What follows belongs to an exercise in optimizing a design on an open flow for small area, a short achievable clock period and few clock cycles per item; a production flow would make more cautious choices. At most, simulation tests tie the RTL to the original design; equivalence was not proved. The series may have gaps, and a smaller design here may also do less where the tests do not look. Only the layout flow was run in runs 2 to 4; the RTL was not checked for function there.

**Run 1: metal 4**

Supply wires on this layer in grey. Cells faint in the background.
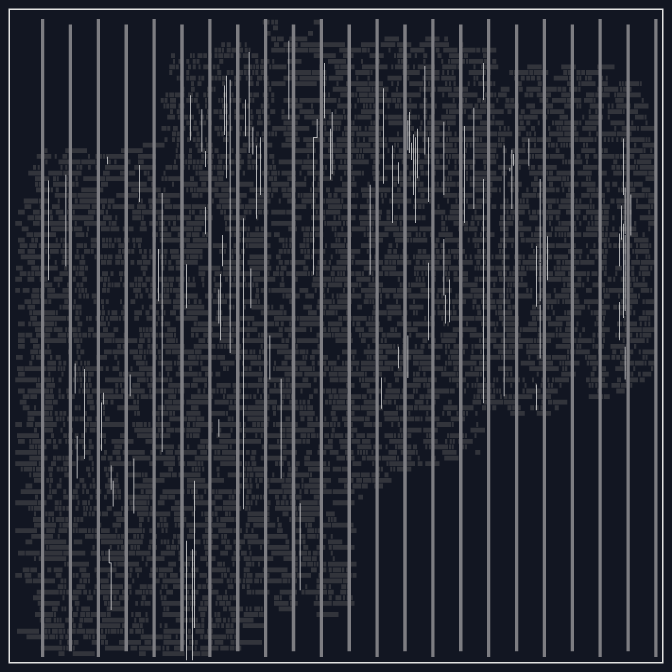
**Run 1: clock network drawn from the DEF**

Scale bar: 100 um.
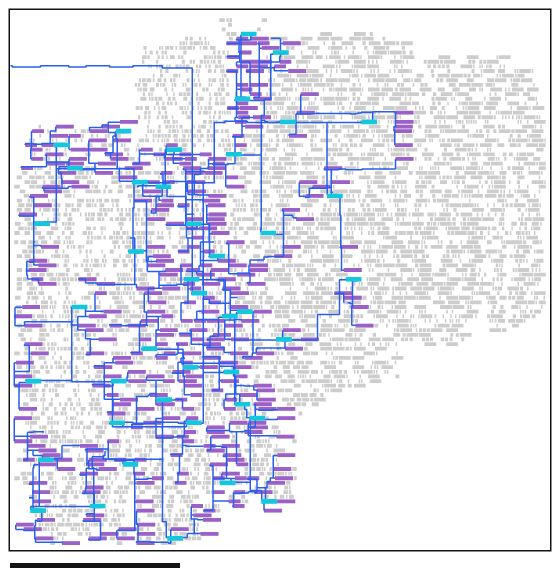
**Run 1: register map, names as in the netlist**

Other sequential cells in the stronger grey, the rest of the logic in the fainter grey.
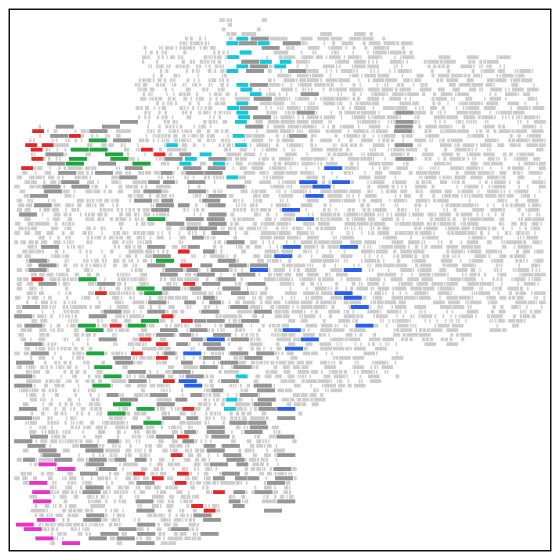
**Run 1: wire density map**

Scale bar: 100 um. 32 x 32 tiles, from white (low) to dark blue (high), scaled to the fullest tile. Values are wire area over tile area, all layers added.
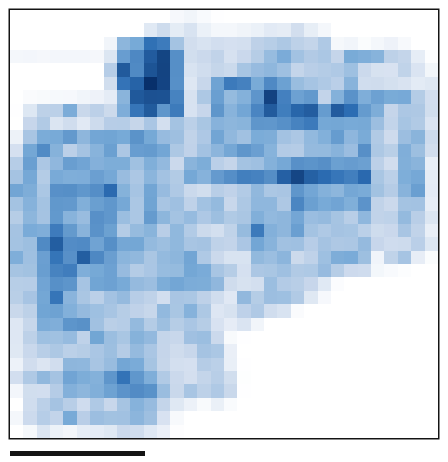
**flow/constraint.sdc**
```tcl
create_clock -name core_clock -period 10.0 [get_ports {clk}]
set_input_delay 2.0000 -clock core_clock [delete_from_list [all_inputs] [get_ports {clk}]]
set_output_delay 2.0000 -clock core_clock [all_outputs]
set_load 0.01 [all_outputs]
```
**flow/config.mk**
```make
export PLATFORM = sky130hd
export DESIGN_NAME = converter
export DESIGN_NICKNAME = converter
export VERILOG_FILES = /design/flow/design.v
export SDC_FILE = /design/flow/constraint.sdc
export NUM_CORES = 4
export LEC_CHECK = 0
export CAP_MARGIN = 20
export CORE_MARGIN = 2
export CORE_UTILIZATION = 40
export PLACE_DENSITY = 0.6
export SLEW_MARGIN = 20
```
**flow/run.sh**
```bash
#!/bin/bash
# synth_recipe.tcl (not shown) runs the flow's synth.tcl, then flattens the netlist and writes it again
# the make line also repeats each setting of config.mk as NAME=value (left out here)
make -C /OpenROAD-flow-scripts/flow DESIGN_CONFIG=/design/flow/config.mk WORK_HOME=/design/flow/orfs CLKGATE_MAP_FILE= SYNTH_SCRIPT=/design/flow/synth_recipe.tcl finish
```
**flow/design.v**
```verilog
module converter (clk, rst, number_in, valid_in,conv_type, select, reverse, number_out, valid_out);
input clk, rst;   
input reverse;    
input valid_in;   
input [31:0] number_in;  
input [1:0]  conv_type;  
input [2:0]  select;  
output [31:0] number_out;   
output valid_out;   
reg [31:0] conv_factor;   
reg [31:0] conv_add;    
wire m_valid_in,m_valid_out;  
wire a_valid_in,a_valid_out;  
wire [31:0] m_number_in,m_number_out;  
wire [31:0] a_number_in,a_number_out;  
fp_mul fp_mult(clk,rst,m_number_in,conv_factor,m_valid_in,m_number_out,m_valid_out);  
fp_add_sub fp_add(clk,rst,a_number_in,conv_add,a_valid_in,a_number_out,a_valid_out);  
assign m_number_in = (conv_type != 2'b11)? number_in   : (!reverse) ? a_number_out : number_in;
assign m_valid_in  = (conv_type != 2'b11)? valid_in    : (!reverse) ? a_valid_out  : valid_in ;
assign a_number_in = (conv_type != 2'b11)? 32'h0       : (!reverse) ? number_in    : m_number_out;
assign a_valid_in  = (conv_type != 2'b11)? 1'b0        : (!reverse) ? valid_in     : m_valid_out;
assign number_out  = (conv_type != 2'b11)? m_number_out: (!reverse) ? m_number_out : a_number_out;
assign valid_out   = (conv_type != 2'b11)? m_valid_out : (!reverse) ? m_valid_out  : a_valid_out ;
always @(posedge clk)
  begin
      if (rst) begin   
         conv_factor <= 0;
         conv_add    <= 0;
      end else 
      begin
  if(conv_type == 2'b00)   
      begin
      case (select)   
         0: conv_factor <= (!reverse) ? 32'h41cb3333 : 32'h3d214270;  
         1: conv_factor <= (!reverse) ? 32'h40228f5c : 32'h3ec9930c;  
         2: conv_factor <= (!reverse) ? 32'h3cd013a9 : 32'h421d7afb;  
         3: conv_factor <= (!reverse) ? 32'h3e9c0ebf : 32'h4051f944;  
         4: conv_factor <= (!reverse) ? 32'h399fcd90 : 32'h454d0d70;  
         5: conv_factor <= (!reverse) ? 32'h3f6a161e : 32'h3f8bfb83;  
         6: conv_factor <= (!reverse) ? 32'h3a6fb458 : 32'h4488b3a0;  
         7: conv_factor <= (!reverse) ? 32'h3fcdfd8b : 32'h3f1f1349;  
      endcase
      end
   else if(conv_type == 2'b01)  
         begin
            case (select)   
               0: conv_factor <= (!reverse) ? 32'h46dd7c00 : 32'h3813f27b;  
               1: conv_factor <= (!reverse) ? 32'h41e2cccd : 32'h3d107acc;  
               2: conv_factor <= (!reverse) ? 32'h43e2cccd : 32'h3b107ab7;  
               3: conv_factor <= (!reverse) ? 32'h3ee83e42 : 32'h400d17ee;  
               4: conv_factor <= (!reverse) ? 32'h40cb35a8 : 32'h3e214091;  
               5: conv_factor <= (!reverse) ? 32'h424b353f : 32'h3ca140c2;  
               6: conv_factor <= (!reverse) ? 32'h4462cccd : 32'h3a907ab7;  
               7: conv_factor <= (!reverse) ? 32'h3f683e42 : 32'h3f8d17ee;  
            endcase
         end
   else if(conv_type == 2'b10)  
         begin
            case (select)   
               0: conv_factor <= (!reverse) ? 32'h41831893 : 32'h3d79f341;  
               1: conv_factor <= (!reverse) ? 32'h3ce7ff58 : 32'h420d3e31;  
               2: conv_factor <= (!reverse) ? 32'h41ec978d : 32'h3d0a7f80;  
               3: conv_factor <= (!reverse) ? 32'h3cf2452c : 32'h42074102;  
               4: conv_factor <= (!reverse) ? 32'h43ec999a : 32'h3b0a7eca;  
               5: conv_factor <= (!reverse) ? 32'h3ef24745 : 32'h40073fd5;  
               6: conv_factor <= (!reverse) ? 32'h407243fe : 32'h3e8741a8;  
               7: conv_factor <= (!reverse) ? 32'h3b781479 : 32'h43841621;  
            endcase
         end
   else if(conv_type == 2'b11)  
         begin
            conv_add    <= (!reverse) ? 32'hc2000000 : 32'h42000000;  
            conv_factor <= (!reverse) ? 32'h3f0e38e4 : 32'h3fe66666;  
         end
   end
   end
endmodule   
module fp_mul(clk,rst,num1,num2,start,num_out,done);
input clk;  
input rst;  
input [31:0] num1;   
input [31:0] num2;   
input start;          
output [31:0] num_out;   
output done;             
reg done;   
reg [31:0] num_out;  
reg [23:0] num1_m, num2_m, out_m;   
reg [9:0] num1_exp, num2_exp, out_exp;  
reg num1_s,num2_s,out_s;   
reg [49:0] temp_product;   
reg [25:0] junk;  
reg [2:0] compute_state;   
parameter init_var        = 3'd0,
          check_number    = 3'd1,
          multiply_start  = 3'd2,
          multiply_finish = 3'd3,
          normalize       = 3'd4,
          output_result   = 3'd5;
always @(posedge clk)
begin
   if (rst) begin   
	 compute_state <= init_var;
    done <= 0;
    num_out <= 0;
   end
	else begin
		case(compute_state)
         init_var:
			begin
         done <= 0;  
				if (start)   
				begin
					num1_s <= num1[31];
					num2_s <= num2[31];
					num1_exp <= num1[30:23]-127;
					num2_exp <= num2[30:23]-127;
               num1_m <= num1[22:0];
					num2_m <= num2[22:0];
					compute_state <= check_number;  
				 end
			 end
         check_number:
         begin
				if ($signed(num1_exp) == -127) begin
				num1_exp <= -126;
				end
				else begin
				num1_m[23] <= 1;   
				end
				if ($signed(num2_exp) == -127) begin
				num2_exp <= -126;
				end 
				else begin
				num2_m[23] <= 1;   
				end
				compute_state <= multiply_start;  
			 end
         multiply_start:
         begin
            out_s <= num1_s ^ num2_s;  
            out_exp <= num1_exp + num2_exp + 1;  
            temp_product <= num1_m * num2_m * 4;  
            compute_state <= multiply_finish;  
         end
         multiply_finish:
         begin
            out_m <= temp_product[49:26];   
		      junk <= temp_product[25:0];   
            compute_state <= normalize;  
         end
         normalize:
         begin
            if (out_m[23] == 0) begin 
            out_exp <= out_exp - 1;
			   out_m <= out_m << 1;
            out_m[0] <= 0;
            end
		      else begin
            compute_state <= output_result;  
            end
         end
         output_result:
         begin
            done <= 1;  
            num_out[31] <= out_s;
            num_out[30:23] <= out_exp[7:0]+127;  
            num_out[22:0] <= out_m[22:0];
            compute_state <= init_var;  
         end
      endcase
	 end
end
endmodule
module fp_add_sub(clk,rst,num1,num2,start,num_out,done);
input clk;   
input rst;   
input [31:0] num1;   
input [31:0] num2;   
input start;          
output [31:0] num_out;   
output done;             
reg done;   
reg [31:0] num_out;  
reg [23:0] num1_m, num2_m;   
reg [23:0] out_m;  
reg [9:0] num1_exp, num2_exp, out_exp;  
reg num1_s, num2_s, out_s;   
reg [24:0] temp_sum_m;   
reg [2:0] compute_state;   
parameter init_var      = 3'd0,  
          balance       = 3'd1,
          start_adding  = 3'd2,
          check_overflow= 3'd3,
          normalize     = 3'd4,
          output_result = 3'd5;
always @(posedge clk)
begin
   if (rst) begin   
    compute_state <= init_var;
    done <= 0;
    num_out <= 0;
   end 
   else begin 
      case(compute_state)
         init_var:
         begin
         done <= 0;  
            if(start)   
            begin
               num1_s <= num1[31];
               num2_s <= num2[31];
               num1_exp <= num1[30:23]-127;
               num2_exp <= num2[30:23]-127;
               num1_m <= {1'b1,num1[22:0]};
               num2_m <= {1'b1,num2[22:0]};
               compute_state <= balance;  
            end
         end
         balance:
         begin
            if ($signed(num1_exp) > $signed(num2_exp)) begin   
               num2_exp <= num2_exp + 1;  
               num2_m <= num2_m >> 1;     
               end else if ($signed(num1_exp) < $signed(num2_exp)) begin  
               num1_exp <= num1_exp + 1;
               num1_m <= num1_m >> 1;
               end else begin  
               compute_state <= start_adding;
               end
         end
         start_adding:
         begin
              out_exp <= num1_exp;  
              if (num1_s == num2_s) begin  
              temp_sum_m <= num1_m + num2_m;  
              out_s <= num1_s;  
              end else begin
              if (num1_m >= num2_m) begin 
              temp_sum_m <= num1_m - num2_m;
              out_s <= num1_s;
              end else begin
              temp_sum_m <= num2_m - num1_m;
              out_s <= num2_s;
                       end
                  end
              compute_state <= check_overflow;   
         end
         check_overflow:
         begin
              if (temp_sum_m[24]) begin
              out_m <= temp_sum_m[24:1];
              out_exp <= out_exp + 1;
              end else begin  
              out_m <= temp_sum_m[23:0];
              end
              compute_state <= normalize;   
         end
         normalize:
         begin
               if (out_m[23] == 0 && $signed(out_exp) > -126) begin
               out_exp <= out_exp - 1;
               out_m <= out_m << 1;
               end else begin 
               compute_state <= output_result;  
               end
         end
         output_result:
         begin
               done <= 1;   
               num_out[31] <= out_s;
               num_out[30:23] <= out_exp[7:0]+127;  
               num_out[22:0] <= out_m[22:0];
               compute_state <= init_var;  
         end
      endcase
   end
end
endmodule
```
==> reports/metrics.yaml, run 1 <==
status:
  status: "finished clean"
final_layout:
  final_core_utilization_pct: 43.90
  multi_input_area_um2: 26230
  layout_top_registers: "fp_add.num_out: 32 flops, fp_mult.num_out: 32 flops, conv_factor: 29 flops"
route:
  met2WireLength_um: 54470
  drt_iter0_drc: 2365
  highest_metal_layer_with_signal_wires: "met5"
  wl_met3_um: 7635
critical_path:
  cp_slowest_stage_delay_ns: 1.08
  cp_num_cells: 24
  setup.worst_path.start: "fp_mult.num1_m[7]"
  worst_r2r_setup_slack_ns: 1.97
  critPathMaxFanout: 24
  critPathBufInv: 5
  worst_ep_required_time_ns: 10.33
  worst_r2r_endpoint: "fp_mult.temp_product[45]"
  critPathKind: "reg2reg"
timing:
  slew_viol_final: 0
  max_clock_freq_mhz: 124.5
  unrepaired_setup_endpoints_after_global_routing: "false"
  timing.final.setup_violations: 0
  post-route-min-period_ns: 8.030
  finalSetupTns_ns: 0
  hold_viol_final: 0
clocking:
  ctsHoldBuffers: 0
  cts-htree-levels: 2
synth:
  synth_async_sr_flop_share_pct: 0
  postSynthCellCount: 4296
  mappedNetlistArea_um2: 39280
  synth_cell_types: 90
  synth-seq-area-share_pct: 24.67
floorplanning:
  horizontal_extent_of_the_die_um: 317.4
  effective_utilization_at_floorplan_pct: 40.50
  placementRows: 114
  i_o_pin_count: 74
placed_design:
  post-place-cells: 5457
  dpl.hpwl_um: 84980
global_route:
  grt_first_pass_wirelength_um: 179400
  grt_overflow: 0
min_path:
  hold_path.class: "reg2reg"
Testbench counts for the RTL of run 1, summed over its fixed seeds: cycles 22,573, items 2,503.
Notes on 'metal 4' above:
main direction: vertical
nets with wire on the layer: 61
longest straight run: 141 um
total number of vias: 30.02k
Post-Route WL: 113900 um

Notes on 'clock network drawn from the DEF' above:
[cyan] clock-net drivers | count: 42
[purple] flip-flops | count: 357
[blue] clock wires | length: 5510 um
routed clock nets: 43
post-route clock skew: 0.02822 ns
clock latency reported for the late side of the worst-skew pair: 0.59 ns

Notes on 'register map, names as in the netlist' above:
| colour | signal | sequential cells |
|---|---|---|
| red | fp_add.num_out | 32 |
| blue | fp_mult.num1_m | 24 |
| green | fp_add.temp_sum_m | 25 |
| magenta | fp_add.num2_exp | 10 |
| cyan | conv_factor | 29 |
footprint of the flip-flops and latches: 9689 um2

Notes on 'wire density map' above:
mean over tiles: 0.18
emptiest ninth of the die: lower right
fullest tile: 0.64
nearly empty tiles: 24%
densest ninth of the die: middle left
tiles over half the peak: 18%
global router's overall resource usage: 23.02%
Avg WL per Cell: 20.57 um

[run 1: per-stage QoR]
stage               area [um2]  worst slack, ns
floorplan                39280            3.077
global placement         41150            2.062
detailed placement       41150            1.990
CTS                      42560            1.956
global route             42580            1.526
finish                   42580            1.970
[run 1: layout make-up]
class                           instances  share of cell area, %
Inverter                              661                  5.828
Clock inverter                         15                 0.3409
Antenna cell                            1               0.005878
Multi-Input combinational cell       3031                  61.60
Clock buffer                           63                  2.968
Timing Repair Buffer                  133                  2.748
Tap cell                             1276                  3.750
Sequential cell                       357                  22.76
[run 1: cell families after synthesis]
family                     after synthesis  synth area share (%)
AOI/OAI and AO/OA                      692                 10.75
xor gates and xnor gates               108                 2.408
adders and majority gates              761                 33.53
buffers and inverters                  908                 8.794
DFF                                    357                 24.67
muxes                                  142                 3.905
and+or+nand+nor                       1328                 15.95
[run 1: cell usage after synthesis, types with 14 or more instances]
cell type                  count  area [um2]
sky130_fd_sc_hd__mux2i_1      52       520.5
sky130_fd_sc_hd__nand2b_1     45       281.5
sky130_fd_sc_hd__dfxtp_1     103        2062
sky130_fd_sc_hd__nor3_1       37       185.2
sky130_fd_sc_hd__o21ai_0     152       760.7
sky130_fd_sc_hd__and2_1      292        1827
sky130_fd_sc_hd__fa_1        486        9729
sky130_fd_sc_hd__o22ai_1      14       87.58
sky130_fd_sc_hd__buf_1        19       71.32
sky130_fd_sc_hd__nor2_1      254       953.4
sky130_fd_sc_hd__nand3_1      64       320.3
sky130_fd_sc_hd__mux2_2       87       979.7
sky130_fd_sc_hd__buf_2        16       80.08
sky130_fd_sc_hd__nand4_1      18       112.6
sky130_fd_sc_hd__o21bai_1     21       157.7
sky130_fd_sc_hd__xor2_1       29       254.0
sky130_fd_sc_hd__clkbuf_1    207       777.0
sky130_fd_sc_hd__a21oi_1     288        1441
sky130_fd_sc_hd__a211oi_1     33       247.7
sky130_fd_sc_hd__a31oi_1      18       112.6
sky130_fd_sc_hd__inv_1       656        2462
sky130_fd_sc_hd__edfxtp_1    254        7627
sky130_fd_sc_hd__ha_1        275        3441
sky130_fd_sc_hd__nand2_1     537        2016
sky130_fd_sc_hd__nor2b_1      21       131.4
sky130_fd_sc_hd__a21o_1       36       270.3
sky130_fd_sc_hd__xnor2_1      79       691.9
--- run 2 (changed files replaced; the others as in run 1) ---
==> flow/design.v <==
module converter (clk, rst, number_in, valid_in, conv_type, select, reverse, number_out, valid_out);
input clk, rst;
input reverse;
input valid_in;
input [31:0] number_in;
input [1:0]  conv_type;
input [2:0]  select;
output [31:0] number_out;
output valid_out;
reg [5:0] set_r;
always @(posedge clk) set_r <= {conv_type, select, reverse};
reg [31:0] factor;
always @* begin
  case (set_r)
    6'b00_000_0: factor = 32'h41cb3333; 6'b00_000_1: factor = 32'h3d214270;
    6'b00_001_0: factor = 32'h40228f5c; 6'b00_001_1: factor = 32'h3ec9930c;
    6'b00_010_0: factor = 32'h3cd013a9; 6'b00_010_1: factor = 32'h421d7afb;
    6'b00_011_0: factor = 32'h3e9c0ebf; 6'b00_011_1: factor = 32'h4051f944;
    6'b00_100_0: factor = 32'h399fcd90; 6'b00_100_1: factor = 32'h454d0d70;
    6'b00_101_0: factor = 32'h3f6a161e; 6'b00_101_1: factor = 32'h3f8bfb83;
    6'b00_110_0: factor = 32'h3a6fb458; 6'b00_110_1: factor = 32'h4488b3a0;
    6'b00_111_0: factor = 32'h3fcdfd8b; 6'b00_111_1: factor = 32'h3f1f1349;
    6'b01_000_0: factor = 32'h46dd7c00; 6'b01_000_1: factor = 32'h3813f27b;
    6'b01_001_0: factor = 32'h41e2cccd; 6'b01_001_1: factor = 32'h3d107acc;
    6'b01_010_0: factor = 32'h43e2cccd; 6'b01_010_1: factor = 32'h3b107ab7;
    6'b01_011_0: factor = 32'h3ee83e42; 6'b01_011_1: factor = 32'h400d17ee;
    6'b01_100_0: factor = 32'h40cb35a8; 6'b01_100_1: factor = 32'h3e214091;
    6'b01_101_0: factor = 32'h424b353f; 6'b01_101_1: factor = 32'h3ca140c2;
    6'b01_110_0: factor = 32'h4462cccd; 6'b01_110_1: factor = 32'h3a907ab7;
    6'b01_111_0: factor = 32'h3f683e42; 6'b01_111_1: factor = 32'h3f8d17ee;
    6'b10_000_0: factor = 32'h41831893; 6'b10_000_1: factor = 32'h3d79f341;
    6'b10_001_0: factor = 32'h3ce7ff58; 6'b10_001_1: factor = 32'h420d3e31;
    6'b10_010_0: factor = 32'h41ec978d; 6'b10_010_1: factor = 32'h3d0a7f80;
    6'b10_011_0: factor = 32'h3cf2452c; 6'b10_011_1: factor = 32'h42074102;
    6'b10_100_0: factor = 32'h43ec999a; 6'b10_100_1: factor = 32'h3b0a7eca;
    6'b10_101_0: factor = 32'h3ef24745; 6'b10_101_1: factor = 32'h40073fd5;
    6'b10_110_0: factor = 32'h407243fe; 6'b10_110_1: factor = 32'h3e8741a8;
    6'b10_111_0: factor = 32'h3b781479; 6'b10_111_1: factor = 32'h43841621;
    default: factor = set_r[0] ? 32'h3fe66666 : 32'h3f0e38e4;  
  endcase
end
wire temp = set_r[5:4] == 2'b11;
wire fc2  = temp & ~set_r[0];    
wire c2f  = temp &  set_r[0];    
reg  [31:0] t_r;
wire [31:0] a = fc2 ? t_r : number_in;        
wire [47:0] ra, rb;
sigmul u_mul (.x({1'b1, a[22:0]}), .c({1'b1, factor[22:0]}), .ra(ra), .rb(rb));
wire [24:0] lo = {1'b0, ra[23:0]} + {1'b0, rb[23:0]};
reg [23:0] m_ra, m_rb;
reg        m_c, m_s;
reg [7:0]  m_e;
reg        v1, v2;
always @(posedge clk) begin
  v1   <= valid_in & ~rst;
  v2   <= v1 & ~rst;
  m_ra <= ra[47:24];
  m_rb <= rb[47:24];
  m_c  <= lo[24];
  m_s  <= a[31];
  m_e  <= a[30:23] + factor[30:23] - 8'd127;
end
wire [23:0] P = m_ra + m_rb + {23'd0, m_c};
wire [31:0] mul_y = {m_s, m_e + {7'd0, P[23]}, P[23] ? P[22:0] : {P[21:0], 1'b0}};
wire [31:0] add_y;
fp_add_sub u_add (.a(c2f ? mul_y : number_in), .sb(~c2f), .y(add_y));
always @(posedge clk) t_r <= add_y;
assign number_out = c2f ? t_r : mul_y;
assign valid_out  = temp ? v2 : v1;
endmodule   
module sigmul(x, c, ra, rb);
input  [23:0] x;
input  [23:0] c;
output [47:0] ra, rb;
wire [26:0] cc = {2'b00, c, 1'b0};
wire [11:0] neg, one, two;
assign neg[0] = cc[2] & ~(cc[1] & cc[0]);
assign one[0] = cc[1] ^ cc[0];
assign two[0] = (cc[2] & ~cc[1] & ~cc[0]) | (~cc[2] & cc[1] & cc[0]);
wire [24:0] pp0 = ({25{one[0]}} & {1'b0, x}) ^ ({25{two[0]}} & {x, 1'b0}) ^ {25{neg[0]}};
assign neg[1] = cc[4] & ~(cc[3] & cc[2]);
assign one[1] = cc[3] ^ cc[2];
assign two[1] = (cc[4] & ~cc[3] & ~cc[2]) | (~cc[4] & cc[3] & cc[2]);
wire [24:0] pp1 = ({25{one[1]}} & {1'b0, x}) ^ ({25{two[1]}} & {x, 1'b0}) ^ {25{neg[1]}};
assign neg[2] = cc[6] & ~(cc[5] & cc[4]);
assign one[2] = cc[5] ^ cc[4];
assign two[2] = (cc[6] & ~cc[5] & ~cc[4]) | (~cc[6] & cc[5] & cc[4]);
wire [24:0] pp2 = ({25{one[2]}} & {1'b0, x}) ^ ({25{two[2]}} & {x, 1'b0}) ^ {25{neg[2]}};
assign neg[3] = cc[8] & ~(cc[7] & cc[6]);
assign one[3] = cc[7] ^ cc[6];
assign two[3] = (cc[8] & ~cc[7] & ~cc[6]) | (~cc[8] & cc[7] & cc[6]);
wire [24:0] pp3 = ({25{one[3]}} & {1'b0, x}) ^ ({25{two[3]}} & {x, 1'b0}) ^ {25{neg[3]}};
assign neg[4] = cc[10] & ~(cc[9] & cc[8]);
assign one[4] = cc[9] ^ cc[8];
assign two[4] = (cc[10] & ~cc[9] & ~cc[8]) | (~cc[10] & cc[9] & cc[8]);
wire [24:0] pp4 = ({25{one[4]}} & {1'b0, x}) ^ ({25{two[4]}} & {x, 1'b0}) ^ {25{neg[4]}};
assign neg[5] = cc[12] & ~(cc[11] & cc[10]);
assign one[5] = cc[11] ^ cc[10];
assign two[5] = (cc[12] & ~cc[11] & ~cc[10]) | (~cc[12] & cc[11] & cc[10]);
wire [24:0] pp5 = ({25{one[5]}} & {1'b0, x}) ^ ({25{two[5]}} & {x, 1'b0}) ^ {25{neg[5]}};
assign neg[6] = cc[14] & ~(cc[13] & cc[12]);
assign one[6] = cc[13] ^ cc[12];
assign two[6] = (cc[14] & ~cc[13] & ~cc[12]) | (~cc[14] & cc[13] & cc[12]);
wire [24:0] pp6 = ({25{one[6]}} & {1'b0, x}) ^ ({25{two[6]}} & {x, 1'b0}) ^ {25{neg[6]}};
assign neg[7] = cc[16] & ~(cc[15] & cc[14]);
assign one[7] = cc[15] ^ cc[14];
assign two[7] = (cc[16] & ~cc[15] & ~cc[14]) | (~cc[16] & cc[15] & cc[14]);
wire [24:0] pp7 = ({25{one[7]}} & {1'b0, x}) ^ ({25{two[7]}} & {x, 1'b0}) ^ {25{neg[7]}};
assign neg[8] = cc[18] & ~(cc[17] & cc[16]);
assign one[8] = cc[17] ^ cc[16];
assign two[8] = (cc[18] & ~cc[17] & ~cc[16]) | (~cc[18] & cc[17] & cc[16]);
wire [24:0] pp8 = ({25{one[8]}} & {1'b0, x}) ^ ({25{two[8]}} & {x, 1'b0}) ^ {25{neg[8]}};
assign neg[9] = cc[20] & ~(cc[19] & cc[18]);
assign one[9] = cc[19] ^ cc[18];
assign two[9] = (cc[20] & ~cc[19] & ~cc[18]) | (~cc[20] & cc[19] & cc[18]);
wire [24:0] pp9 = ({25{one[9]}} & {1'b0, x}) ^ ({25{two[9]}} & {x, 1'b0}) ^ {25{neg[9]}};
assign neg[10] = cc[22] & ~(cc[21] & cc[20]);
assign one[10] = cc[21] ^ cc[20];
assign two[10] = (cc[22] & ~cc[21] & ~cc[20]) | (~cc[22] & cc[21] & cc[20]);
wire [24:0] pp10 = ({25{one[10]}} & {1'b0, x}) ^ ({25{two[10]}} & {x, 1'b0}) ^ {25{neg[10]}};
assign neg[11] = cc[24] & ~(cc[23] & cc[22]);
assign one[11] = cc[23] ^ cc[22];
assign two[11] = (cc[24] & ~cc[23] & ~cc[22]) | (~cc[24] & cc[23] & cc[22]);
wire [24:0] pp11 = ({25{one[11]}} & {1'b0, x}) ^ ({25{two[11]}} & {x, 1'b0}) ^ {25{neg[11]}};
wire s1 = ~neg[0] ^ pp1[23];
wire c2 = ~neg[0] & pp1[23];
wire s3 = pp1[24] ^ pp2[22];
wire c4 = pp1[24] & pp2[22];
wire s5 = pp0[16] ^ pp1[14];
wire c6 = pp0[16] & pp1[14];
wire s7 = pp0[17] ^ pp1[15];
wire c8 = pp0[17] & pp1[15];
wire s9 = pp0[18] ^ pp1[16] ^ pp2[14];
wire c10 = (pp0[18] & pp1[16]) | (pp0[18] & pp2[14]) | (pp1[16] & pp2[14]);
wire s11 = pp3[12] ^ pp4[10];
wire c12 = pp3[12] & pp4[10];
wire s13 = pp0[19] ^ pp1[17] ^ pp2[15];
wire c14 = (pp0[19] & pp1[17]) | (pp0[19] & pp2[15]) | (pp1[17] & pp2[15]);
wire s15 = pp3[13] ^ pp4[11];
wire c16 = pp3[13] & pp4[11];
wire s17 = pp0[20] ^ pp1[18] ^ pp2[16];
wire c18 = (pp0[20] & pp1[18]) | (pp0[20] & pp2[16]) | (pp1[18] & pp2[16]);
wire s19 = pp3[14] ^ pp4[12] ^ pp5[10];
wire c20 = (pp3[14] & pp4[12]) | (pp3[14] & pp5[10]) | (pp4[12] & pp5[10]);
wire s21 = pp6[8] ^ pp7[6];
wire c22 = pp6[8] & pp7[6];
wire s23 = pp0[21] ^ pp1[19] ^ pp2[17];
wire c24 = (pp0[21] & pp1[19]) | (pp0[21] & pp2[17]) | (pp1[19] & pp2[17]);
wire s25 = pp3[15] ^ pp4[13] ^ pp5[11];
wire c26 = (pp3[15] & pp4[13]) | (pp3[15] & pp5[11]) | (pp4[13] & pp5[11]);
wire s27 = pp6[9] ^ pp7[7];
wire c28 = pp6[9] & pp7[7];
wire s29 = pp0[22] ^ pp1[20] ^ pp2[18];
wire c30 = (pp0[22] & pp1[20]) | (pp0[22] & pp2[18]) | (pp1[20] & pp2[18]);
wire s31 = pp3[16] ^ pp4[14] ^ pp5[12];
wire c32 = (pp3[16] & pp4[14]) | (pp3[16] & pp5[12]) | (pp4[14] & pp5[12]);
wire s33 = pp6[10] ^ pp7[8] ^ pp8[6];
wire c34 = (pp6[10] & pp7[8]) | (pp6[10] & pp8[6]) | (pp7[8] & pp8[6]);
wire s35 = pp9[4] ^ pp10[2];
wire c36 = pp9[4] & pp10[2];
wire s37 = pp0[23] ^ pp1[21] ^ pp2[19];
wire c38 = (pp0[23] & pp1[21]) | (pp0[23] & pp2[19]) | (pp1[21] & pp2[19]);
wire s39 = pp3[17] ^ pp4[15] ^ pp5[13];
wire c40 = (pp3[17] & pp4[15]) | (pp3[17] & pp5[13]) | (pp4[15] & pp5[13]);
wire s41 = pp6[11] ^ pp7[9] ^ pp8[7];
wire c42 = (pp6[11] & pp7[9]) | (pp6[11] & pp8[7]) | (pp7[9] & pp8[7]);
wire s43 = pp9[5] ^ pp10[3];
wire c44 = pp9[5] & pp10[3];
wire s45 = pp0[24] ^ pp1[22] ^ pp2[20];
wire c46 = (pp0[24] & pp1[22]) | (pp0[24] & pp2[20]) | (pp1[22] & pp2[20]);
wire s47 = pp3[18] ^ pp4[16] ^ pp5[14];
wire c48 = (pp3[18] & pp4[16]) | (pp3[18] & pp5[14]) | (pp4[16] & pp5[14]);
wire s49 = pp6[12] ^ pp7[10] ^ pp8[8];
wire c50 = (pp6[12] & pp7[10]) | (pp6[12] & pp8[8]) | (pp7[10] & pp8[8]);
wire s51 = pp9[6] ^ pp10[4] ^ pp11[2];
wire c52 = (pp9[6] & pp10[4]) | (pp9[6] & pp11[2]) | (pp10[4] & pp11[2]);
wire s53 = pp2[21] ^ pp3[19] ^ pp4[17];
wire c54 = (pp2[21] & pp3[19]) | (pp2[21] & pp4[17]) | (pp3[19] & pp4[17]);
wire s55 = pp5[15] ^ pp6[13] ^ pp7[11];
wire c56 = (pp5[15] & pp6[13]) | (pp5[15] & pp7[11]) | (pp6[13] & pp7[11]);
wire s57 = pp8[9] ^ pp9[7] ^ pp10[5];
wire c58 = (pp8[9] & pp9[7]) | (pp8[9] & pp10[5]) | (pp9[7] & pp10[5]);
wire s59 = pp11[3] ^ x[1] ^ 1'b1;
wire c60 = (pp11[3] & x[1]) | (pp11[3] & 1'b1) | (x[1] & 1'b1);
wire s61 = pp3[20] ^ pp4[18] ^ pp5[16];
wire c62 = (pp3[20] & pp4[18]) | (pp3[20] & pp5[16]) | (pp4[18] & pp5[16]);
wire s63 = pp6[14] ^ pp7[12] ^ pp8[10];
wire c64 = (pp6[14] & pp7[12]) | (pp6[14] & pp8[10]) | (pp7[12] & pp8[10]);
wire s65 = pp9[8] ^ pp10[6] ^ pp11[4];
wire c66 = (pp9[8] & pp10[6]) | (pp9[8] & pp11[4]) | (pp10[6] & pp11[4]);
wire s67 = x[2] ^ 1'b1 ^ c2;
wire c68 = (x[2] & 1'b1) | (x[2] & c2) | (1'b1 & c2);
wire s69 = ~neg[1] ^ pp2[23] ^ pp3[21];
wire c70 = (~neg[1] & pp2[23]) | (~neg[1] & pp3[21]) | (pp2[23] & pp3[21]);
wire s71 = pp4[19] ^ pp5[17] ^ pp6[15];
wire c72 = (pp4[19] & pp5[17]) | (pp4[19] & pp6[15]) | (pp5[17] & pp6[15]);
wire s73 = pp7[13] ^ pp8[11] ^ pp9[9];
wire c74 = (pp7[13] & pp8[11]) | (pp7[13] & pp9[9]) | (pp8[11] & pp9[9]);
wire s75 = pp10[7] ^ pp11[5] ^ x[3];
wire c76 = (pp10[7] & pp11[5]) | (pp10[7] & x[3]) | (pp11[5] & x[3]);
wire s77 = pp2[24] ^ pp3[22] ^ pp4[20];
wire c78 = (pp2[24] & pp3[22]) | (pp2[24] & pp4[20]) | (pp3[22] & pp4[20]);
wire s79 = pp5[18] ^ pp6[16] ^ pp7[14];
wire c80 = (pp5[18] & pp6[16]) | (pp5[18] & pp7[14]) | (pp6[16] & pp7[14]);
wire s81 = pp8[12] ^ pp9[10] ^ pp10[8];
wire c82 = (pp8[12] & pp9[10]) | (pp8[12] & pp10[8]) | (pp9[10] & pp10[8]);
wire s83 = pp11[6] ^ x[4];
wire c84 = pp11[6] & x[4];
wire s85 = ~neg[2] ^ pp3[23] ^ pp4[21];
wire c86 = (~neg[2] & pp3[23]) | (~neg[2] & pp4[21]) | (pp3[23] & pp4[21]);
wire s87 = pp5[19] ^ pp6[17] ^ pp7[15];
wire c88 = (pp5[19] & pp6[17]) | (pp5[19] & pp7[15]) | (pp6[17] & pp7[15]);
wire s89 = pp8[13] ^ pp9[11] ^ pp10[9];
wire c90 = (pp8[13] & pp9[11]) | (pp8[13] & pp10[9]) | (pp9[11] & pp10[9]);
wire s91 = pp3[24] ^ pp4[22] ^ pp5[20];
wire c92 = (pp3[24] & pp4[22]) | (pp3[24] & pp5[20]) | (pp4[22] & pp5[20]);
wire s93 = pp6[18] ^ pp7[16] ^ pp8[14];
wire c94 = (pp6[18] & pp7[16]) | (pp6[18] & pp8[14]) | (pp7[16] & pp8[14]);
wire s95 = pp9[12] ^ pp10[10];
wire c96 = pp9[12] & pp10[10];
wire s97 = ~neg[3] ^ pp4[23] ^ pp5[21];
wire c98 = (~neg[3] & pp4[23]) | (~neg[3] & pp5[21]) | (pp4[23] & pp5[21]);
wire s99 = pp6[19] ^ pp7[17] ^ pp8[15];
wire c100 = (pp6[19] & pp7[17]) | (pp6[19] & pp8[15]) | (pp7[17] & pp8[15]);
wire s101 = pp4[24] ^ pp5[22] ^ pp6[20];
wire c102 = (pp4[24] & pp5[22]) | (pp4[24] & pp6[20]) | (pp5[22] & pp6[20]);
wire s103 = pp7[18] ^ pp8[16];
wire c104 = pp7[18] & pp8[16];
wire s105 = ~neg[4] ^ pp5[23] ^ pp6[21];
wire c106 = (~neg[4] & pp5[23]) | (~neg[4] & pp6[21]) | (pp5[23] & pp6[21]);
wire s107 = pp5[24] ^ pp6[22];
wire c108 = pp5[24] & pp6[22];
wire s109 = pp0[10] ^ pp1[8];
wire c110 = pp0[10] & pp1[8];
wire s111 = pp0[11] ^ pp1[9];
wire c112 = pp0[11] & pp1[9];
wire s113 = pp0[12] ^ pp1[10] ^ pp2[8];
wire c114 = (pp0[12] & pp1[10]) | (pp0[12] & pp2[8]) | (pp1[10] & pp2[8]);
wire s115 = pp3[6] ^ pp4[4];
wire c116 = pp3[6] & pp4[4];
wire s117 = pp0[13] ^ pp1[11] ^ pp2[9];
wire c118 = (pp0[13] & pp1[11]) | (pp0[13] & pp2[9]) | (pp1[11] & pp2[9]);
wire s119 = pp3[7] ^ pp4[5];
wire c120 = pp3[7] & pp4[5];
wire s121 = pp0[14] ^ pp1[12] ^ pp2[10];
wire c122 = (pp0[14] & pp1[12]) | (pp0[14] & pp2[10]) | (pp1[12] & pp2[10]);
wire s123 = pp3[8] ^ pp4[6] ^ pp5[4];
wire c124 = (pp3[8] & pp4[6]) | (pp3[8] & pp5[4]) | (pp4[6] & pp5[4]);
wire s125 = pp6[2] ^ pp7[0];
wire c126 = pp6[2] & pp7[0];
wire s127 = pp0[15] ^ pp1[13] ^ pp2[11];
wire c128 = (pp0[15] & pp1[13]) | (pp0[15] & pp2[11]) | (pp1[13] & pp2[11]);
wire s129 = pp3[9] ^ pp4[7] ^ pp5[5];
wire c130 = (pp3[9] & pp4[7]) | (pp3[9] & pp5[5]) | (pp4[7] & pp5[5]);
wire s131 = pp6[3] ^ pp7[1];
wire c132 = pp6[3] & pp7[1];
wire s133 = pp2[12] ^ pp3[10] ^ pp4[8];
wire c134 = (pp2[12] & pp3[10]) | (pp2[12] & pp4[8]) | (pp3[10] & pp4[8]);
wire s135 = pp5[6] ^ pp6[4] ^ pp7[2];
wire c136 = (pp5[6] & pp6[4]) | (pp5[6] & pp7[2]) | (pp6[4] & pp7[2]);
wire s137 = pp8[0] ^ neg[8] ^ s5;
wire c138 = (pp8[0] & neg[8]) | (pp8[0] & s5) | (neg[8] & s5);
wire s139 = pp2[13] ^ pp3[11] ^ pp4[9];
wire c140 = (pp2[13] & pp3[11]) | (pp2[13] & pp4[9]) | (pp3[11] & pp4[9]);
wire s141 = pp5[7] ^ pp6[5] ^ pp7[3];
wire c142 = (pp5[7] & pp6[5]) | (pp5[7] & pp7[3]) | (pp6[5] & pp7[3]);
wire s143 = pp8[1] ^ c6 ^ s7;
wire c144 = (pp8[1] & c6) | (pp8[1] & s7) | (c6 & s7);
wire s145 = pp5[8] ^ pp6[6] ^ pp7[4];
wire c146 = (pp5[8] & pp6[6]) | (pp5[8] & pp7[4]) | (pp6[6] & pp7[4]);
wire s147 = pp8[2] ^ pp9[0] ^ neg[9];
wire c148 = (pp8[2] & pp9[0]) | (pp8[2] & neg[9]) | (pp9[0] & neg[9]);
wire s149 = c8 ^ s9 ^ s11;
wire c150 = (c8 & s9) | (c8 & s11) | (s9 & s11);
wire s151 = pp5[9] ^ pp6[7] ^ pp7[5];
wire c152 = (pp5[9] & pp6[7]) | (pp5[9] & pp7[5]) | (pp6[7] & pp7[5]);
wire s153 = pp8[3] ^ pp9[1] ^ c10;
wire c154 = (pp8[3] & pp9[1]) | (pp8[3] & c10) | (pp9[1] & c10);
wire s155 = c12 ^ s13 ^ s15;
wire c156 = (c12 & s13) | (c12 & s15) | (s13 & s15);
wire s157 = pp8[4] ^ pp9[2] ^ pp10[0];
wire c158 = (pp8[4] & pp9[2]) | (pp8[4] & pp10[0]) | (pp9[2] & pp10[0]);
wire s159 = neg[10] ^ c14 ^ c16;
wire c160 = (neg[10] & c14) | (neg[10] & c16) | (c14 & c16);
wire s161 = s17 ^ s19 ^ s21;
wire c162 = (s17 & s19) | (s17 & s21) | (s19 & s21);
wire s163 = pp8[5] ^ pp9[3] ^ pp10[1];
wire c164 = (pp8[5] & pp9[3]) | (pp8[5] & pp10[1]) | (pp9[3] & pp10[1]);
wire s165 = c18 ^ c20 ^ c22;
wire c166 = (c18 & c20) | (c18 & c22) | (c20 & c22);
wire s167 = s23 ^ s25 ^ s27;
wire c168 = (s23 & s25) | (s23 & s27) | (s25 & s27);
wire s169 = pp11[0] ^ neg[11] ^ c24;
wire c170 = (pp11[0] & neg[11]) | (pp11[0] & c24) | (neg[11] & c24);
wire s171 = c26 ^ c28 ^ s29;
wire c172 = (c26 & c28) | (c26 & s29) | (c28 & s29);
wire s173 = s31 ^ s33 ^ s35;
wire c174 = (s31 & s33) | (s31 & s35) | (s33 & s35);
wire s175 = pp11[1] ^ c30 ^ c32;
wire c176 = (pp11[1] & c30) | (pp11[1] & c32) | (c30 & c32);
wire s177 = c34 ^ c36 ^ s37;
wire c178 = (c34 & c36) | (c34 & s37) | (c36 & s37);
wire s179 = s39 ^ s41 ^ s43;
wire c180 = (s39 & s41) | (s39 & s43) | (s41 & s43);
wire s181 = x[0] ^ c38 ^ c40;
wire c182 = (x[0] & c38) | (x[0] & c40) | (c38 & c40);
wire s183 = c42 ^ c44 ^ s45;
wire c184 = (c42 & c44) | (c42 & s45) | (c44 & s45);
wire s185 = s47 ^ s49 ^ s51;
wire c186 = (s47 & s49) | (s47 & s51) | (s49 & s51);
wire s187 = s1 ^ c46 ^ c48;
wire c188 = (s1 & c46) | (s1 & c48) | (c46 & c48);
wire s189 = c50 ^ c52 ^ s53;
wire c190 = (c50 & c52) | (c50 & s53) | (c52 & s53);
wire s191 = s55 ^ s57 ^ s59;
wire c192 = (s55 & s57) | (s55 & s59) | (s57 & s59);
wire s193 = s3 ^ c54 ^ c56;
wire c194 = (s3 & c54) | (s3 & c56) | (c54 & c56);
wire s195 = c58 ^ c60 ^ s61;
wire c196 = (c58 & c60) | (c58 & s61) | (c60 & s61);
wire s197 = s63 ^ s65 ^ s67;
wire c198 = (s63 & s65) | (s63 & s67) | (s65 & s67);
wire s199 = c4 ^ c62 ^ c64;
wire c200 = (c4 & c62) | (c4 & c64) | (c62 & c64);
wire s201 = c66 ^ c68 ^ s69;
wire c202 = (c66 & c68) | (c66 & s69) | (c68 & s69);
wire s203 = s71 ^ s73 ^ s75;
wire c204 = (s71 & s73) | (s71 & s75) | (s73 & s75);
wire s205 = 1'b1 ^ c70 ^ c72;
wire c206 = (1'b1 & c70) | (1'b1 & c72) | (c70 & c72);
wire s207 = c74 ^ c76 ^ s77;
wire c208 = (c74 & c76) | (c74 & s77) | (c76 & s77);
wire s209 = s79 ^ s81 ^ s83;
wire c210 = (s79 & s81) | (s79 & s83) | (s81 & s83);
wire s211 = pp11[7] ^ x[5] ^ c78;
wire c212 = (pp11[7] & x[5]) | (pp11[7] & c78) | (x[5] & c78);
wire s213 = c80 ^ c82 ^ c84;
wire c214 = (c80 & c82) | (c80 & c84) | (c82 & c84);
wire s215 = s85 ^ s87 ^ s89;
wire c216 = (s85 & s87) | (s85 & s89) | (s87 & s89);
wire s217 = pp11[8] ^ x[6] ^ 1'b1;
wire c218 = (pp11[8] & x[6]) | (pp11[8] & 1'b1) | (x[6] & 1'b1);
wire s219 = c86 ^ c88 ^ c90;
wire c220 = (c86 & c88) | (c86 & c90) | (c88 & c90);
wire s221 = s91 ^ s93 ^ s95;
wire c222 = (s91 & s93) | (s91 & s95) | (s93 & s95);
wire s223 = pp9[13] ^ pp10[11] ^ pp11[9];
wire c224 = (pp9[13] & pp10[11]) | (pp9[13] & pp11[9]) | (pp10[11] & pp11[9]);
wire s225 = x[7] ^ c92 ^ c94;
wire c226 = (x[7] & c92) | (x[7] & c94) | (c92 & c94);
wire s227 = c96 ^ s97 ^ s99;
wire c228 = (c96 & s97) | (c96 & s99) | (s97 & s99);
wire s229 = pp9[14] ^ pp10[12] ^ pp11[10];
wire c230 = (pp9[14] & pp10[12]) | (pp9[14] & pp11[10]) | (pp10[12] & pp11[10]);
wire s231 = x[8] ^ 1'b1 ^ c98;
wire c232 = (x[8] & 1'b1) | (x[8] & c98) | (1'b1 & c98);
wire s233 = c100 ^ s101 ^ s103;
wire c234 = (c100 & s101) | (c100 & s103) | (s101 & s103);
wire s235 = pp7[19] ^ pp8[17] ^ pp9[15];
wire c236 = (pp7[19] & pp8[17]) | (pp7[19] & pp9[15]) | (pp8[17] & pp9[15]);
wire s237 = pp10[13] ^ pp11[11] ^ x[9];
wire c238 = (pp10[13] & pp11[11]) | (pp10[13] & x[9]) | (pp11[11] & x[9]);
wire s239 = c102 ^ c104 ^ s105;
wire c240 = (c102 & c104) | (c102 & s105) | (c104 & s105);
wire s241 = pp7[20] ^ pp8[18] ^ pp9[16];
wire c242 = (pp7[20] & pp8[18]) | (pp7[20] & pp9[16]) | (pp8[18] & pp9[16]);
wire s243 = pp10[14] ^ pp11[12] ^ x[10];
wire c244 = (pp10[14] & pp11[12]) | (pp10[14] & x[10]) | (pp11[12] & x[10]);
wire s245 = 1'b1 ^ c106 ^ s107;
wire c246 = (1'b1 & c106) | (1'b1 & s107) | (c106 & s107);
wire s247 = ~neg[5] ^ pp6[23] ^ pp7[21];
wire c248 = (~neg[5] & pp6[23]) | (~neg[5] & pp7[21]) | (pp6[23] & pp7[21]);
wire s249 = pp8[19] ^ pp9[17] ^ pp10[15];
wire c250 = (pp8[19] & pp9[17]) | (pp8[19] & pp10[15]) | (pp9[17] & pp10[15]);
wire s251 = pp11[13] ^ x[11] ^ c108;
wire c252 = (pp11[13] & x[11]) | (pp11[13] & c108) | (x[11] & c108);
wire s253 = pp6[24] ^ pp7[22] ^ pp8[20];
wire c254 = (pp6[24] & pp7[22]) | (pp6[24] & pp8[20]) | (pp7[22] & pp8[20]);
wire s255 = pp9[18] ^ pp10[16] ^ pp11[14];
wire c256 = (pp9[18] & pp10[16]) | (pp9[18] & pp11[14]) | (pp10[16] & pp11[14]);
wire s257 = x[12] ^ 1'b1;
wire c258 = x[12] & 1'b1;
wire s259 = ~neg[6] ^ pp7[23] ^ pp8[21];
wire c260 = (~neg[6] & pp7[23]) | (~neg[6] & pp8[21]) | (pp7[23] & pp8[21]);
wire s261 = pp9[19] ^ pp10[17] ^ pp11[15];
wire c262 = (pp9[19] & pp10[17]) | (pp9[19] & pp11[15]) | (pp10[17] & pp11[15]);
wire s263 = pp7[24] ^ pp8[22] ^ pp9[20];
wire c264 = (pp7[24] & pp8[22]) | (pp7[24] & pp9[20]) | (pp8[22] & pp9[20]);
wire s265 = pp10[18] ^ pp11[16];
wire c266 = pp10[18] & pp11[16];
wire s267 = ~neg[7] ^ pp8[23] ^ pp9[21];
wire c268 = (~neg[7] & pp8[23]) | (~neg[7] & pp9[21]) | (pp8[23] & pp9[21]);
wire s269 = pp8[24] ^ pp9[22];
wire c270 = pp8[24] & pp9[22];
wire s271 = pp0[6] ^ pp1[4];
wire c272 = pp0[6] & pp1[4];
wire s273 = pp0[7] ^ pp1[5];
wire c274 = pp0[7] & pp1[5];
wire s275 = pp0[8] ^ pp1[6] ^ pp2[4];
wire c276 = (pp0[8] & pp1[6]) | (pp0[8] & pp2[4]) | (pp1[6] & pp2[4]);
wire s277 = pp3[2] ^ pp4[0];
wire c278 = pp3[2] & pp4[0];
wire s279 = pp0[9] ^ pp1[7] ^ pp2[5];
wire c280 = (pp0[9] & pp1[7]) | (pp0[9] & pp2[5]) | (pp1[7] & pp2[5]);
wire s281 = pp3[3] ^ pp4[1];
wire c282 = pp3[3] & pp4[1];
wire s283 = pp2[6] ^ pp3[4] ^ pp4[2];
wire c284 = (pp2[6] & pp3[4]) | (pp2[6] & pp4[2]) | (pp3[4] & pp4[2]);
wire s285 = pp5[0] ^ neg[5] ^ s109;
wire c286 = (pp5[0] & neg[5]) | (pp5[0] & s109) | (neg[5] & s109);
wire s287 = pp2[7] ^ pp3[5] ^ pp4[3];
wire c288 = (pp2[7] & pp3[5]) | (pp2[7] & pp4[3]) | (pp3[5] & pp4[3]);
wire s289 = pp5[1] ^ c110 ^ s111;
wire c290 = (pp5[1] & c110) | (pp5[1] & s111) | (c110 & s111);
wire s291 = pp5[2] ^ pp6[0] ^ neg[6];
wire c292 = (pp5[2] & pp6[0]) | (pp5[2] & neg[6]) | (pp6[0] & neg[6]);
wire s293 = c112 ^ s113 ^ s115;
wire c294 = (c112 & s113) | (c112 & s115) | (s113 & s115);
wire s295 = pp5[3] ^ pp6[1] ^ c114;
wire c296 = (pp5[3] & pp6[1]) | (pp5[3] & c114) | (pp6[1] & c114);
wire s297 = c116 ^ s117 ^ s119;
wire c298 = (c116 & s117) | (c116 & s119) | (s117 & s119);
wire s299 = neg[7] ^ c118 ^ c120;
wire c300 = (neg[7] & c118) | (neg[7] & c120) | (c118 & c120);
wire s301 = s121 ^ s123 ^ s125;
wire c302 = (s121 & s123) | (s121 & s125) | (s123 & s125);
wire s303 = c122 ^ c124 ^ c126;
wire c304 = (c122 & c124) | (c122 & c126) | (c124 & c126);
wire s305 = s127 ^ s129 ^ s131;
wire c306 = (s127 & s129) | (s127 & s131) | (s129 & s131);
wire s307 = c128 ^ c130 ^ c132;
wire c308 = (c128 & c130) | (c128 & c132) | (c130 & c132);
wire s309 = s133 ^ s135 ^ s137;
wire c310 = (s133 & s135) | (s133 & s137) | (s135 & s137);
wire s311 = c134 ^ c136 ^ c138;
wire c312 = (c134 & c136) | (c134 & c138) | (c136 & c138);
wire s313 = s139 ^ s141 ^ s143;
wire c314 = (s139 & s141) | (s139 & s143) | (s141 & s143);
wire s315 = c140 ^ c142 ^ c144;
wire c316 = (c140 & c142) | (c140 & c144) | (c142 & c144);
wire s317 = s145 ^ s147 ^ s149;
wire c318 = (s145 & s147) | (s145 & s149) | (s147 & s149);
wire s319 = c146 ^ c148 ^ c150;
wire c320 = (c146 & c148) | (c146 & c150) | (c148 & c150);
wire s321 = s151 ^ s153 ^ s155;
wire c322 = (s151 & s153) | (s151 & s155) | (s153 & s155);
wire s323 = c152 ^ c154 ^ c156;
wire c324 = (c152 & c154) | (c152 & c156) | (c154 & c156);
wire s325 = s157 ^ s159 ^ s161;
wire c326 = (s157 & s159) | (s157 & s161) | (s159 & s161);
wire s327 = c158 ^ c160 ^ c162;
wire c328 = (c158 & c160) | (c158 & c162) | (c160 & c162);
wire s329 = s163 ^ s165 ^ s167;
wire c330 = (s163 & s165) | (s163 & s167) | (s165 & s167);
wire s331 = c164 ^ c166 ^ c168;
wire c332 = (c164 & c166) | (c164 & c168) | (c166 & c168);
wire s333 = s169 ^ s171 ^ s173;
wire c334 = (s169 & s171) | (s169 & s173) | (s171 & s173);
wire s335 = c170 ^ c172 ^ c174;
wire c336 = (c170 & c172) | (c170 & c174) | (c172 & c174);
wire s337 = s175 ^ s177 ^ s179;
wire c338 = (s175 & s177) | (s175 & s179) | (s177 & s179);
wire s339 = c176 ^ c178 ^ c180;
wire c340 = (c176 & c178) | (c176 & c180) | (c178 & c180);
wire s341 = s181 ^ s183 ^ s185;
wire c342 = (s181 & s183) | (s181 & s185) | (s183 & s185);
wire s343 = c182 ^ c184 ^ c186;
wire c344 = (c182 & c184) | (c182 & c186) | (c184 & c186);
wire s345 = s187 ^ s189 ^ s191;
wire c346 = (s187 & s189) | (s187 & s191) | (s189 & s191);
wire s347 = c188 ^ c190 ^ c192;
wire c348 = (c188 & c190) | (c188 & c192) | (c190 & c192);
wire s349 = s193 ^ s195 ^ s197;
wire c350 = (s193 & s195) | (s193 & s197) | (s195 & s197);
wire s351 = c194 ^ c196 ^ c198;
wire c352 = (c194 & c196) | (c194 & c198) | (c196 & c198);
wire s353 = s199 ^ s201 ^ s203;
wire c354 = (s199 & s201) | (s199 & s203) | (s201 & s203);
wire s355 = c200 ^ c202 ^ c204;
wire c356 = (c200 & c202) | (c200 & c204) | (c202 & c204);
wire s357 = s205 ^ s207 ^ s209;
wire c358 = (s205 & s207) | (s205 & s209) | (s207 & s209);
wire s359 = c206 ^ c208 ^ c210;
wire c360 = (c206 & c208) | (c206 & c210) | (c208 & c210);
wire s361 = s211 ^ s213 ^ s215;
wire c362 = (s211 & s213) | (s211 & s215) | (s213 & s215);
wire s363 = c212 ^ c214 ^ c216;
wire c364 = (c212 & c214) | (c212 & c216) | (c214 & c216);
wire s365 = s217 ^ s219 ^ s221;
wire c366 = (s217 & s219) | (s217 & s221) | (s219 & s221);
wire s367 = c218 ^ c220 ^ c222;
wire c368 = (c218 & c220) | (c218 & c222) | (c220 & c222);
wire s369 = s223 ^ s225 ^ s227;
wire c370 = (s223 & s225) | (s223 & s227) | (s225 & s227);
wire s371 = c224 ^ c226 ^ c228;
wire c372 = (c224 & c226) | (c224 & c228) | (c226 & c228);
wire s373 = s229 ^ s231 ^ s233;
wire c374 = (s229 & s231) | (s229 & s233) | (s231 & s233);
wire s375 = c230 ^ c232 ^ c234;
wire c376 = (c230 & c232) | (c230 & c234) | (c232 & c234);
wire s377 = s235 ^ s237 ^ s239;
wire c378 = (s235 & s237) | (s235 & s239) | (s237 & s239);
wire s379 = c236 ^ c238 ^ c240;
wire c380 = (c236 & c238) | (c236 & c240) | (c238 & c240);
wire s381 = s241 ^ s243 ^ s245;
wire c382 = (s241 & s243) | (s241 & s245) | (s243 & s245);
wire s383 = c242 ^ c244 ^ c246;
wire c384 = (c242 & c244) | (c242 & c246) | (c244 & c246);
wire s385 = s247 ^ s249 ^ s251;
wire c386 = (s247 & s249) | (s247 & s251) | (s249 & s251);
wire s387 = c248 ^ c250 ^ c252;
wire c388 = (c248 & c250) | (c248 & c252) | (c250 & c252);
wire s389 = s253 ^ s255 ^ s257;
wire c390 = (s253 & s255) | (s253 & s257) | (s255 & s257);
wire s391 = x[13] ^ c254 ^ c256;
wire c392 = (x[13] & c254) | (x[13] & c256) | (c254 & c256);
wire s393 = c258 ^ s259 ^ s261;
wire c394 = (c258 & s259) | (c258 & s261) | (s259 & s261);
wire s395 = x[14] ^ 1'b1 ^ c260;
wire c396 = (x[14] & 1'b1) | (x[14] & c260) | (1'b1 & c260);
wire s397 = c262 ^ s263 ^ s265;
wire c398 = (c262 & s263) | (c262 & s265) | (s263 & s265);
wire s399 = pp10[19] ^ pp11[17] ^ x[15];
wire c400 = (pp10[19] & pp11[17]) | (pp10[19] & x[15]) | (pp11[17] & x[15]);
wire s401 = c264 ^ c266 ^ s267;
wire c402 = (c264 & c266) | (c264 & s267) | (c266 & s267);
wire s403 = pp10[20] ^ pp11[18] ^ x[16];
wire c404 = (pp10[20] & pp11[18]) | (pp10[20] & x[16]) | (pp11[18] & x[16]);
wire s405 = 1'b1 ^ c268 ^ s269;
wire c406 = (1'b1 & c268) | (1'b1 & s269) | (c268 & s269);
wire s407 = ~neg[8] ^ pp9[23] ^ pp10[21];
wire c408 = (~neg[8] & pp9[23]) | (~neg[8] & pp10[21]) | (pp9[23] & pp10[21]);
wire s409 = pp11[19] ^ x[17] ^ c270;
wire c410 = (pp11[19] & x[17]) | (pp11[19] & c270) | (x[17] & c270);
wire s411 = pp9[24] ^ pp10[22] ^ pp11[20];
wire c412 = (pp9[24] & pp10[22]) | (pp9[24] & pp11[20]) | (pp10[22] & pp11[20]);
wire s413 = x[18] ^ 1'b1;
wire c414 = x[18] & 1'b1;
wire s415 = ~neg[9] ^ pp10[23] ^ pp11[21];
wire c416 = (~neg[9] & pp10[23]) | (~neg[9] & pp11[21]) | (pp10[23] & pp11[21]);
wire s417 = pp10[24] ^ pp11[22];
wire c418 = pp10[24] & pp11[22];
wire s419 = pp0[4] ^ pp1[2];
wire c420 = pp0[4] & pp1[2];
wire s421 = pp0[5] ^ pp1[3];
wire c422 = pp0[5] & pp1[3];
wire s423 = pp2[2] ^ pp3[0] ^ neg[3];
wire c424 = (pp2[2] & pp3[0]) | (pp2[2] & neg[3]) | (pp3[0] & neg[3]);
wire s425 = pp2[3] ^ pp3[1] ^ c272;
wire c426 = (pp2[3] & pp3[1]) | (pp2[3] & c272) | (pp3[1] & c272);
wire s427 = neg[4] ^ c274 ^ s275;
wire c428 = (neg[4] & c274) | (neg[4] & s275) | (c274 & s275);
wire s429 = c276 ^ c278 ^ s279;
wire c430 = (c276 & c278) | (c276 & s279) | (c278 & s279);
wire s431 = c280 ^ c282 ^ s283;
wire c432 = (c280 & c282) | (c280 & s283) | (c282 & s283);
wire s433 = c284 ^ c286 ^ s287;
wire c434 = (c284 & c286) | (c284 & s287) | (c286 & s287);
wire s435 = c288 ^ c290 ^ s291;
wire c436 = (c288 & c290) | (c288 & s291) | (c290 & s291);
wire s437 = c292 ^ c294 ^ s295;
wire c438 = (c292 & c294) | (c292 & s295) | (c294 & s295);
wire s439 = c296 ^ c298 ^ s299;
wire c440 = (c296 & c298) | (c296 & s299) | (c298 & s299);
wire s441 = c300 ^ c302 ^ s303;
wire c442 = (c300 & c302) | (c300 & s303) | (c302 & s303);
wire s443 = c304 ^ c306 ^ s307;
wire c444 = (c304 & c306) | (c304 & s307) | (c306 & s307);
wire s445 = c308 ^ c310 ^ s311;
wire c446 = (c308 & c310) | (c308 & s311) | (c310 & s311);
wire s447 = c312 ^ c314 ^ s315;
wire c448 = (c312 & c314) | (c312 & s315) | (c314 & s315);
wire s449 = c316 ^ c318 ^ s319;
wire c450 = (c316 & c318) | (c316 & s319) | (c318 & s319);
wire s451 = c320 ^ c322 ^ s323;
wire c452 = (c320 & c322) | (c320 & s323) | (c322 & s323);
wire s453 = c324 ^ c326 ^ s327;
wire c454 = (c324 & c326) | (c324 & s327) | (c326 & s327);
wire s455 = c328 ^ c330 ^ s331;
wire c456 = (c328 & c330) | (c328 & s331) | (c330 & s331);
wire s457 = c332 ^ c334 ^ s335;
wire c458 = (c332 & c334) | (c332 & s335) | (c334 & s335);
wire s459 = c336 ^ c338 ^ s339;
wire c460 = (c336 & c338) | (c336 & s339) | (c338 & s339);
wire s461 = c340 ^ c342 ^ s343;
wire c462 = (c340 & c342) | (c340 & s343) | (c342 & s343);
wire s463 = c344 ^ c346 ^ s347;
wire c464 = (c344 & c346) | (c344 & s347) | (c346 & s347);
wire s465 = c348 ^ c350 ^ s351;
wire c466 = (c348 & c350) | (c348 & s351) | (c350 & s351);
wire s467 = c352 ^ c354 ^ s355;
wire c468 = (c352 & c354) | (c352 & s355) | (c354 & s355);
wire s469 = c356 ^ c358 ^ s359;
wire c470 = (c356 & c358) | (c356 & s359) | (c358 & s359);
wire s471 = c360 ^ c362 ^ s363;
wire c472 = (c360 & c362) | (c360 & s363) | (c362 & s363);
wire s473 = c364 ^ c366 ^ s367;
wire c474 = (c364 & c366) | (c364 & s367) | (c366 & s367);
wire s475 = c368 ^ c370 ^ s371;
wire c476 = (c368 & c370) | (c368 & s371) | (c370 & s371);
wire s477 = c372 ^ c374 ^ s375;
wire c478 = (c372 & c374) | (c372 & s375) | (c374 & s375);
wire s479 = c376 ^ c378 ^ s379;
wire c480 = (c376 & c378) | (c376 & s379) | (c378 & s379);
wire s481 = c380 ^ c382 ^ s383;
wire c482 = (c380 & c382) | (c380 & s383) | (c382 & s383);
wire s483 = c384 ^ c386 ^ s387;
wire c484 = (c384 & c386) | (c384 & s387) | (c386 & s387);
wire s485 = c388 ^ c390 ^ s391;
wire c486 = (c388 & c390) | (c388 & s391) | (c390 & s391);
wire s487 = c392 ^ c394 ^ s395;
wire c488 = (c392 & c394) | (c392 & s395) | (c394 & s395);
wire s489 = c396 ^ c398 ^ s399;
wire c490 = (c396 & c398) | (c396 & s399) | (c398 & s399);
wire s491 = c400 ^ c402 ^ s403;
wire c492 = (c400 & c402) | (c400 & s403) | (c402 & s403);
wire s493 = c404 ^ c406 ^ s407;
wire c494 = (c404 & c406) | (c404 & s407) | (c406 & s407);
wire s495 = c408 ^ c410 ^ s411;
wire c496 = (c408 & c410) | (c408 & s411) | (c410 & s411);
wire s497 = x[19] ^ c412 ^ c414;
wire c498 = (x[19] & c412) | (x[19] & c414) | (c412 & c414);
wire s499 = x[20] ^ 1'b1 ^ c416;
wire c500 = (x[20] & 1'b1) | (x[20] & c416) | (1'b1 & c416);
wire s501 = ~neg[10] ^ pp11[23] ^ x[21];
wire c502 = (~neg[10] & pp11[23]) | (~neg[10] & x[21]) | (pp11[23] & x[21]);
wire s503 = pp11[24] ^ x[22];
wire c504 = pp11[24] & x[22];
wire s505 = pp0[2] ^ pp1[0];
wire c506 = pp0[2] & pp1[0];
wire s507 = pp0[3] ^ pp1[1];
wire c508 = pp0[3] & pp1[1];
wire s509 = pp2[0] ^ neg[2] ^ s419;
wire c510 = (pp2[0] & neg[2]) | (pp2[0] & s419) | (neg[2] & s419);
wire s511 = pp2[1] ^ c420 ^ s421;
wire c512 = (pp2[1] & c420) | (pp2[1] & s421) | (c420 & s421);
wire s513 = s271 ^ c422 ^ s423;
wire c514 = (s271 & c422) | (s271 & s423) | (c422 & s423);
wire s515 = s273 ^ c424 ^ s425;
wire c516 = (s273 & c424) | (s273 & s425) | (c424 & s425);
wire s517 = s277 ^ c426 ^ s427;
wire c518 = (s277 & c426) | (s277 & s427) | (c426 & s427);
wire s519 = s281 ^ c428 ^ s429;
wire c520 = (s281 & c428) | (s281 & s429) | (c428 & s429);
wire s521 = s285 ^ c430 ^ s431;
wire c522 = (s285 & c430) | (s285 & s431) | (c430 & s431);
wire s523 = s289 ^ c432 ^ s433;
wire c524 = (s289 & c432) | (s289 & s433) | (c432 & s433);
wire s525 = s293 ^ c434 ^ s435;
wire c526 = (s293 & c434) | (s293 & s435) | (c434 & s435);
wire s527 = s297 ^ c436 ^ s437;
wire c528 = (s297 & c436) | (s297 & s437) | (c436 & s437);
wire s529 = s301 ^ c438 ^ s439;
wire c530 = (s301 & c438) | (s301 & s439) | (c438 & s439);
wire s531 = s305 ^ c440 ^ s441;
wire c532 = (s305 & c440) | (s305 & s441) | (c440 & s441);
wire s533 = s309 ^ c442 ^ s443;
wire c534 = (s309 & c442) | (s309 & s443) | (c442 & s443);
wire s535 = s313 ^ c444 ^ s445;
wire c536 = (s313 & c444) | (s313 & s445) | (c444 & s445);
wire s537 = s317 ^ c446 ^ s447;
wire c538 = (s317 & c446) | (s317 & s447) | (c446 & s447);
wire s539 = s321 ^ c448 ^ s449;
wire c540 = (s321 & c448) | (s321 & s449) | (c448 & s449);
wire s541 = s325 ^ c450 ^ s451;
wire c542 = (s325 & c450) | (s325 & s451) | (c450 & s451);
wire s543 = s329 ^ c452 ^ s453;
wire c544 = (s329 & c452) | (s329 & s453) | (c452 & s453);
wire s545 = s333 ^ c454 ^ s455;
wire c546 = (s333 & c454) | (s333 & s455) | (c454 & s455);
wire s547 = s337 ^ c456 ^ s457;
wire c548 = (s337 & c456) | (s337 & s457) | (c456 & s457);
wire s549 = s341 ^ c458 ^ s459;
wire c550 = (s341 & c458) | (s341 & s459) | (c458 & s459);
wire s551 = s345 ^ c460 ^ s461;
wire c552 = (s345 & c460) | (s345 & s461) | (c460 & s461);
wire s553 = s349 ^ c462 ^ s463;
wire c554 = (s349 & c462) | (s349 & s463) | (c462 & s463);
wire s555 = s353 ^ c464 ^ s465;
wire c556 = (s353 & c464) | (s353 & s465) | (c464 & s465);
wire s557 = s357 ^ c466 ^ s467;
wire c558 = (s357 & c466) | (s357 & s467) | (c466 & s467);
wire s559 = s361 ^ c468 ^ s469;
wire c560 = (s361 & c468) | (s361 & s469) | (c468 & s469);
wire s561 = s365 ^ c470 ^ s471;
wire c562 = (s365 & c470) | (s365 & s471) | (c470 & s471);
wire s563 = s369 ^ c472 ^ s473;
wire c564 = (s369 & c472) | (s369 & s473) | (c472 & s473);
wire s565 = s373 ^ c474 ^ s475;
wire c566 = (s373 & c474) | (s373 & s475) | (c474 & s475);
wire s567 = s377 ^ c476 ^ s477;
wire c568 = (s377 & c476) | (s377 & s477) | (c476 & s477);
wire s569 = s381 ^ c478 ^ s479;
wire c570 = (s381 & c478) | (s381 & s479) | (c478 & s479);
wire s571 = s385 ^ c480 ^ s481;
wire c572 = (s385 & c480) | (s385 & s481) | (c480 & s481);
wire s573 = s389 ^ c482 ^ s483;
wire c574 = (s389 & c482) | (s389 & s483) | (c482 & s483);
wire s575 = s393 ^ c484 ^ s485;
wire c576 = (s393 & c484) | (s393 & s485) | (c484 & s485);
wire s577 = s397 ^ c486 ^ s487;
wire c578 = (s397 & c486) | (s397 & s487) | (c486 & s487);
wire s579 = s401 ^ c488 ^ s489;
wire c580 = (s401 & c488) | (s401 & s489) | (c488 & s489);
wire s581 = s405 ^ c490 ^ s491;
wire c582 = (s405 & c490) | (s405 & s491) | (c490 & s491);
wire s583 = s409 ^ c492 ^ s493;
wire c584 = (s409 & c492) | (s409 & s493) | (c492 & s493);
wire s585 = s413 ^ c494 ^ s495;
wire c586 = (s413 & c494) | (s413 & s495) | (c494 & s495);
wire s587 = s415 ^ c496 ^ s497;
wire c588 = (s415 & c496) | (s415 & s497) | (c496 & s497);
wire s589 = s417 ^ c498 ^ s499;
wire c590 = (s417 & c498) | (s417 & s499) | (c498 & s499);
wire s591 = c418 ^ c500 ^ s501;
wire c592 = (c418 & c500) | (c418 & s501) | (c500 & s501);
wire s593 = 1'b1 ^ c502 ^ s503;
wire c594 = (1'b1 & c502) | (1'b1 & s503) | (c502 & s503);
wire s595 = ~neg[11] ^ x[23] ^ c504;
wire c596 = (~neg[11] & x[23]) | (~neg[11] & c504) | (x[23] & c504);
assign ra = {c594, c592, c590, c588, c586, c584, c582, c580, c578, c576, c574, c572, c570, c568, c566, c564, c562, c560, c558, c556, c554, c552, c550, c548, c546, c544, c542, c540, c538, c536, c534, c532, c530, c528, c526, c524, c522, c520, c518, c516, c514, c512, c510, c508, c506, neg[1], pp0[1], pp0[0]};
assign rb = {s595, s593, s591, s589, s587, s585, s583, s581, s579, s577, s575, s573, s571, s569, s567, s565, s563, s561, s559, s557, s555, s553, s551, s549, s547, s545, s543, s541, s539, s537, s535, s533, s531, s529, s527, s525, s523, s521, s519, s517, s515, s513, s511, s509, s507, s505, 1'b0, neg[0]};
endmodule
module fp_add_sub(a, sb, y);
input  [31:0] a;
input         sb;
output [31:0] y;
wire        sa = a[31];
wire [7:0]  fe = a[30:23];
wire [22:0] fr = a[22:0];
wire [23:0] ma = {1'b1, fr};
wire        sub = sa ^ sb;
wire        big   = fe >= 8'd132;                
wire [7:0]  db    = fe - 8'd132;                 
wire [7:0]  ds    = 8'd132 - fe;                 
wire        ds1   = ds == 8'd1;
wire        eq    = fe == 8'd132;
wire [23:0] oh = (db > 8'd23) ? 24'd0 : (24'h800000 >> db[4:0]);     
wire [23:0] t  = (ds > 8'd23) ? 24'd0 : (ma >> ds[4:0]);             
wire [24:0] X  = big ? {1'b0, ma} : 25'd0;
wire [24:0] Z  = big ? (sub ? {1'b1, ~oh} : {1'b0, oh}) : (sub ? {1'b1, ~t} : {1'b0, t});
wire [24:0] T  = X + Z + {24'd0, sub};
reg  [7:0]  f_far;
reg  [22:0] m_far;
always @* begin
  if (big) begin
    if (T[24] & ~sub)       begin f_far = fe + 8'd1; m_far = T[23:1];          end
    else if (~T[23])        begin f_far = fe - 8'd1; m_far = {T[21:0], 1'b0}; end
    else                    begin f_far = fe;        m_far = T[22:0];          end
  end else begin
    if (~sub)               begin f_far = 8'd132;    m_far = T[22:0];          end
    else if (t == 24'd0)    begin f_far = 8'd132;    m_far = 23'd0;            end
    else                    begin f_far = 8'd131;    m_far = {T[21:0], 1'b0}; end
  end
end
wire [22:0] N = eq ? fr : (23'h400000 - {1'b0, fr[22:1]});
reg  [4:0]  lz;
integer i;
always @* begin
  lz = 5'd23;
  for (i = 0; i < 23; i = i + 1)
    if (N[i]) lz = 5'd22 - i[4:0];
end
wire        nzero = (N == 23'd0);
wire [22:0] m_near = (N << lz) << 1;             
wire [7:0]  f_near = nzero ? 8'd1 : (8'd131 - {3'd0, lz});
wire        near = sub & (eq | ds1);
wire        s = (sub & ~big) ? sb : sa;
assign y = near ? {s, f_near, m_near} : {s, f_far, m_far};
endmodule
==> flow/config.mk <==
export PLATFORM = sky130hd
export DESIGN_NAME = converter
export DESIGN_NICKNAME = converter
export VERILOG_FILES = /design/flow/design.v
export SDC_FILE = /design/flow/constraint.sdc
export NUM_CORES = 4
export LEC_CHECK = 0
export CAP_MARGIN = 20
export CORE_MARGIN = 2
export CORE_UTILIZATION = 40
export PLACE_DENSITY = 0.6
export SETUP_SLACK_MARGIN = 3.5
export SLEW_MARGIN = 20
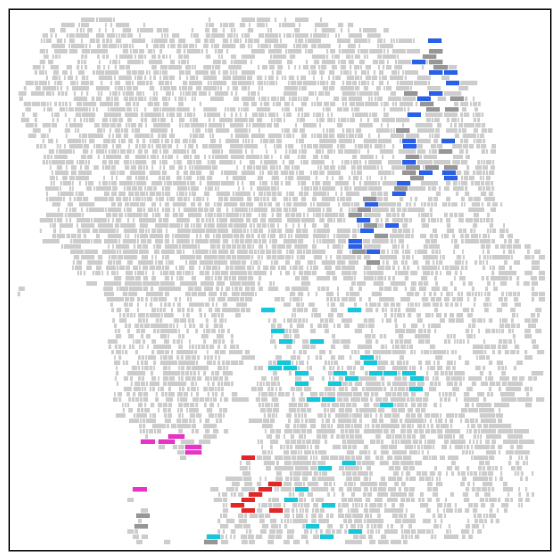
**Above:** run 2 (register map, names as in the netlist).
Other sequential cells in the stronger grey, the rest of the logic in the fainter grey.
| colour | signal | sequential cells |
|---|---|---|
| magenta | set_r | 6 |
| cyan | t_r | 32 |
| red | m_e | 8 |
| blue | m_rb | 24 |
not coloured: 28
Finished Core Util: 50.54%
footprint of the flip-flops and latches: 1982 um2

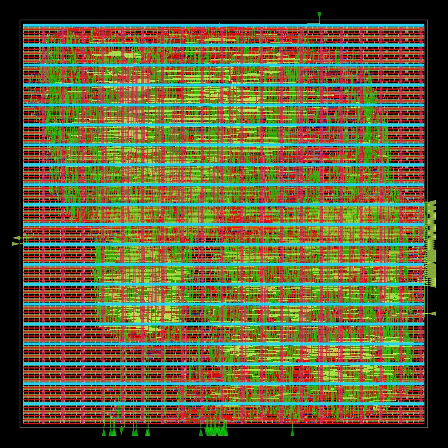
**Above:** run 2 (top view of the die).
chip height: 278.4 um
I/O pin count: 74
area of all placed cells without fillers: 37620 um2
Post-Route WL: 129200 um

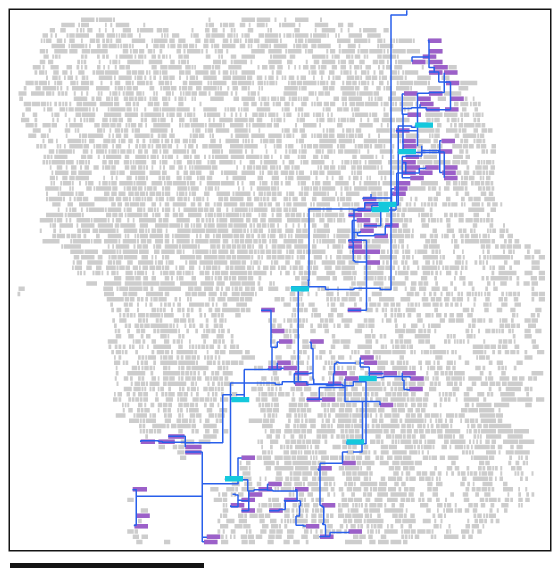
**Above:** run 2 (clock network drawn from the DEF).
Scale bar: 100 um.
[purple] flip-flops | count: 98
[cyan] clock-net drivers | count: 9
[blue] clock wires | length: 1870 um
routed clock nets: 10
post-route clock skew: 0.01981 ns
clock latency reported for the late side of the worst-skew pair: 0.39 ns

==> run 2 against run 1 <==
  * Register-to-register slack worse by 0.12 ns
  * Critical path depth is 18 higher
  * Clock skew fell by 0.0084 ns
  * Synthesized area decreased by 23%
  * Critical endpoint is now t_r[5]
==> reports/metrics.yaml, run 2 <==
synth:
  synth-seq-area-share_pct: 6.516  # -18 points
  share_of_the_synthesized_area_in_compound_gates_ao_oa_aoi_oai_pct: 19.82  # +9.1 points
  dominant_combinational_cell_family_by_area_after_synthesis: "adder cells"
  post-synth-top-count-cell: "sky130_fd_sc_hd__nand2_1"
  postSynthCellCount: 4094  # -4.7%
  synth_cell_types: 122  # +36%
  mappedNetlistArea_um2: 30110  # -23%
  synth-adder-area-share_pct: 23.13  # -10 points
  post_synth_xor_area_fraction_pct: 18.07  # +16 points
timing:
  post-route-min-period_ns: 8.147  # +0.1172 ns
  post-route-worst-setup-slack_ns: 1.853  # -0.1172 ns
  finalSetupTns_ns: 0  # unchanged
  hold_viol_final: 0  # unchanged
  max_clock_freq_mhz: 122.7  # -1.4%
  unrepaired_setup_endpoints_after_global_routing: "true"
critical_path:
  critPathBufInv: 6  # +1
  cp_slowest_stage_delay_ns: 0.41  # -0.67 ns
final_layout:
  layout_top_registers: "t_r: 32 flops, m_ra: 24 flops, m_rb: 24 flops"
placed_design:
  dp_worst_setup_slack_ns: 0.7282  # -1.261 ns
  dpl.hpwl_um: 88360  # +4.0%
  post-place-cells: 4978  # -8.8%
global_route:
  grt_overflow: 0  # unchanged
route:
  drt_iter0_drc: 4258  # +80%
  vias: 32351  # +7.8%
min_path:
  hold_path.class: "reg2reg"
clocking:
  ctsHoldBuffers: 0  # unchanged
status:
  status: "finished clean"
## run 2: cell types whose count changed in the layout (fill, tap and decap cells not counted), sizes merged, moves of 30 or more
| cell | before | now |
|---|---|---|
| o21ai | 166 | 234 |
| edfxtp | 254 | 0 |
| xor2 | 29 | 153 |
| mux2 | 90 | 39 |
| buf | 64 | 444 |
| nand2b | 45 | 15 |
| clkbuf | 63 | 33 |
| xnor2 | 79 | 469 |
| fa | 486 | 251 |
| ha | 275 | 155 |
| a21oi | 289 | 214 |
| inv | 664 | 351 |
| and2 | 292 | 23 |
| nor2 | 255 | 494 |
## run 2: cell type report
class                   count  area [um2]  area share [%]
multi-input cells        3337       27610           73.40
repair buffers            525        5015           13.33
flip-flops and latches     98        1982           5.268
inverters                 374        1506           4.004
well taps                 969        1212           3.222
clock buffers              10       229.0          0.6086
clock inverters             6       55.05          0.1463
repair inverters            1       5.005         0.01330
diodes                      2       5.005         0.01330
## run 2: worst paths after layout
kind | start | endpoint | slack (ns) | cells after the start
worst max-delay path | m_ra[0] | t_r[5] | 1.85 | 42
worst min register to register | v1 | v2 | 0.47 | 1
worst max register to register | m_ra[0] | t_r[5] | 1.85 | 42
worst min-delay path | v1 | v2 | 0.47 | 1
## run 2: through the flow
stage | hold WS [ns] | cell area [um2] | utilization [%]
4_1_cts | 0.4745 | 34020 | 45.69
3_5_place_dp | 0.4576 | 32190 | 43.24
3_3_place_gp | 0.4558 | 32190 | 43.24
5_1_grt | 0.4890 | 37620 | 50.53
6_report | 0.4713 | 37620 | 50.54
2_1_floorplan | 0.4321 | 30470 | -
## run 2: cells by family after synthesis
kind of cell | Yosys count
compound gates | 880
xor+xnor | 621
fa+ha+maj | 406
buf+inv | 661
flops | 98
mux | 109
simple gates | 1319
## run 2: layer usage
metal	vias to the layer above	track usage (%)	part of all wire, %
li1	14218	-	-
met1	15502	43.48	41
met2	2215	47.58	42
met3	416	5.238	11
met4	0	11.78	5.3
met5	-	0	0
## run 2: timing repair
| action | in CTS | in global routing |
|---|---|---|
| cloned | 3 | 17 |
| pin swaps | 50 | 156 |
| setup buffers | 117 | 189 |
| gates resized for setup | 148 | 459 |
| endpoints found under the setup margin | 52 | 49 |
==> inputs of run 3 (changes only) <==
--- a/flow/design.v
+++ b/flow/design.v
@@ -49,5 +49,5 @@
 wire [24:0] lo = {1'b0, ra[23:0]} + {1'b0, rb[23:0]};
 reg [23:0] m_ra, m_rb;
-reg        m_c, m_s;
+reg        m_c, m_s, m_p;
 reg [7:0]  m_e;
 reg        v1, v2;
@@ -60,9 +60,11 @@
   m_s  <= a[31];
   m_e  <= a[30:23] + factor[30:23] - 8'd127;
+  m_p  <= {1'b1, a[22:0]} >= 24'h8e38e4;
 end
 wire [23:0] P = m_ra + m_rb + {23'd0, m_c};
 wire [31:0] mul_y = {m_s, m_e + {7'd0, P[23]}, P[23] ? P[22:0] : {P[21:0], 1'b0}};
+wire [31:0] cf_y  = {m_s, m_e + {7'd0, m_p}, m_p ? P[22:0] : {P[21:0], 1'b0}};   
 wire [31:0] add_y;
-fp_add_sub u_add (.a(c2f ? mul_y : number_in), .sb(~c2f), .y(add_y));
+fp_add_sub u_add (.a(c2f ? cf_y : number_in), .sb(~c2f), .y(add_y));
 always @(posedge clk) t_r <= add_y;
 assign number_out = c2f ? t_r : mul_y;
@@ -726,45 +728,90 @@
 input         sb;
 output [31:0] y;
-wire        sa = a[31];
-wire [7:0]  fe = a[30:23];
-wire [22:0] fr = a[22:0];
-wire [23:0] ma = {1'b1, fr};
+wire        sa  = a[31];
+wire [7:0]  fe  = a[30:23];
+wire [22:0] fr  = a[22:0];
+wire [23:0] ma  = {1'b1, fr};
 wire        sub = sa ^ sb;
-wire        big   = fe >= 8'd132;                
-wire [7:0]  db    = fe - 8'd132;                 
-wire [7:0]  ds    = 8'd132 - fe;                 
-wire        ds1   = ds == 8'd1;
+wire        big   = fe >= 8'd132;
 wire        eq    = fe == 8'd132;
-wire [23:0] oh = (db > 8'd23) ? 24'd0 : (24'h800000 >> db[4:0]);     
-wire [23:0] t  = (ds > 8'd23) ? 24'd0 : (ma >> ds[4:0]);             
-wire [24:0] X  = big ? {1'b0, ma} : 25'd0;
-wire [24:0] Z  = big ? (sub ? {1'b1, ~oh} : {1'b0, oh}) : (sub ? {1'b1, ~t} : {1'b0, t});
-wire [24:0] T  = X + Z + {24'd0, sub};
-reg  [7:0]  f_far;
-reg  [22:0] m_far;
+wire        one_below = fe == 8'd131;
+wire        killb = fe >= 8'd156;             
+wire        killa = fe <= 8'd108;             
+wire [7:0]  ds    = 8'd132 - fe;
+reg  [23:0] mb, ms;
+integer i;
 always @* begin
-  if (big) begin
-    if (T[24] & ~sub)       begin f_far = fe + 8'd1; m_far = T[23:1];          end
-    else if (~T[23])        begin f_far = fe - 8'd1; m_far = {T[21:0], 1'b0}; end
-    else                    begin f_far = fe;        m_far = T[22:0];          end
-  end else begin
-    if (~sub)               begin f_far = 8'd132;    m_far = T[22:0];          end
-    else if (t == 24'd0)    begin f_far = 8'd132;    m_far = 23'd0;            end
-    else                    begin f_far = 8'd131;    m_far = {T[21:0], 1'b0}; end
+  for (i = 0; i < 24; i = i + 1) begin
+    mb[i] = (fe >= 8'd155 - i) & ~killb;
+    ms[i] = (fe >= 8'd132 - i);
   end
 end
-wire [22:0] N = eq ? fr : (23'h400000 - {1'b0, fr[22:1]});
+reg  [23:0] ca, cs, wo;
+reg  [21:0] wv;
+integer s;
+always @* begin
+  ca = {ma[22:0] | ~mb[22:0], 1'b1};         
+  cs = {~ma[22:0] | ~mb[22:0], 1'b1};        
+  wo = {ma[22:0] & ms[22:0], 1'b0};          
+  wv = {fr[21:1], 1'b0};                     
+  for (s = 1; s < 24; s = s * 2) begin
+    ca = ca & (ca << s | ((24'd1 << s) - 24'd1));
+    cs = cs & (cs << s | ((24'd1 << s) - 24'd1));
+    wo = wo | (wo << s);
+  end
+  for (s = 1; s < 22; s = s * 2)
+    wv = wv | (wv << s);
+end
+wire [23:0] tadd = ma ^ (mb & ca);
+wire        ov   = ca[23] & ma[23] & ~killb & (fe <= 8'd155);      
+wire [23:0] tsub = ma ^ (mb & cs);
+wire        n1   = ~tsub[23];
+wire [22:0] m_big = sub ? (n1 ? {tsub[21:0], 1'b0} : tsub[22:0])
+                        : (ov ? tadd[23:1] : tadd[22:0]);
+wire [7:0]  f_big = sub ? fe - {7'd0, n1} : fe + {7'd0, ov};
+wire [23:0] z  = sub ? (ma ^ wo) : ma;       
+wire [24:0] zs = $signed({sub, z}) >>> ds[4:0];
+wire [23:0] ts = killa ? 24'd0 : zs[23:0];
+wire [22:0] m_small = sub ? {ts[21:0], 1'b0} : ts[22:0];
+wire [7:0]  f_small = (sub & ~killa) ? 8'd131 : 8'd132;
+wire [21:0] negv = fr[22:1] ^ wv;            
+wire        vz   = ~|fr[22:1];
+wire [22:0] N    = eq ? fr : {vz, negv};
+wire [31:0] Np   = {N, 1'b1, 8'd0};
+reg  [15:0] v1, c1;
+reg  [7:0]  v2; reg [15:0] c2;
+reg  [3:0]  v3; reg [11:0] c3;
+reg  [1:0]  v4; reg [7:0]  c4;
 reg  [4:0]  lz;
-integer i;
+integer g;
 always @* begin
-  lz = 5'd23;
-  for (i = 0; i < 23; i = i + 1)
-    if (N[i]) lz = 5'd22 - i[4:0];
+  for (g = 0; g < 16; g = g + 1) begin
+    v1[g] = Np[2*g+1] | Np[2*g];
+    c1[g] = ~Np[2*g+1];
+  end
+  for (g = 0; g < 8; g = g + 1) begin
+    v2[g] = v1[2*g+1] | v1[2*g];
+    c2[2*g+:2] = v1[2*g+1] ? {1'b0, c1[2*g+1]} : {1'b1, c1[2*g]};
+  end
+  for (g = 0; g < 4; g = g + 1) begin
+    v3[g] = v2[2*g+1] | v2[2*g];
+    c3[3*g+:3] = v2[2*g+1] ? {1'b0, c2[2*(2*g+1)+:2]} : {1'b1, c2[2*(2*g)+:2]};
+  end
+  for (g = 0; g < 2; g = g + 1) begin
+    v4[g] = v3[2*g+1] | v3[2*g];
+    c4[4*g+:4] = v3[2*g+1] ? {1'b0, c3[3*(2*g+1)+:3]} : {1'b1, c3[3*(2*g)+:3]};
+  end
+  lz = v4[1] ? {1'b0, c4[7:4]} : {1'b1, c4[3:0]};
 end
-wire        nzero = (N == 23'd0);
-wire [22:0] m_near = (N << lz) << 1;             
-wire [7:0]  f_near = nzero ? 8'd1 : (8'd131 - {3'd0, lz});
-wire        near = sub & (eq | ds1);
-wire        s = (sub & ~big) ? sb : sa;
-assign y = near ? {s, f_near, m_near} : {s, f_far, m_far};
+wire [22:0] n4 = lz[4] ? {N[6:0], 16'd0} : N;
+wire [22:0] n3 = lz[3] ? {n4[14:0], 8'd0} : n4;
+wire [22:0] n2 = lz[2] ? {n3[18:0], 4'd0} : n3;
+wire [22:0] n1s = lz[1] ? {n2[20:0], 2'd0} : n2;
+wire [22:0] n0 = lz[0] ? {n1s[21:0], 1'b0} : n1s;
+wire        nzero  = lz == 5'd23;
+wire [22:0] m_near = {n0[21:0], 1'b0};
+wire [7:0]  f_near = nzero ? 8'd1 : 8'd131 - {3'd0, lz};
+wire        near = sub & (eq | one_below);
+wire        sgn  = (sub & ~big) ? sb : sa;
+assign y = near ? {sgn, f_near, m_near} : big ? {sgn, f_big, m_big} : {sgn, f_small, m_small};
 endmodule
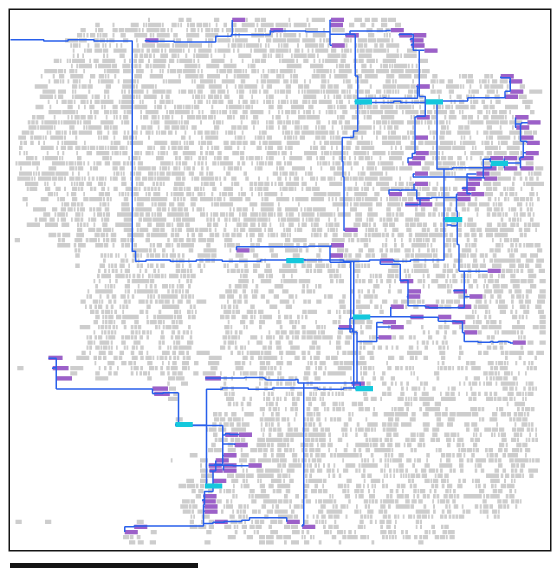
**Above:** run 3 (clock network drawn from the DEF).
Scale bar: 100 um.
[purple] flip-flops | count: 99
[blue] clock wires | length: 2380 um
[cyan] clock-net drivers | count: 9
routed clock nets: 10
post-route clock skew: 0.03241 ns
clock latency reported for the late side of the worst-skew pair: 0.43 ns

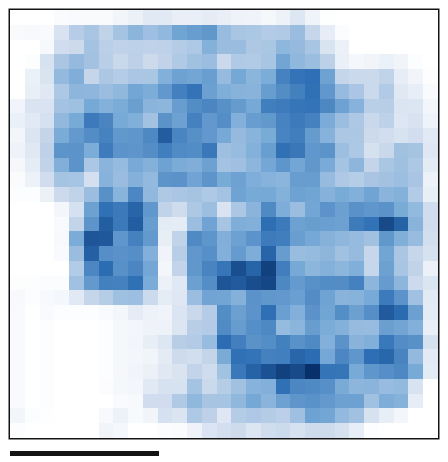
**Above:** run 3 (wire density map).
Scale bar: 100 um. 29 x 29 tiles, from white (low) to dark blue (high), scaled to the fullest tile. Values are wire area over tile area, all layers added.
fullest tile: 0.92
tiles over half the peak: 31%
mean over tiles: 0.32
emptiest ninth of the die: lower left
densest ninth of the die: centre
nearly empty tiles: 14%
total number of vias: 35.06k
Post-Route WL: 148100 um

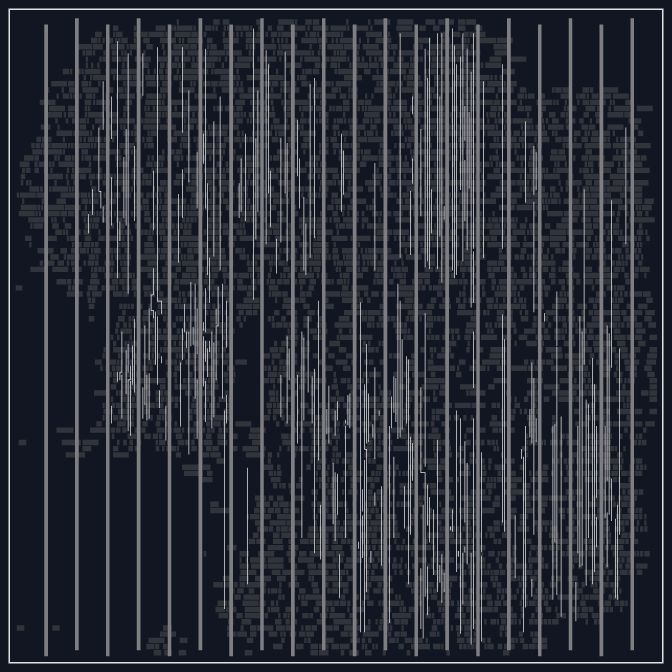
**Above:** run 3 (metal 4).
Supply wires on this layer in grey. Cells faint in the background.
nets with wire on the layer: 210
share of all routed wire: 6.6%
wire length on this layer: 9740 um

==> run 3 against run 2 <==
  * Non-clock buffer count shrank 166
  * Cell count grew 5.2%
  * Setup slack gained 1.5 ns
  * Critical path type is now in2reg
  * Critical path depth shrank 27
  * Flip-flop and latch count grew 1
==> reports/metrics.yaml, run 3 <==
timing:
  max-slew-margin-rel_pct: 35.83
  finalSetupTns_ns: 0  # unchanged
  hold_viol_final: 0  # unchanged
  slew_viol_final: 0
  post-route-min-period_ns: 6.612  # -1.535 ns
  unrepaired_setup_endpoints_after_global_routing: "true"
  max_clock_freq_mhz: 151.3  # +23%
  tightest_slew_ns: 0.9525
  whs_ns: 0.4754  # +0.004197 ns
critical_path:
  critPathBufInv: 2  # -4
  timing.critical_path.slowest_stage_cell: "sky130_fd_sc_hd__nor4_4"
  critPathKind: "in2reg"
  cp_slowest_stage_delay_ns: 0.51  # +0.10 ns
  critical_path.cell_chain: "clkdlybuf4s50_1 > nand2b_1 > and3_1 > nor3_4 > and4_1 > nand3_1 > nor4_4 > a211oi_2 > o211ai_1 > buf_4 > a21oi_1 > a22oi_1 > mux2i_1 > a22oi_1 > nand3_1"
  critPathCaptureType: "register"
  cp_num_cells: 15  # -64%
  startpoint_type: "input pin"
  r2r_cells: 19  # -55%
route:
  final_antenna_net_count: 0
  detail_route.first_pass.iterations: 8
  vias_per_cell: 6.265
  drt_iter0_drc: 4979  # +17%
  drt_drc_violations_left: 0
final_layout:
  finalInstanceArea_um2: 37340  # -0.76%
  layout.cells.most_common: "sky130_fd_sc_hd__nand2_1"
  final_layout_size_suffix_gt1_share_pct: 14.63
  layout_top_registers: "t_r: 32 flops, m_ra: 24 flops, m_rb: 24 flops"
  final_cells: 5597
  max_flop_register: "t_r"
placed_design:
  placement.cell_area_um2: 33960  # +5.5%
  post-place-cells: 5411  # +8.7%
  finalWeightedCongestion: 1.064
  dpl.hpwl_um: 106100  # +20%
min_path:
  whs_path_depth: 1  # unchanged
  hold_path.class: "reg2reg"
synth:
  synth_cell_types: 117  # -4.1%
  postSynthCellCount: 4482  # +9.5%
  mappedNetlistArea_um2: 31990  # +6.2%
  synth-seq-area-share_pct: 6.196  # -0.32 points
  post-synth-top-count-cell: "sky130_fd_sc_hd__nand2_1"
  yosys_most_used_dff: "sky130_fd_sc_hd__dfxtp_1"
  number_of_warnings_reported_in_the_yosys_synthesis_log: 2
clocking:
  cts_max_path_buffers: 2
  clock_sinks: 99
  clock_tree_from_tritoncts: "yes"
  root_buffer: "sky130_fd_sc_hd__clkbuf_16"
  clock_transition_at_the_register_clock_pins_on_the_worst_setup_and_hold_paths_after_cts_ns: 0.09
  ctsHoldBuffers: 0  # unchanged
status:
  status: "finished clean"
floorplanning:
  i_o_pin_count: 74  # unchanged
  dieHeight_um: 286.8  # +3.0%
  die_area_um2: 82250
  core_area_um2: 79130
global_route:
  grt_overflow: 0  # unchanged
job:
  max-cap-violations: 0
[run 3: changes by cell type after synthesis, sizes merged, moves of 16 or more]
| cell | delta |
|---|---|
| nand2 | +137 |
| mux2i | +43 |
| clkbuf | +34 |
| ha | -25 |
| nor2 | -21 |
| a21oi | +20 |
| nand2b | +19 |
| nand4 | +18 |
| nand3 | +16 |
[run 3: logic make-up after synthesis]
group,count (synthesis),synth area share [%]
xor+xnor,623,17.06
simple gates,1520,20.91
compound gates,1017,21.76
fa+ha+maj,380,20.73
buf+inv,708,8.633
mux,135,4.706
flops,99,6.196
[run 3: path summary, 6_finish.rpt]
kind           startpoint  endpoint  slack [ns]
max          number_in[4]   t_r[16]        3.39
min                    v1        v2        0.48
max reg2reg           m_c   t_r[16]        3.52
min reg2reg            v1        v2        0.48
[run 3: cell type report]
| type | count | area, um2 | share of cell area (%) |
|---|---|---|---|
| Clock buffer | 9 | 225.2 | 0.6032 |
| Sequential cell | 99 | 2002 | 5.362 |
| Tap cell | 1050 | 1314 | 3.519 |
| Timing Repair inverter | 1 | 7.507 | 0.02011 |
| Clock inverter | 7 | 70.07 | 0.1877 |
| Inverter | 393 | 1635 | 4.380 |
| Antenna cell | 1 | 2.502 | 0.006702 |
| Multi-Input combinational cell | 3678 | 28640 | 76.71 |
| Timing Repair Buffer | 359 | 3441 | 9.216 |
[run 3: through the flow]
step	util, %	setup WS, ns
finish	47.18	3.388
global route	47.18	3.369
CTS	44.91	3.413
detailed placement	42.92	1.805
global placement	42.92	1.765
floorplan	-	3.412
[run 3: metal layers]
layer / track usage [%] / vias to the layer above / share of wire, %
li1: - / 15355 / -
met2: 51.04 / 2385 / 41
met5: 0 / - / 0
met4: 18.93 / 0 / 6.6
met3: 8.444 / 516 / 12
met1: 47.05 / 16807 / 40
[run 3: timing repair]
item / in CTS / in global routing
cloned: 5 / 7
setup buffers: 67 / 90
endpoints found under the hold margin: 0 / 0
resized for setup: 173 / 247
setup endpoints to repair: 91 / 51
pin swaps: 18 / 38
## Run 4: large edit since run 3, in outline
flow/design.v: 817 -> 841 lines; modules unchanged: 2
  sigmul: edited, 653 -> 665 lines
  fa: new, 6 lines
  ha: new, 6 lines
==> module fa as of run 4 <==
module fa(a, b, c, s, co);
input a, b, c;
output s, co;
assign s = a ^ b ^ c;
assign co = (a & b) | (a & c) | (b & c);
endmodule
==> module ha as of run 4 <==
module ha(a, b, s, co);
input a, b;
output s, co;
assign s = a ^ b;
assign co = a & b;
endmodule
--- a/flow/config.mk
+++ b/flow/config.mk
@@ -10,4 +10,4 @@
 export CORE_UTILIZATION = 40
 export PLACE_DENSITY = 0.6
-export SETUP_SLACK_MARGIN = 3.5
 export SLEW_MARGIN = 20
+export SYNTH_HIERARCHICAL = 1
==> run 4 against run 3 <==
  * Clock skew shrank 0.0068 ns
  * First-iteration DRC count shrank 7.4%
  * Clock-buffer cell count is 1 higher
  * Still clean on timing, DRC and antenna
  * Highest routed layer is now met5
  * Die area is 7.5% lower
==> reports/metrics.yaml, run 4 <==
status:
  status: "finished clean"
route:
  detail_route.first_pass.iterations: 19  # +11
  drt_drc_violations_left: 0  # unchanged
  final_antenna_net_count: 0  # unchanged
  vias_per_cell: 6.648  # +6.1%
  drt_iter0_drc: 4610  # -7.4%
critical_path:
  timing.critical_path.slowest_stage_cell: "sky130_fd_sc_hd__a221oi_1"
  critPathCaptureType: "register"
  critPathKind: "reg2reg"
  startpoint_type: "register"
  r2r_cells: 25  # +6
  cp_common_cell: "sky130_fd_sc_hd__fa_1"
  cp_num_cells: 25  # +10
  critPathBufInv: 3  # +1
floorplanning:
  i_o_pin_count: 74  # unchanged
  die_area_um2: 76050  # -7.5%
  core_area_um2: 73080  # -7.6%
timing:
  max_clock_freq_mhz: 126.4  # -16%
  hold_viol_final: 0  # unchanged
  fin_skew_ns: 0.02565  # -0.006758 ns
  max-slew-margin-rel_pct: 17.36  # -18 points
  finalSetupTns_ns: 0  # unchanged
  tightest_slew_ns: 1.240  # +0.2872 ns
  post-route-min-period_ns: 7.910  # +1.299 ns
  unrepaired_setup_endpoints_after_global_routing: "false"
  slew_viol_final: 0  # unchanged
  post-route-worst-setup-slack_ns: 2.090  # -1.299 ns
clocking:
  ctsHoldBuffers: 0  # unchanged
  clock_sinks: 99  # unchanged
  post_cts_buffers: 0  # -100%
  clock_latency_ns: 0.39  # -0.04 ns
  clock_tree_from_tritoncts: "yes"
  clock_transition_at_the_register_clock_pins_on_the_worst_setup_and_hold_paths_after_cts_ns: 0.09  # about the same
final_layout:
  final_cells: 4540  # -19%
  layout_top_registers: "t_r: 32 flops, m_ra: 24 flops, m_rb: 24 flops"
  layout.cells.most_common: "sky130_fd_sc_hd__nand2_1"
  max_flop_register: "t_r"
synth:
  post-synth-top-count-cell: "sky130_fd_sc_hd__nand2_1"
  mappedNetlistArea_um2: 29540  # -7.6%
  synth_cell_types: 130  # +11%
  postSynthCellCount: 3810  # -15%
  netlist.area_leader.share_pct: 17.48
  synth-seq-area-share_pct: 6.709  # +0.51 points
  yosys_most_used_dff: "sky130_fd_sc_hd__dfxtp_1"
min_path:
  whs_path_depth: 2  # +1
  hold_path.class: "reg2reg"
placed_design:
  finalWeightedCongestion: 1.030  # -3.1%
  dpl.hpwl_um: 90970  # -14%
  placement.cell_area_um2: 30000  # -12%
  io_buffers: 73
  post-place-cells: 4524  # -16%
job:
  max-cap-violations: 0  # unchanged
global_route:
  grt_overflow: 0  # unchanged
[run 4: logic make-up (layout without fill, tap and decap cells)]
kind of cell	Yosys count	after routing	synth area share (%)
other cells	2	7	0.02542
compound gates	1235	1235	28.44
fa+ha+maj	390	390	23.07
xor+xnor	376	376	11.17
mux	88	88	3.121
simple gates	1073	1073	17.48
flops	99	99	6.709
buf+inv	547	313	9.974
[run 4: final timing paths]
| path | from | end | slack [ns] |
|---|---|---|---|
| max | set_r[1] | m_c | 2.09 |
| min | t_r[31] | m_s | 0.47 |
| max reg2reg | set_r[1] | m_c | 2.09 |
| min reg2reg | t_r[31] | m_s | 0.47 |
[run 4: metal layers]
metal	share of wire (%)	track usage [%]	up-vias
met3	13	9.282	271
met4	3.5	9.649	2
met5	0.017	0	-
li1	-	-	13423
met1	43	44.90	14524
met2	40	43.31	1962
[run 4: stage by stage]
step           hold WS, ns  utilization (%)
5_1_grt             0.4809            41.48
2_1_floorplan       0.4154                -
4_1_cts             0.4658            41.48
3_3_place_gp        0.4440            41.05
3_5_place_dp        0.4536            41.05
6_report            0.4661            41.48
[run 4: modules after synthesis (local to each module, per instance)]
module / cells inside / flip-flops and latches / times used
fp_add_sub: 1459 / 0 / 1
fa: 1 / 0 / 254
sigmul: 978 / 0 / 1
ha: 1 / 0 / 32
converter: 1087 / 99 / 1
[run 4: layout make-up]
class / instances / area, um2 / share of cell area (%)
clock inverters: 6 / 83.83 / 0.2765
clock buffers: 10 / 229.0 / 0.7553
repair buffers: 184 / 1564 / 5.159
multi-input cells: 3169 / 24790 / 81.79
inverters: 113 / 459.2 / 1.515
well taps: 959 / 1200 / 3.958
flip-flops and latches: 99 / 1984 / 6.546
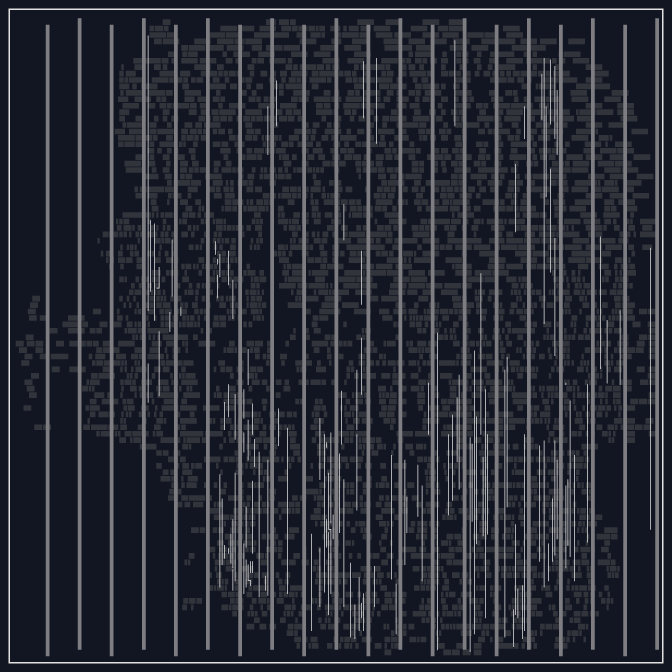
**Above:** run 4 (metal 4).
Supply wires on this layer in grey. Cells faint in the background.
longest straight run: 134 um
nets with wire on the layer: 105
share of all routed wire: 3.5%
main direction: vertical
Post-Route WL: 119500 um
total number of vias: 30.18k

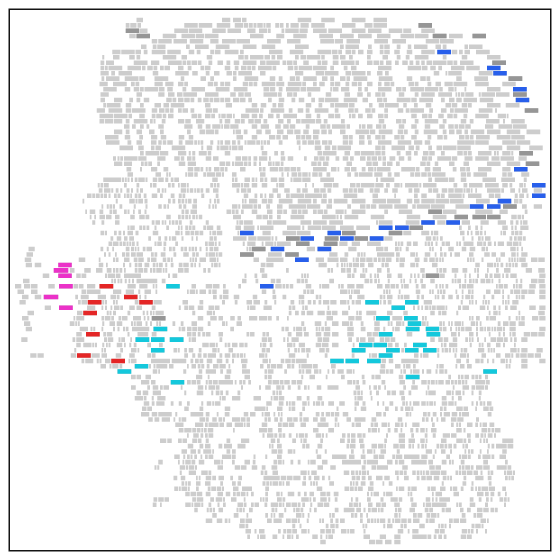
**Above:** run 4 (register map, names as in the netlist).
Other sequential cells in the stronger grey, the rest of the logic in the fainter grey.
| colour | signal | sequential cells |
|---|---|---|
| blue | m_rb | 24 |
| cyan | t_r | 32 |
| red | m_e | 8 |
| magenta | set_r | 6 |
footprint of the flip-flops and latches: 1984 um2
Finished Core Util: 41.48%
fraction of area in registers: 6.546%

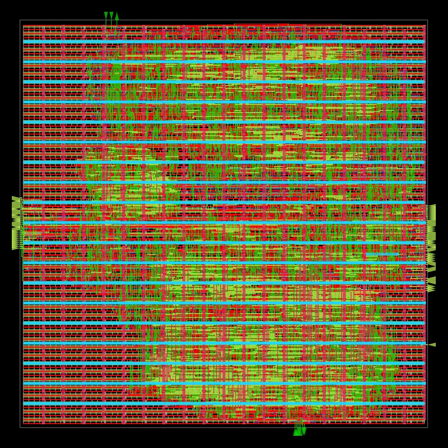
**Above:** run 4 (top view of the die).
Row Count: 99
horizontal extent of the die: 275.8 um

**Run 4: clock network drawn from the DEF**

Scale bar: 100 um.
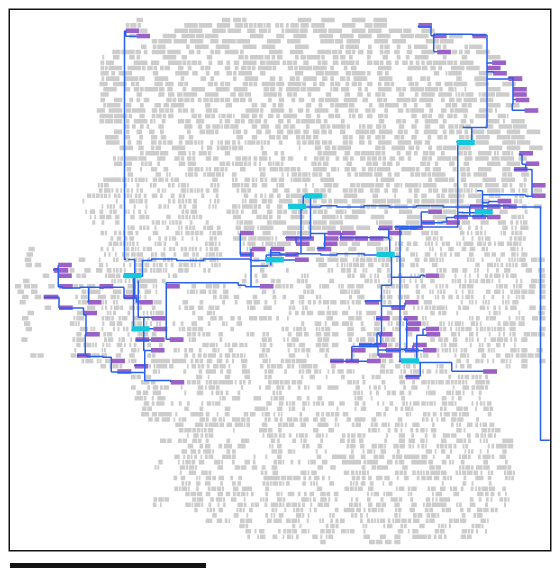

==> inputs of run 5 (changes only) <==
--- a/flow/design.v
+++ b/flow/design.v
@@ -771,33 +771,26 @@
   end
 end
-reg  [23:0] ca, cs, wo;
-reg  [21:0] wv;
+reg  [23:0] cb, wo;
 integer s;
 always @* begin
-  ca = {ma[22:0] | ~mb[22:0], 1'b1};         
-  cs = {~ma[22:0] | ~mb[22:0], 1'b1};        
-  wo = {ma[22:0] & ms[22:0], 1'b0};          
-  wv = {fr[21:1], 1'b0};                     
+  cb = {(ma[22:0] ^ {23{sub}}) | ~mb[22:0], 1'b1};
+  wo = {ma[22:0] & ms[22:0], 1'b0};
   for (s = 1; s < 24; s = s * 2) begin
-    ca = ca & (ca << s | ((24'd1 << s) - 24'd1));
-    cs = cs & (cs << s | ((24'd1 << s) - 24'd1));
+    cb = cb & (cb << s | ((24'd1 << s) - 24'd1));
     wo = wo | (wo << s);
   end
-  for (s = 1; s < 22; s = s * 2)
-    wv = wv | (wv << s);
 end
-wire [23:0] tadd = ma ^ (mb & ca);
-wire        ov   = ca[23] & ma[23] & ~killb & (fe <= 8'd155);      
-wire [23:0] tsub = ma ^ (mb & cs);
-wire        n1   = ~tsub[23];
-wire [22:0] m_big = sub ? (n1 ? {tsub[21:0], 1'b0} : tsub[22:0])
-                        : (ov ? tadd[23:1] : tadd[22:0]);
-wire [7:0]  f_big = sub ? fe - {7'd0, n1} : fe + {7'd0, ov};
-wire [23:0] z  = sub ? (ma ^ wo) : ma;       
+wire [23:0] tb   = ma ^ (mb & cb);
+wire        ovn  = cb[23] & ~killb;          
+wire [22:0] m_big = sub ? (ovn ? {tb[21:0], 1'b0} : tb[22:0])
+                        : (ovn ? tb[23:1] : tb[22:0]);
+wire [7:0]  f_big = sub ? fe - {7'd0, ovn} : fe + {7'd0, ovn};
+wire [23:0] zn = ma ^ wo;                    
+wire [23:0] z  = sub ? zn : ma;
 wire [24:0] zs = $signed({sub, z}) >>> ds[4:0];
 wire [23:0] ts = killa ? 24'd0 : zs[23:0];
 wire [22:0] m_small = sub ? {ts[21:0], 1'b0} : ts[22:0];
 wire [7:0]  f_small = (sub & ~killa) ? 8'd131 : 8'd132;
-wire [21:0] negv = fr[22:1] ^ wv;            
+wire [21:0] negv = zn[22:1];
 wire        vz   = ~|fr[22:1];
 wire [22:0] N    = eq ? fr : {vz, negv};
--- a/flow/config.mk
+++ b/flow/config.mk
@@ -7,7 +7,8 @@
 export LEC_CHECK = 0
 export CAP_MARGIN = 20
-export CORE_MARGIN = 2
+export CORE_MARGIN = 4
 export CORE_UTILIZATION = 40
 export PLACE_DENSITY = 0.6
+export SETUP_SLACK_MARGIN = 3.5
 export SLEW_MARGIN = 20
 export SYNTH_HIERARCHICAL = 1
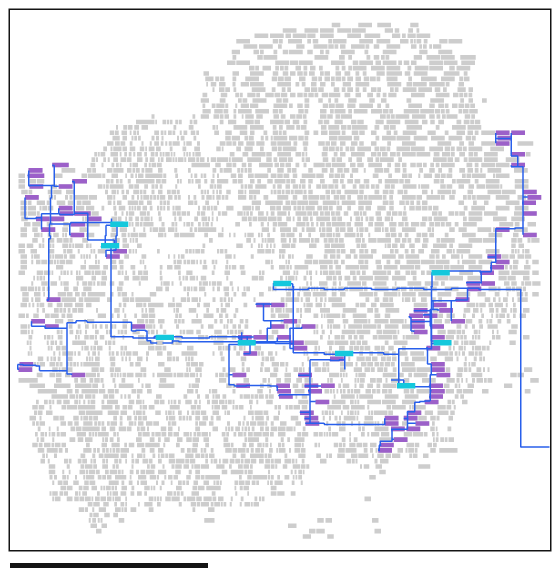
**Above:** run 5 (clock network drawn from the DEF).
Scale bar: 100 um.
[blue] clock wires | length: 1700 um
[purple] flip-flops | count: 99
[cyan] clock-net drivers | count: 9
routed clock nets: 10
post-route clock skew: 0.02256 ns
clock latency reported for the late side of the worst-skew pair: 0.39 ns

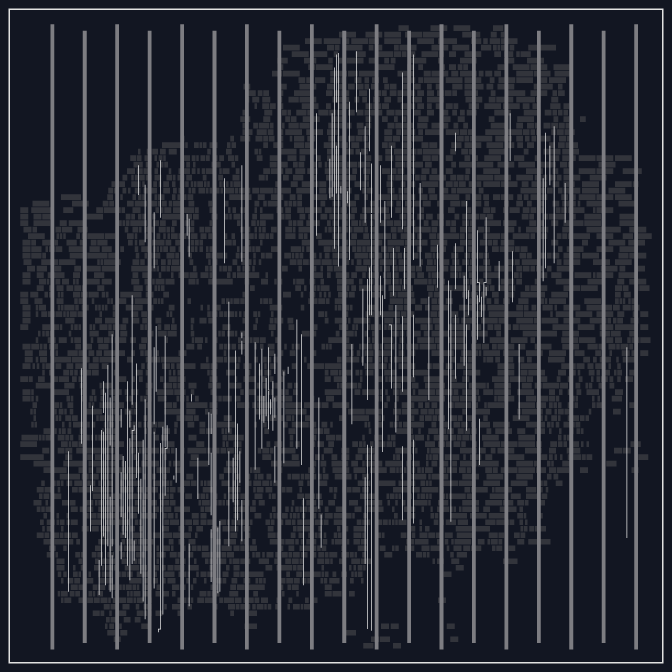
**Above:** run 5 (metal 4).
Supply wires on this layer in grey. Cells faint in the background.
wire length on this layer: 5060 um
nets with wire on the layer: 131
longest straight run: 96.6 um
share of all routed wire: 4.4%
main direction: vertical
Post-Route WL: 114500 um
total number of vias: 28.67k

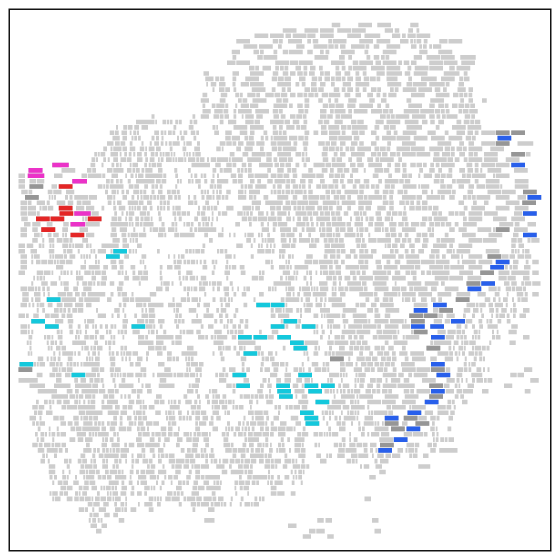
**Above:** run 5 (register map, names as in the netlist).
Other sequential cells in the stronger grey, the rest of the logic in the fainter grey.
| colour | signal | sequential cells |
|---|---|---|
| blue | m_rb | 24 |
| cyan | t_r | 32 |
| red | m_e | 8 |
| magenta | set_r | 6 |
not coloured: 29
footprint of the flip-flops and latches: 1996 um2
fraction of area in registers: 6.311%

==> run 5 against run 4 <==
  * Design area rose by 4.3%
  * First-iteration DRC count fell by 19%
  * Critical endpoint unchanged
  * Fmax rose by 22%
  * Register-to-register slack improved by 1.5 ns
  * Die area fell by 2.1%
  * Via count fell by 5.0%
  * Critical path type is now in2reg
  * Clock-buffer cell count did not move
  * Non-clock buffer count rose by 153
  * Critical path depth fell by 7
  * Worst hold slack got worse by 0.015 ns
==> reports/metrics.yaml, run 5 <==
route:
  met2WireLength_um: 48150  # +0.58%
  highest_metal_layer_with_signal_wires: "met5"
  wl_on_met1_um: 46260  # -10%
  final_antenna_net_count: 0  # unchanged
  detail_route.first_pass.iterations: 6  # -13
  drt_iter0_drc: 3719  # -19%
floorplanning:
  placementRows: 96  # -3.0%
  i_o_pin_count: 74  # unchanged
  horizontal_extent_of_the_die_um: 272.8  # -1.1%
  die_area_um2: 74420  # -2.1%
timing:
  unrepaired_setup_endpoints_after_global_routing: "true"
  finalSetupTns_ns: 0  # unchanged
  post-route-worst-setup-slack_ns: 3.540  # +1.450 ns
  max-slew-margin-rel_pct: 37.06  # +20 points
  post-route-min-period_ns: 6.460  # -1.450 ns
  whs_ns: 0.4510  # -0.01516 ns
  max_clock_freq_mhz: 154.8  # +22%
clocking:
  ctsHoldBuffers: 0  # unchanged
  clock_sinks: 99  # unchanged
  clock_tree_from_tritoncts: "yes"
global_route:
  globalRouteMet2Util_pct: 43.10  # -0.21 points
  grtUsageMet3_pct: 8.674  # -0.61 points
  grt_overflow: 0  # unchanged
  global_route.peak_usage_layer: "met2"
critical_path:
  worst_r2r_setup_slack_ns: 3.58  # +1.49 ns
  critPathKind: "in2reg"
  startpoint_type: "input pin"
  r2r_start: "m_ra[0]"
synth:
  synth_cell_types: 122  # -6.2%
  post-synth-top-count-cell: "sky130_fd_sc_hd__nand2_1"
  yosys_most_used_dff: "sky130_fd_sc_hd__dfxtp_1"
  mappedNetlistArea_um2: 28050  # -5.1%
placed_design:
  finalWeightedCongestion: 1.068  # +3.7%
  placement.cell_area_um2: 28500  # -5.0%
final_layout:
  final_cells: 4453  # -1.9%
  final_core_utilization_pct: 45.79  # +4.3 points
  layout.cells.most_common: "sky130_fd_sc_hd__xnor2_1"
  layout_top_registers: "t_r: 32 flops, m_ra: 24 flops, m_rb: 24 flops"
status:
  status: "finished clean"
min_path:
  whs_path_depth: 2  # unchanged
Testbench counts for the RTL of run 5, summed over its fixed seeds: cycles 3,804, items 2,503.
[run 5: what timing repair did]
action                                  in CTS  in global routing
endpoints found under the setup margin      68                 34
cloned                                       6                 16
gates resized for setup                    154                199
pin swaps                                   12                 36
buffers inserted                            32                125
[run 5: worst max path at each step]
stage | startpoint | slack [ns] | depth (start not counted) | to
detailed placement | number_in[24] | 2.04 | 24 | t_r[30]
global route | number_in[30] | 3.39 | 19 | t_r[20]
finish | number_in[4] | 3.54 | 18 | m_c
floorplan | set_r[5] | 3.52 | 25 | m_c
global placement | number_in[30] | 2.14 | 23 | t_r[30]
CTS | number_in[31] | 3.46 | 22 | t_r[30]
[run 5: critical path, cell delays in order]
cell and delay (ns):
sky130_fd_sc_hd__clkdlybuf4s50_1 0.66, sky130_fd_sc_hd__nand2_1 0.08, sky130_fd_sc_hd__nand2_1 0.09, sky130_fd_sc_hd__buf_6 0.26
sky130_fd_sc_hd__xnor2_1 0.14, sky130_fd_sc_hd__o22ai_1 0.22, sky130_fd_sc_hd__fa_1 0.47, sky130_fd_sc_hd__fa_1 0.42
sky130_fd_sc_hd__fa_1 0.51, sky130_fd_sc_hd__ha_1 0.33, sky130_fd_sc_hd__a21o_1 0.20, sky130_fd_sc_hd__a21o_1 0.17
sky130_fd_sc_hd__a21oi_1 0.15, sky130_fd_sc_hd__nor2b_1 0.06, sky130_fd_sc_hd__o21ai_1 0.15, sky130_fd_sc_hd__nand2b_1 0.08
sky130_fd_sc_hd__a221o_1 0.39, sky130_fd_sc_hd__a31o_2 0.32
[run 5: kinds of logic (layout without fill, tap and decap cells)]
| family | count (synthesis) | after routing | synth area share [%] |
|---|---|---|---|
| AO/OA/AOI/OAI | 1101 | 1104 | 25.66 |
| flip-flops | 99 | 99 | 7.066 |
| multiplexers | 125 | 125 | 4.827 |
| buffers and inverters | 512 | 474 | 9.988 |
| adder cells (fa/ha/maj) | 387 | 387 | 24.17 |
| AND/OR/NAND/NOR | 919 | 921 | 15.33 |
| XOR/XNOR | 404 | 404 | 12.93 |
| other | 2 | 8 | 0.02678 |
[run 5: cell type report]
class                      instances  area, um2  share of cell area (%)
clock inverter                     6      56.30                  0.1780
timing repair buffer             337       3009                   9.515
sequential                        99       1996                   6.311
antenna                            1      2.502                0.007913
inverter                         105      576.8                   1.824
tap                              931       1165                   3.683
clock buffer                      10      239.0                  0.7557
multi-input combinational       2948      24470                   77.37
timing repair inverter            16      113.9                  0.3600
## Run 6: large edit since run 5, in outline
flow/design.v: 834 -> 855 lines; modules unchanged: 3
  converter: edited, 72 -> 79 lines
  fp_add_pre: new, 78 lines
  fp_add_post: new, 21 lines
  removed: fp_add_sub
==> module fp_add_post as of run 6 <==
module fp_add_post(st, y);
input  [35:0] st;
output [31:0] y;
wire        sgn  = st[35];
wire        near = st[34];
wire [23:0] v    = st[33:10];
wire [1:0]  code = st[9:8];
wire [7:0]  f    = st[7:0];
wire [4:0]  lz   = f[4:0];
wire [22:0] N    = v[22:0];
wire [22:0] n4 = lz[4] ? {N[6:0], 16'd0} : N;
wire [22:0] n3 = lz[3] ? {n4[14:0], 8'd0} : n4;
wire [22:0] n2 = lz[2] ? {n3[18:0], 4'd0} : n3;
wire [22:0] n1s = lz[1] ? {n2[20:0], 2'd0} : n2;
wire [22:0] n0 = lz[0] ? {n1s[21:0], 1'b0} : n1s;
wire        nzero  = lz == 5'd23;
wire [22:0] m_near = {n0[21:0], 1'b0};
wire [7:0]  f_near = nzero ? 8'd1 : 8'd131 - {3'd0, lz};
wire [22:0] m_far = code[0] ? {v[21:0], 1'b0} : code[1] ? v[23:1] : v[22:0];
assign y = near ? {sgn, f_near, m_near} : {sgn, f, m_far};
endmodule
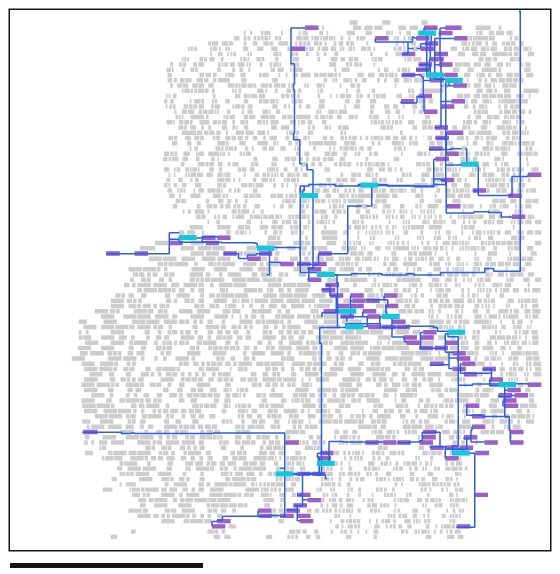
**Above:** run 6 (clock network drawn from the DEF).
Scale bar: 100 um.
[blue] clock wires | length: 2490 um
[cyan] clock-net drivers | count: 17
[purple] flip-flops | count: 128
routed clock nets: 18
post-route clock skew: 0.02085 ns
clock latency reported for the late side of the worst-skew pair: 0.47 ns

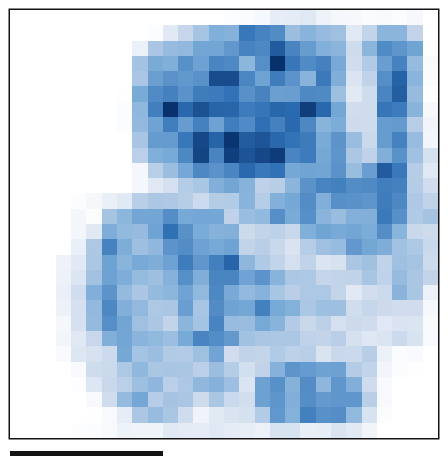
**Above:** run 6 (wire density map).
Scale bar: 100 um. 28 x 28 tiles, from white (low) to dark blue (high), scaled to the fullest tile. Values are wire area over tile area, all layers added.
tiles over half the peak: 27%
nearly empty tiles: 25%
fullest tile: 0.78
densest ninth of the die: top centre
mean over tiles: 0.25
emptiest ninth of the die: upper left
global router's overall resource usage: 28.02%
total number of vias: 28.86k
Post-Route WL: 112700 um
Avg WL per Cell: 25.26 um

==> run 6 against run 5 <==
  * Via count grew 0.66%
  * Synthesized cell count grew 4.0%
  * Register-to-register slack gained 0.17 ns
  * Clock-buffer cell count grew 7
  * First-iteration DRC count grew 8.9%
  * Flip-flop and latch count grew 29
  * Design area shrank 2.0%
  * Clock skew shrank 0.0017 ns
  * Global-route usage shrank 0.62 points
==> reports/metrics.yaml, run 6 <==
timing:
  whs_ns: 0.4695  # +0.01854 ns
  unrepaired_setup_endpoints_after_global_routing: "true"
  finalSetupTns_ns: 0  # unchanged
  hold_viol_final: 0
  max-slew-margin-rel_pct: 27.50  # -9.6 points
  max_clock_freq_mhz: 155.6  # +0.55%
  post-route-min-period_ns: 6.425  # -0.03551 ns
critical_path:
  startpoint_type: "input pin"
  crit_family: "compound AO/OA/AOI/OAI gates"
  critPathKind: "in2reg"
  timing.critical_path.slowest_stage_cell: "sky130_fd_sc_hd__a2111oi_0"
  cp_slowest_stage_delay_ns: 0.59  # -0.07 ns
  critPathBufInv: 3  # +1
  critical_path.cell_chain: "clkdlybuf4s50_1 > nand2_1 > nand2_2 > inv_1 > buf_4 > ha_1 > or4b_4 > and3_1 > nor3_2 > a211oi_1 > a2111oi_0 > a221o_1 > a2bb2oi_1 > nand2_1 > o2bb2ai_1 > o31ai_2"
  cp_common_cell: "sky130_fd_sc_hd__nand2_1"
status:
  status: "finished clean"
floorplanning:
  die_area_um2: 78320  # +5.2%
  placementRows: 99  # +3.1%
  i_o_pin_count: 74  # unchanged
  horizontal_extent_of_the_die_um: 279.9  # +2.6%
clocking:
  clock_sinks: 128  # +29%
  ctsHoldBuffers: 0  # unchanged
  clock_tree_from_tritoncts: "yes"
placed_design:
  finalWeightedCongestion: 0.9997  # -6.4%
synth:
  mappedNetlistArea_um2: 29560  # +5.4%
  postSynthCellCount: 3690
  yosys_most_used_dff: "sky130_fd_sc_hd__dfxtp_1"
  post-synth-top-count-cell: "sky130_fd_sc_hd__nand2_1"
  synth_cell_types: 126  # +3.3%
global_route:
  grt_overflow: 0  # unchanged
route:
  detail_route.first_pass.iterations: 6  # unchanged
  final_antenna_net_count: 0  # unchanged
  drt_iter0_drc: 4050  # +8.9%
final_layout:
  finalNetCount: 3916
Testbench counts for the RTL of run 6, summed over its fixed seeds: cycles 3,804, items 2,503.
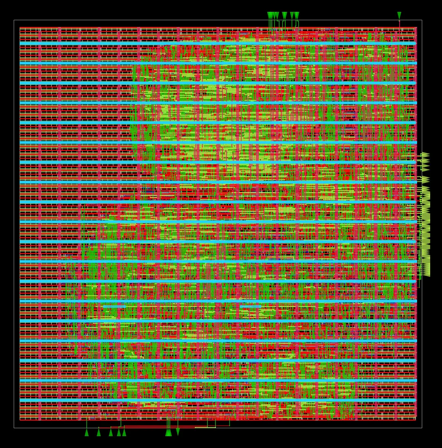
**Above:** run 6 (top view of the die).
area of all placed cells without fillers: 31000 um2
Cell Count, Final, Fillers Out: 4462
chip height: 279.9 um

[run 6: layer usage]
| metal | routed length [um] | up-vias | GRT usage (%) |
|---|---|---|---|
| met5 | 26 | - | 0 |
| met4 | 4856 | 4 | 10.89 |
| met3 | 11660 | 294 | 5.917 |
| met2 | 47740 | 1690 | 42.15 |
| met1 | 48420 | 14005 | 39.39 |
| li1 | - | 12862 | - |
[run 6: through the flow]
step | area, um2 | util [%]
after floorplan | 29580 | -
after global placement | 29810 | 40.79
after detailed placement | 29810 | 40.79
after CTS | 30550 | 41.80
after global routing | 31000 | 42.42
final | 31000 | 42.42
[run 6: kinds of logic after synthesis]
logic type      count (synthesis)  synth area share [%]
compound gates               1145                 26.27
simple gates                  963                 15.44
buf+inv                       548                 10.14
fa+ha+maj                     385                 22.85
other cells                     2               0.02540
xor+xnor                      382                 11.52
flops                         128                 8.668
mux                           137                 5.100
[run 6: area by class of cell]
type / instances / area [um2] / share of cell area, %
diodes: 1 / 2.502 / 0.008072
clock buffers: 17 / 425.4 / 1.372
clock inverters: 14 / 146.4 / 0.4722
inverters: 115 / 467.9 / 1.509
multi-input cells: 3020 / 24320 / 78.44
flip-flops and latches: 128 / 2574 / 8.302
well taps: 959 / 1200 / 3.870
repair buffers: 208 / 1868 / 6.026
[run 6: path summary, 6_finish.rpt]
check / start / end / slack (ns) / cells past startpoint
worst max-delay path: number_in[23] / t_r[10] / 3.58 / 16
worst min-delay path: v1 / v2 / 0.47 / 1
worst max register to register: mode_r[1] / t_r[10] / 3.75 / 19
worst min register to register: v1 / v2 / 0.47 / 1
[run 6: repair_timing]
item | 4_1_cts | 5_1_grt
gates cloned | 1 | 0
pin swaps | 3 | 12
setup endpoints to repair | 39 | 41
buffers inserted | 8 | 22
gates resized for setup | 25 | 76
[run 6: modules after synthesis (local to each module, per instance)]
module       flip-flops and latches  area (um2)  cells
converter                       128        8402   1121
sigmul                            0        7147    978
fp_add_pre                        0        6591   1040
fp_add_post                       0        1937    265
fa                                0       20.02      1
ha                                0       12.51      1

==> notes/layouts.md <==
Pictures saved along the way, in no particular order.

Wire density map.
(a)
Scale bar: 100 um. 28 x 28 tiles, from white (low) to dark blue (high), scaled to the fullest tile. Values are wire area over tile area, all layers added.
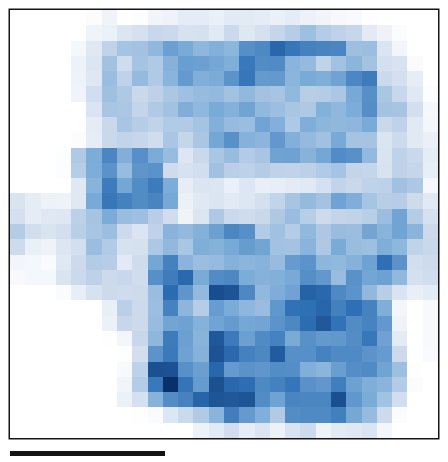
(b)
Scale bar: 100 um. 27 x 27 tiles, from white (low) to dark blue (high), scaled to the fullest tile. Values are wire area over tile area, all layers added.
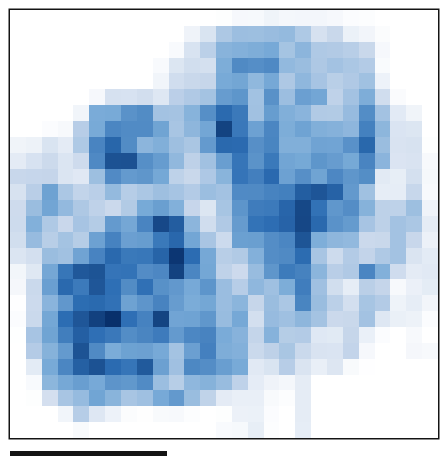
(c)
Scale bar: 100 um. 28 x 28 tiles, from white (low) to dark blue (high), scaled to the fullest tile. Values are wire area over tile area, all layers added.
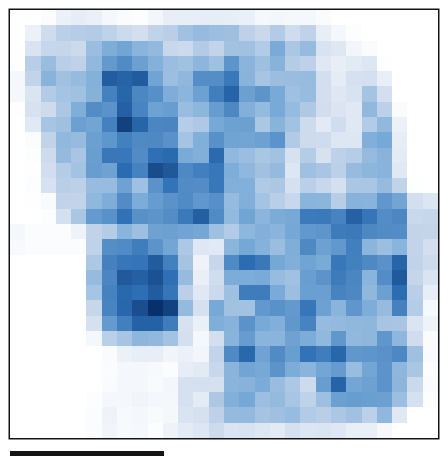
- run 2 = (c)
- run 4 = (a)
- run 5 = (b)


## Gallery

Top view of the die.
Plate I
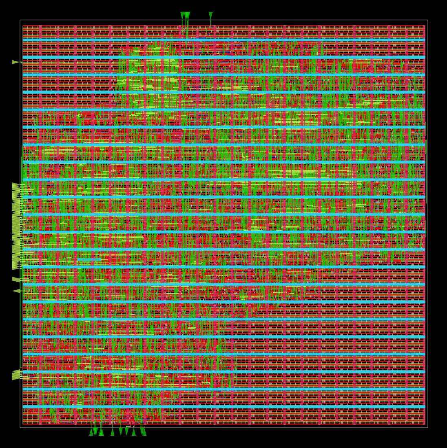
Plate II
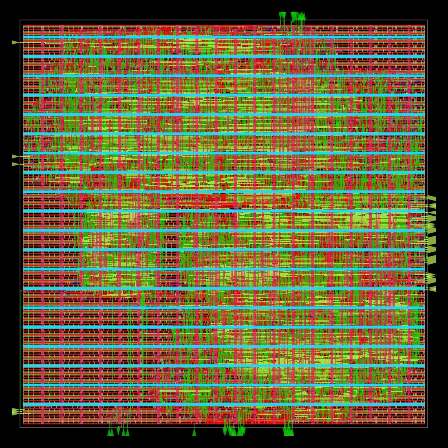
Plate III
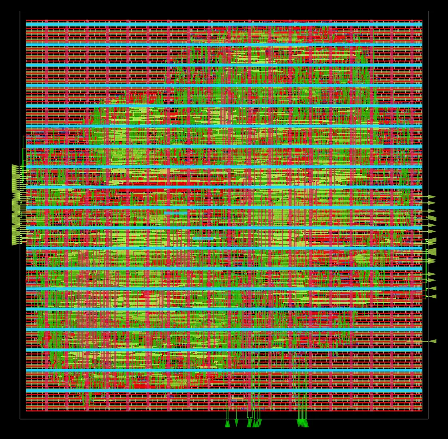
Plate II is run 3.
Plate I is run 1.
Plate III is run 5.

[what the ideal ports hide]
The flow's constraints put no driver on any port. The routed layouts listed below were extracted and timed again, unchanged, in two steps.
Step 1 (the two cells are an assumption about what drives the block):
set clk [get_ports {clk}]
set_driving_cell -lib_cell sky130_fd_sc_hd__clkbuf_16 $clk
set_driving_cell -lib_cell sky130_fd_sc_hd__buf_2 [delete_from_list [all_inputs] $clk]
Step 2 also shifts input and output timing later by t, the mid clock arrival at the registers, as if the neighbouring blocks saw the same clock.
Slacks: ideal / step 1 / step 2; pairs: ideal / step 1.
run	t (ns)	slack for setup (ns)	worst setup path after step 2
run 1	0.643	1.970 / 1.970 / 1.970	register to register
run 2	0.441	1.853 / 1.853 / 1.644	input to register
run 3	0.486	3.388 / 3.430 / 2.946	input to register
run 4	0.440	2.090 / 2.090 / 1.724	input to register
run 5	0.435	3.540 / 3.528 / 3.092	input to register
run 6	0.534	3.575 / 3.572 / 3.086	input to register
After both steps every run listed still meets setup and hold. For run 6, which loses most, drivers alone change the setup slack by -0.003 ns; drivers and shift together by -0.489 ns.
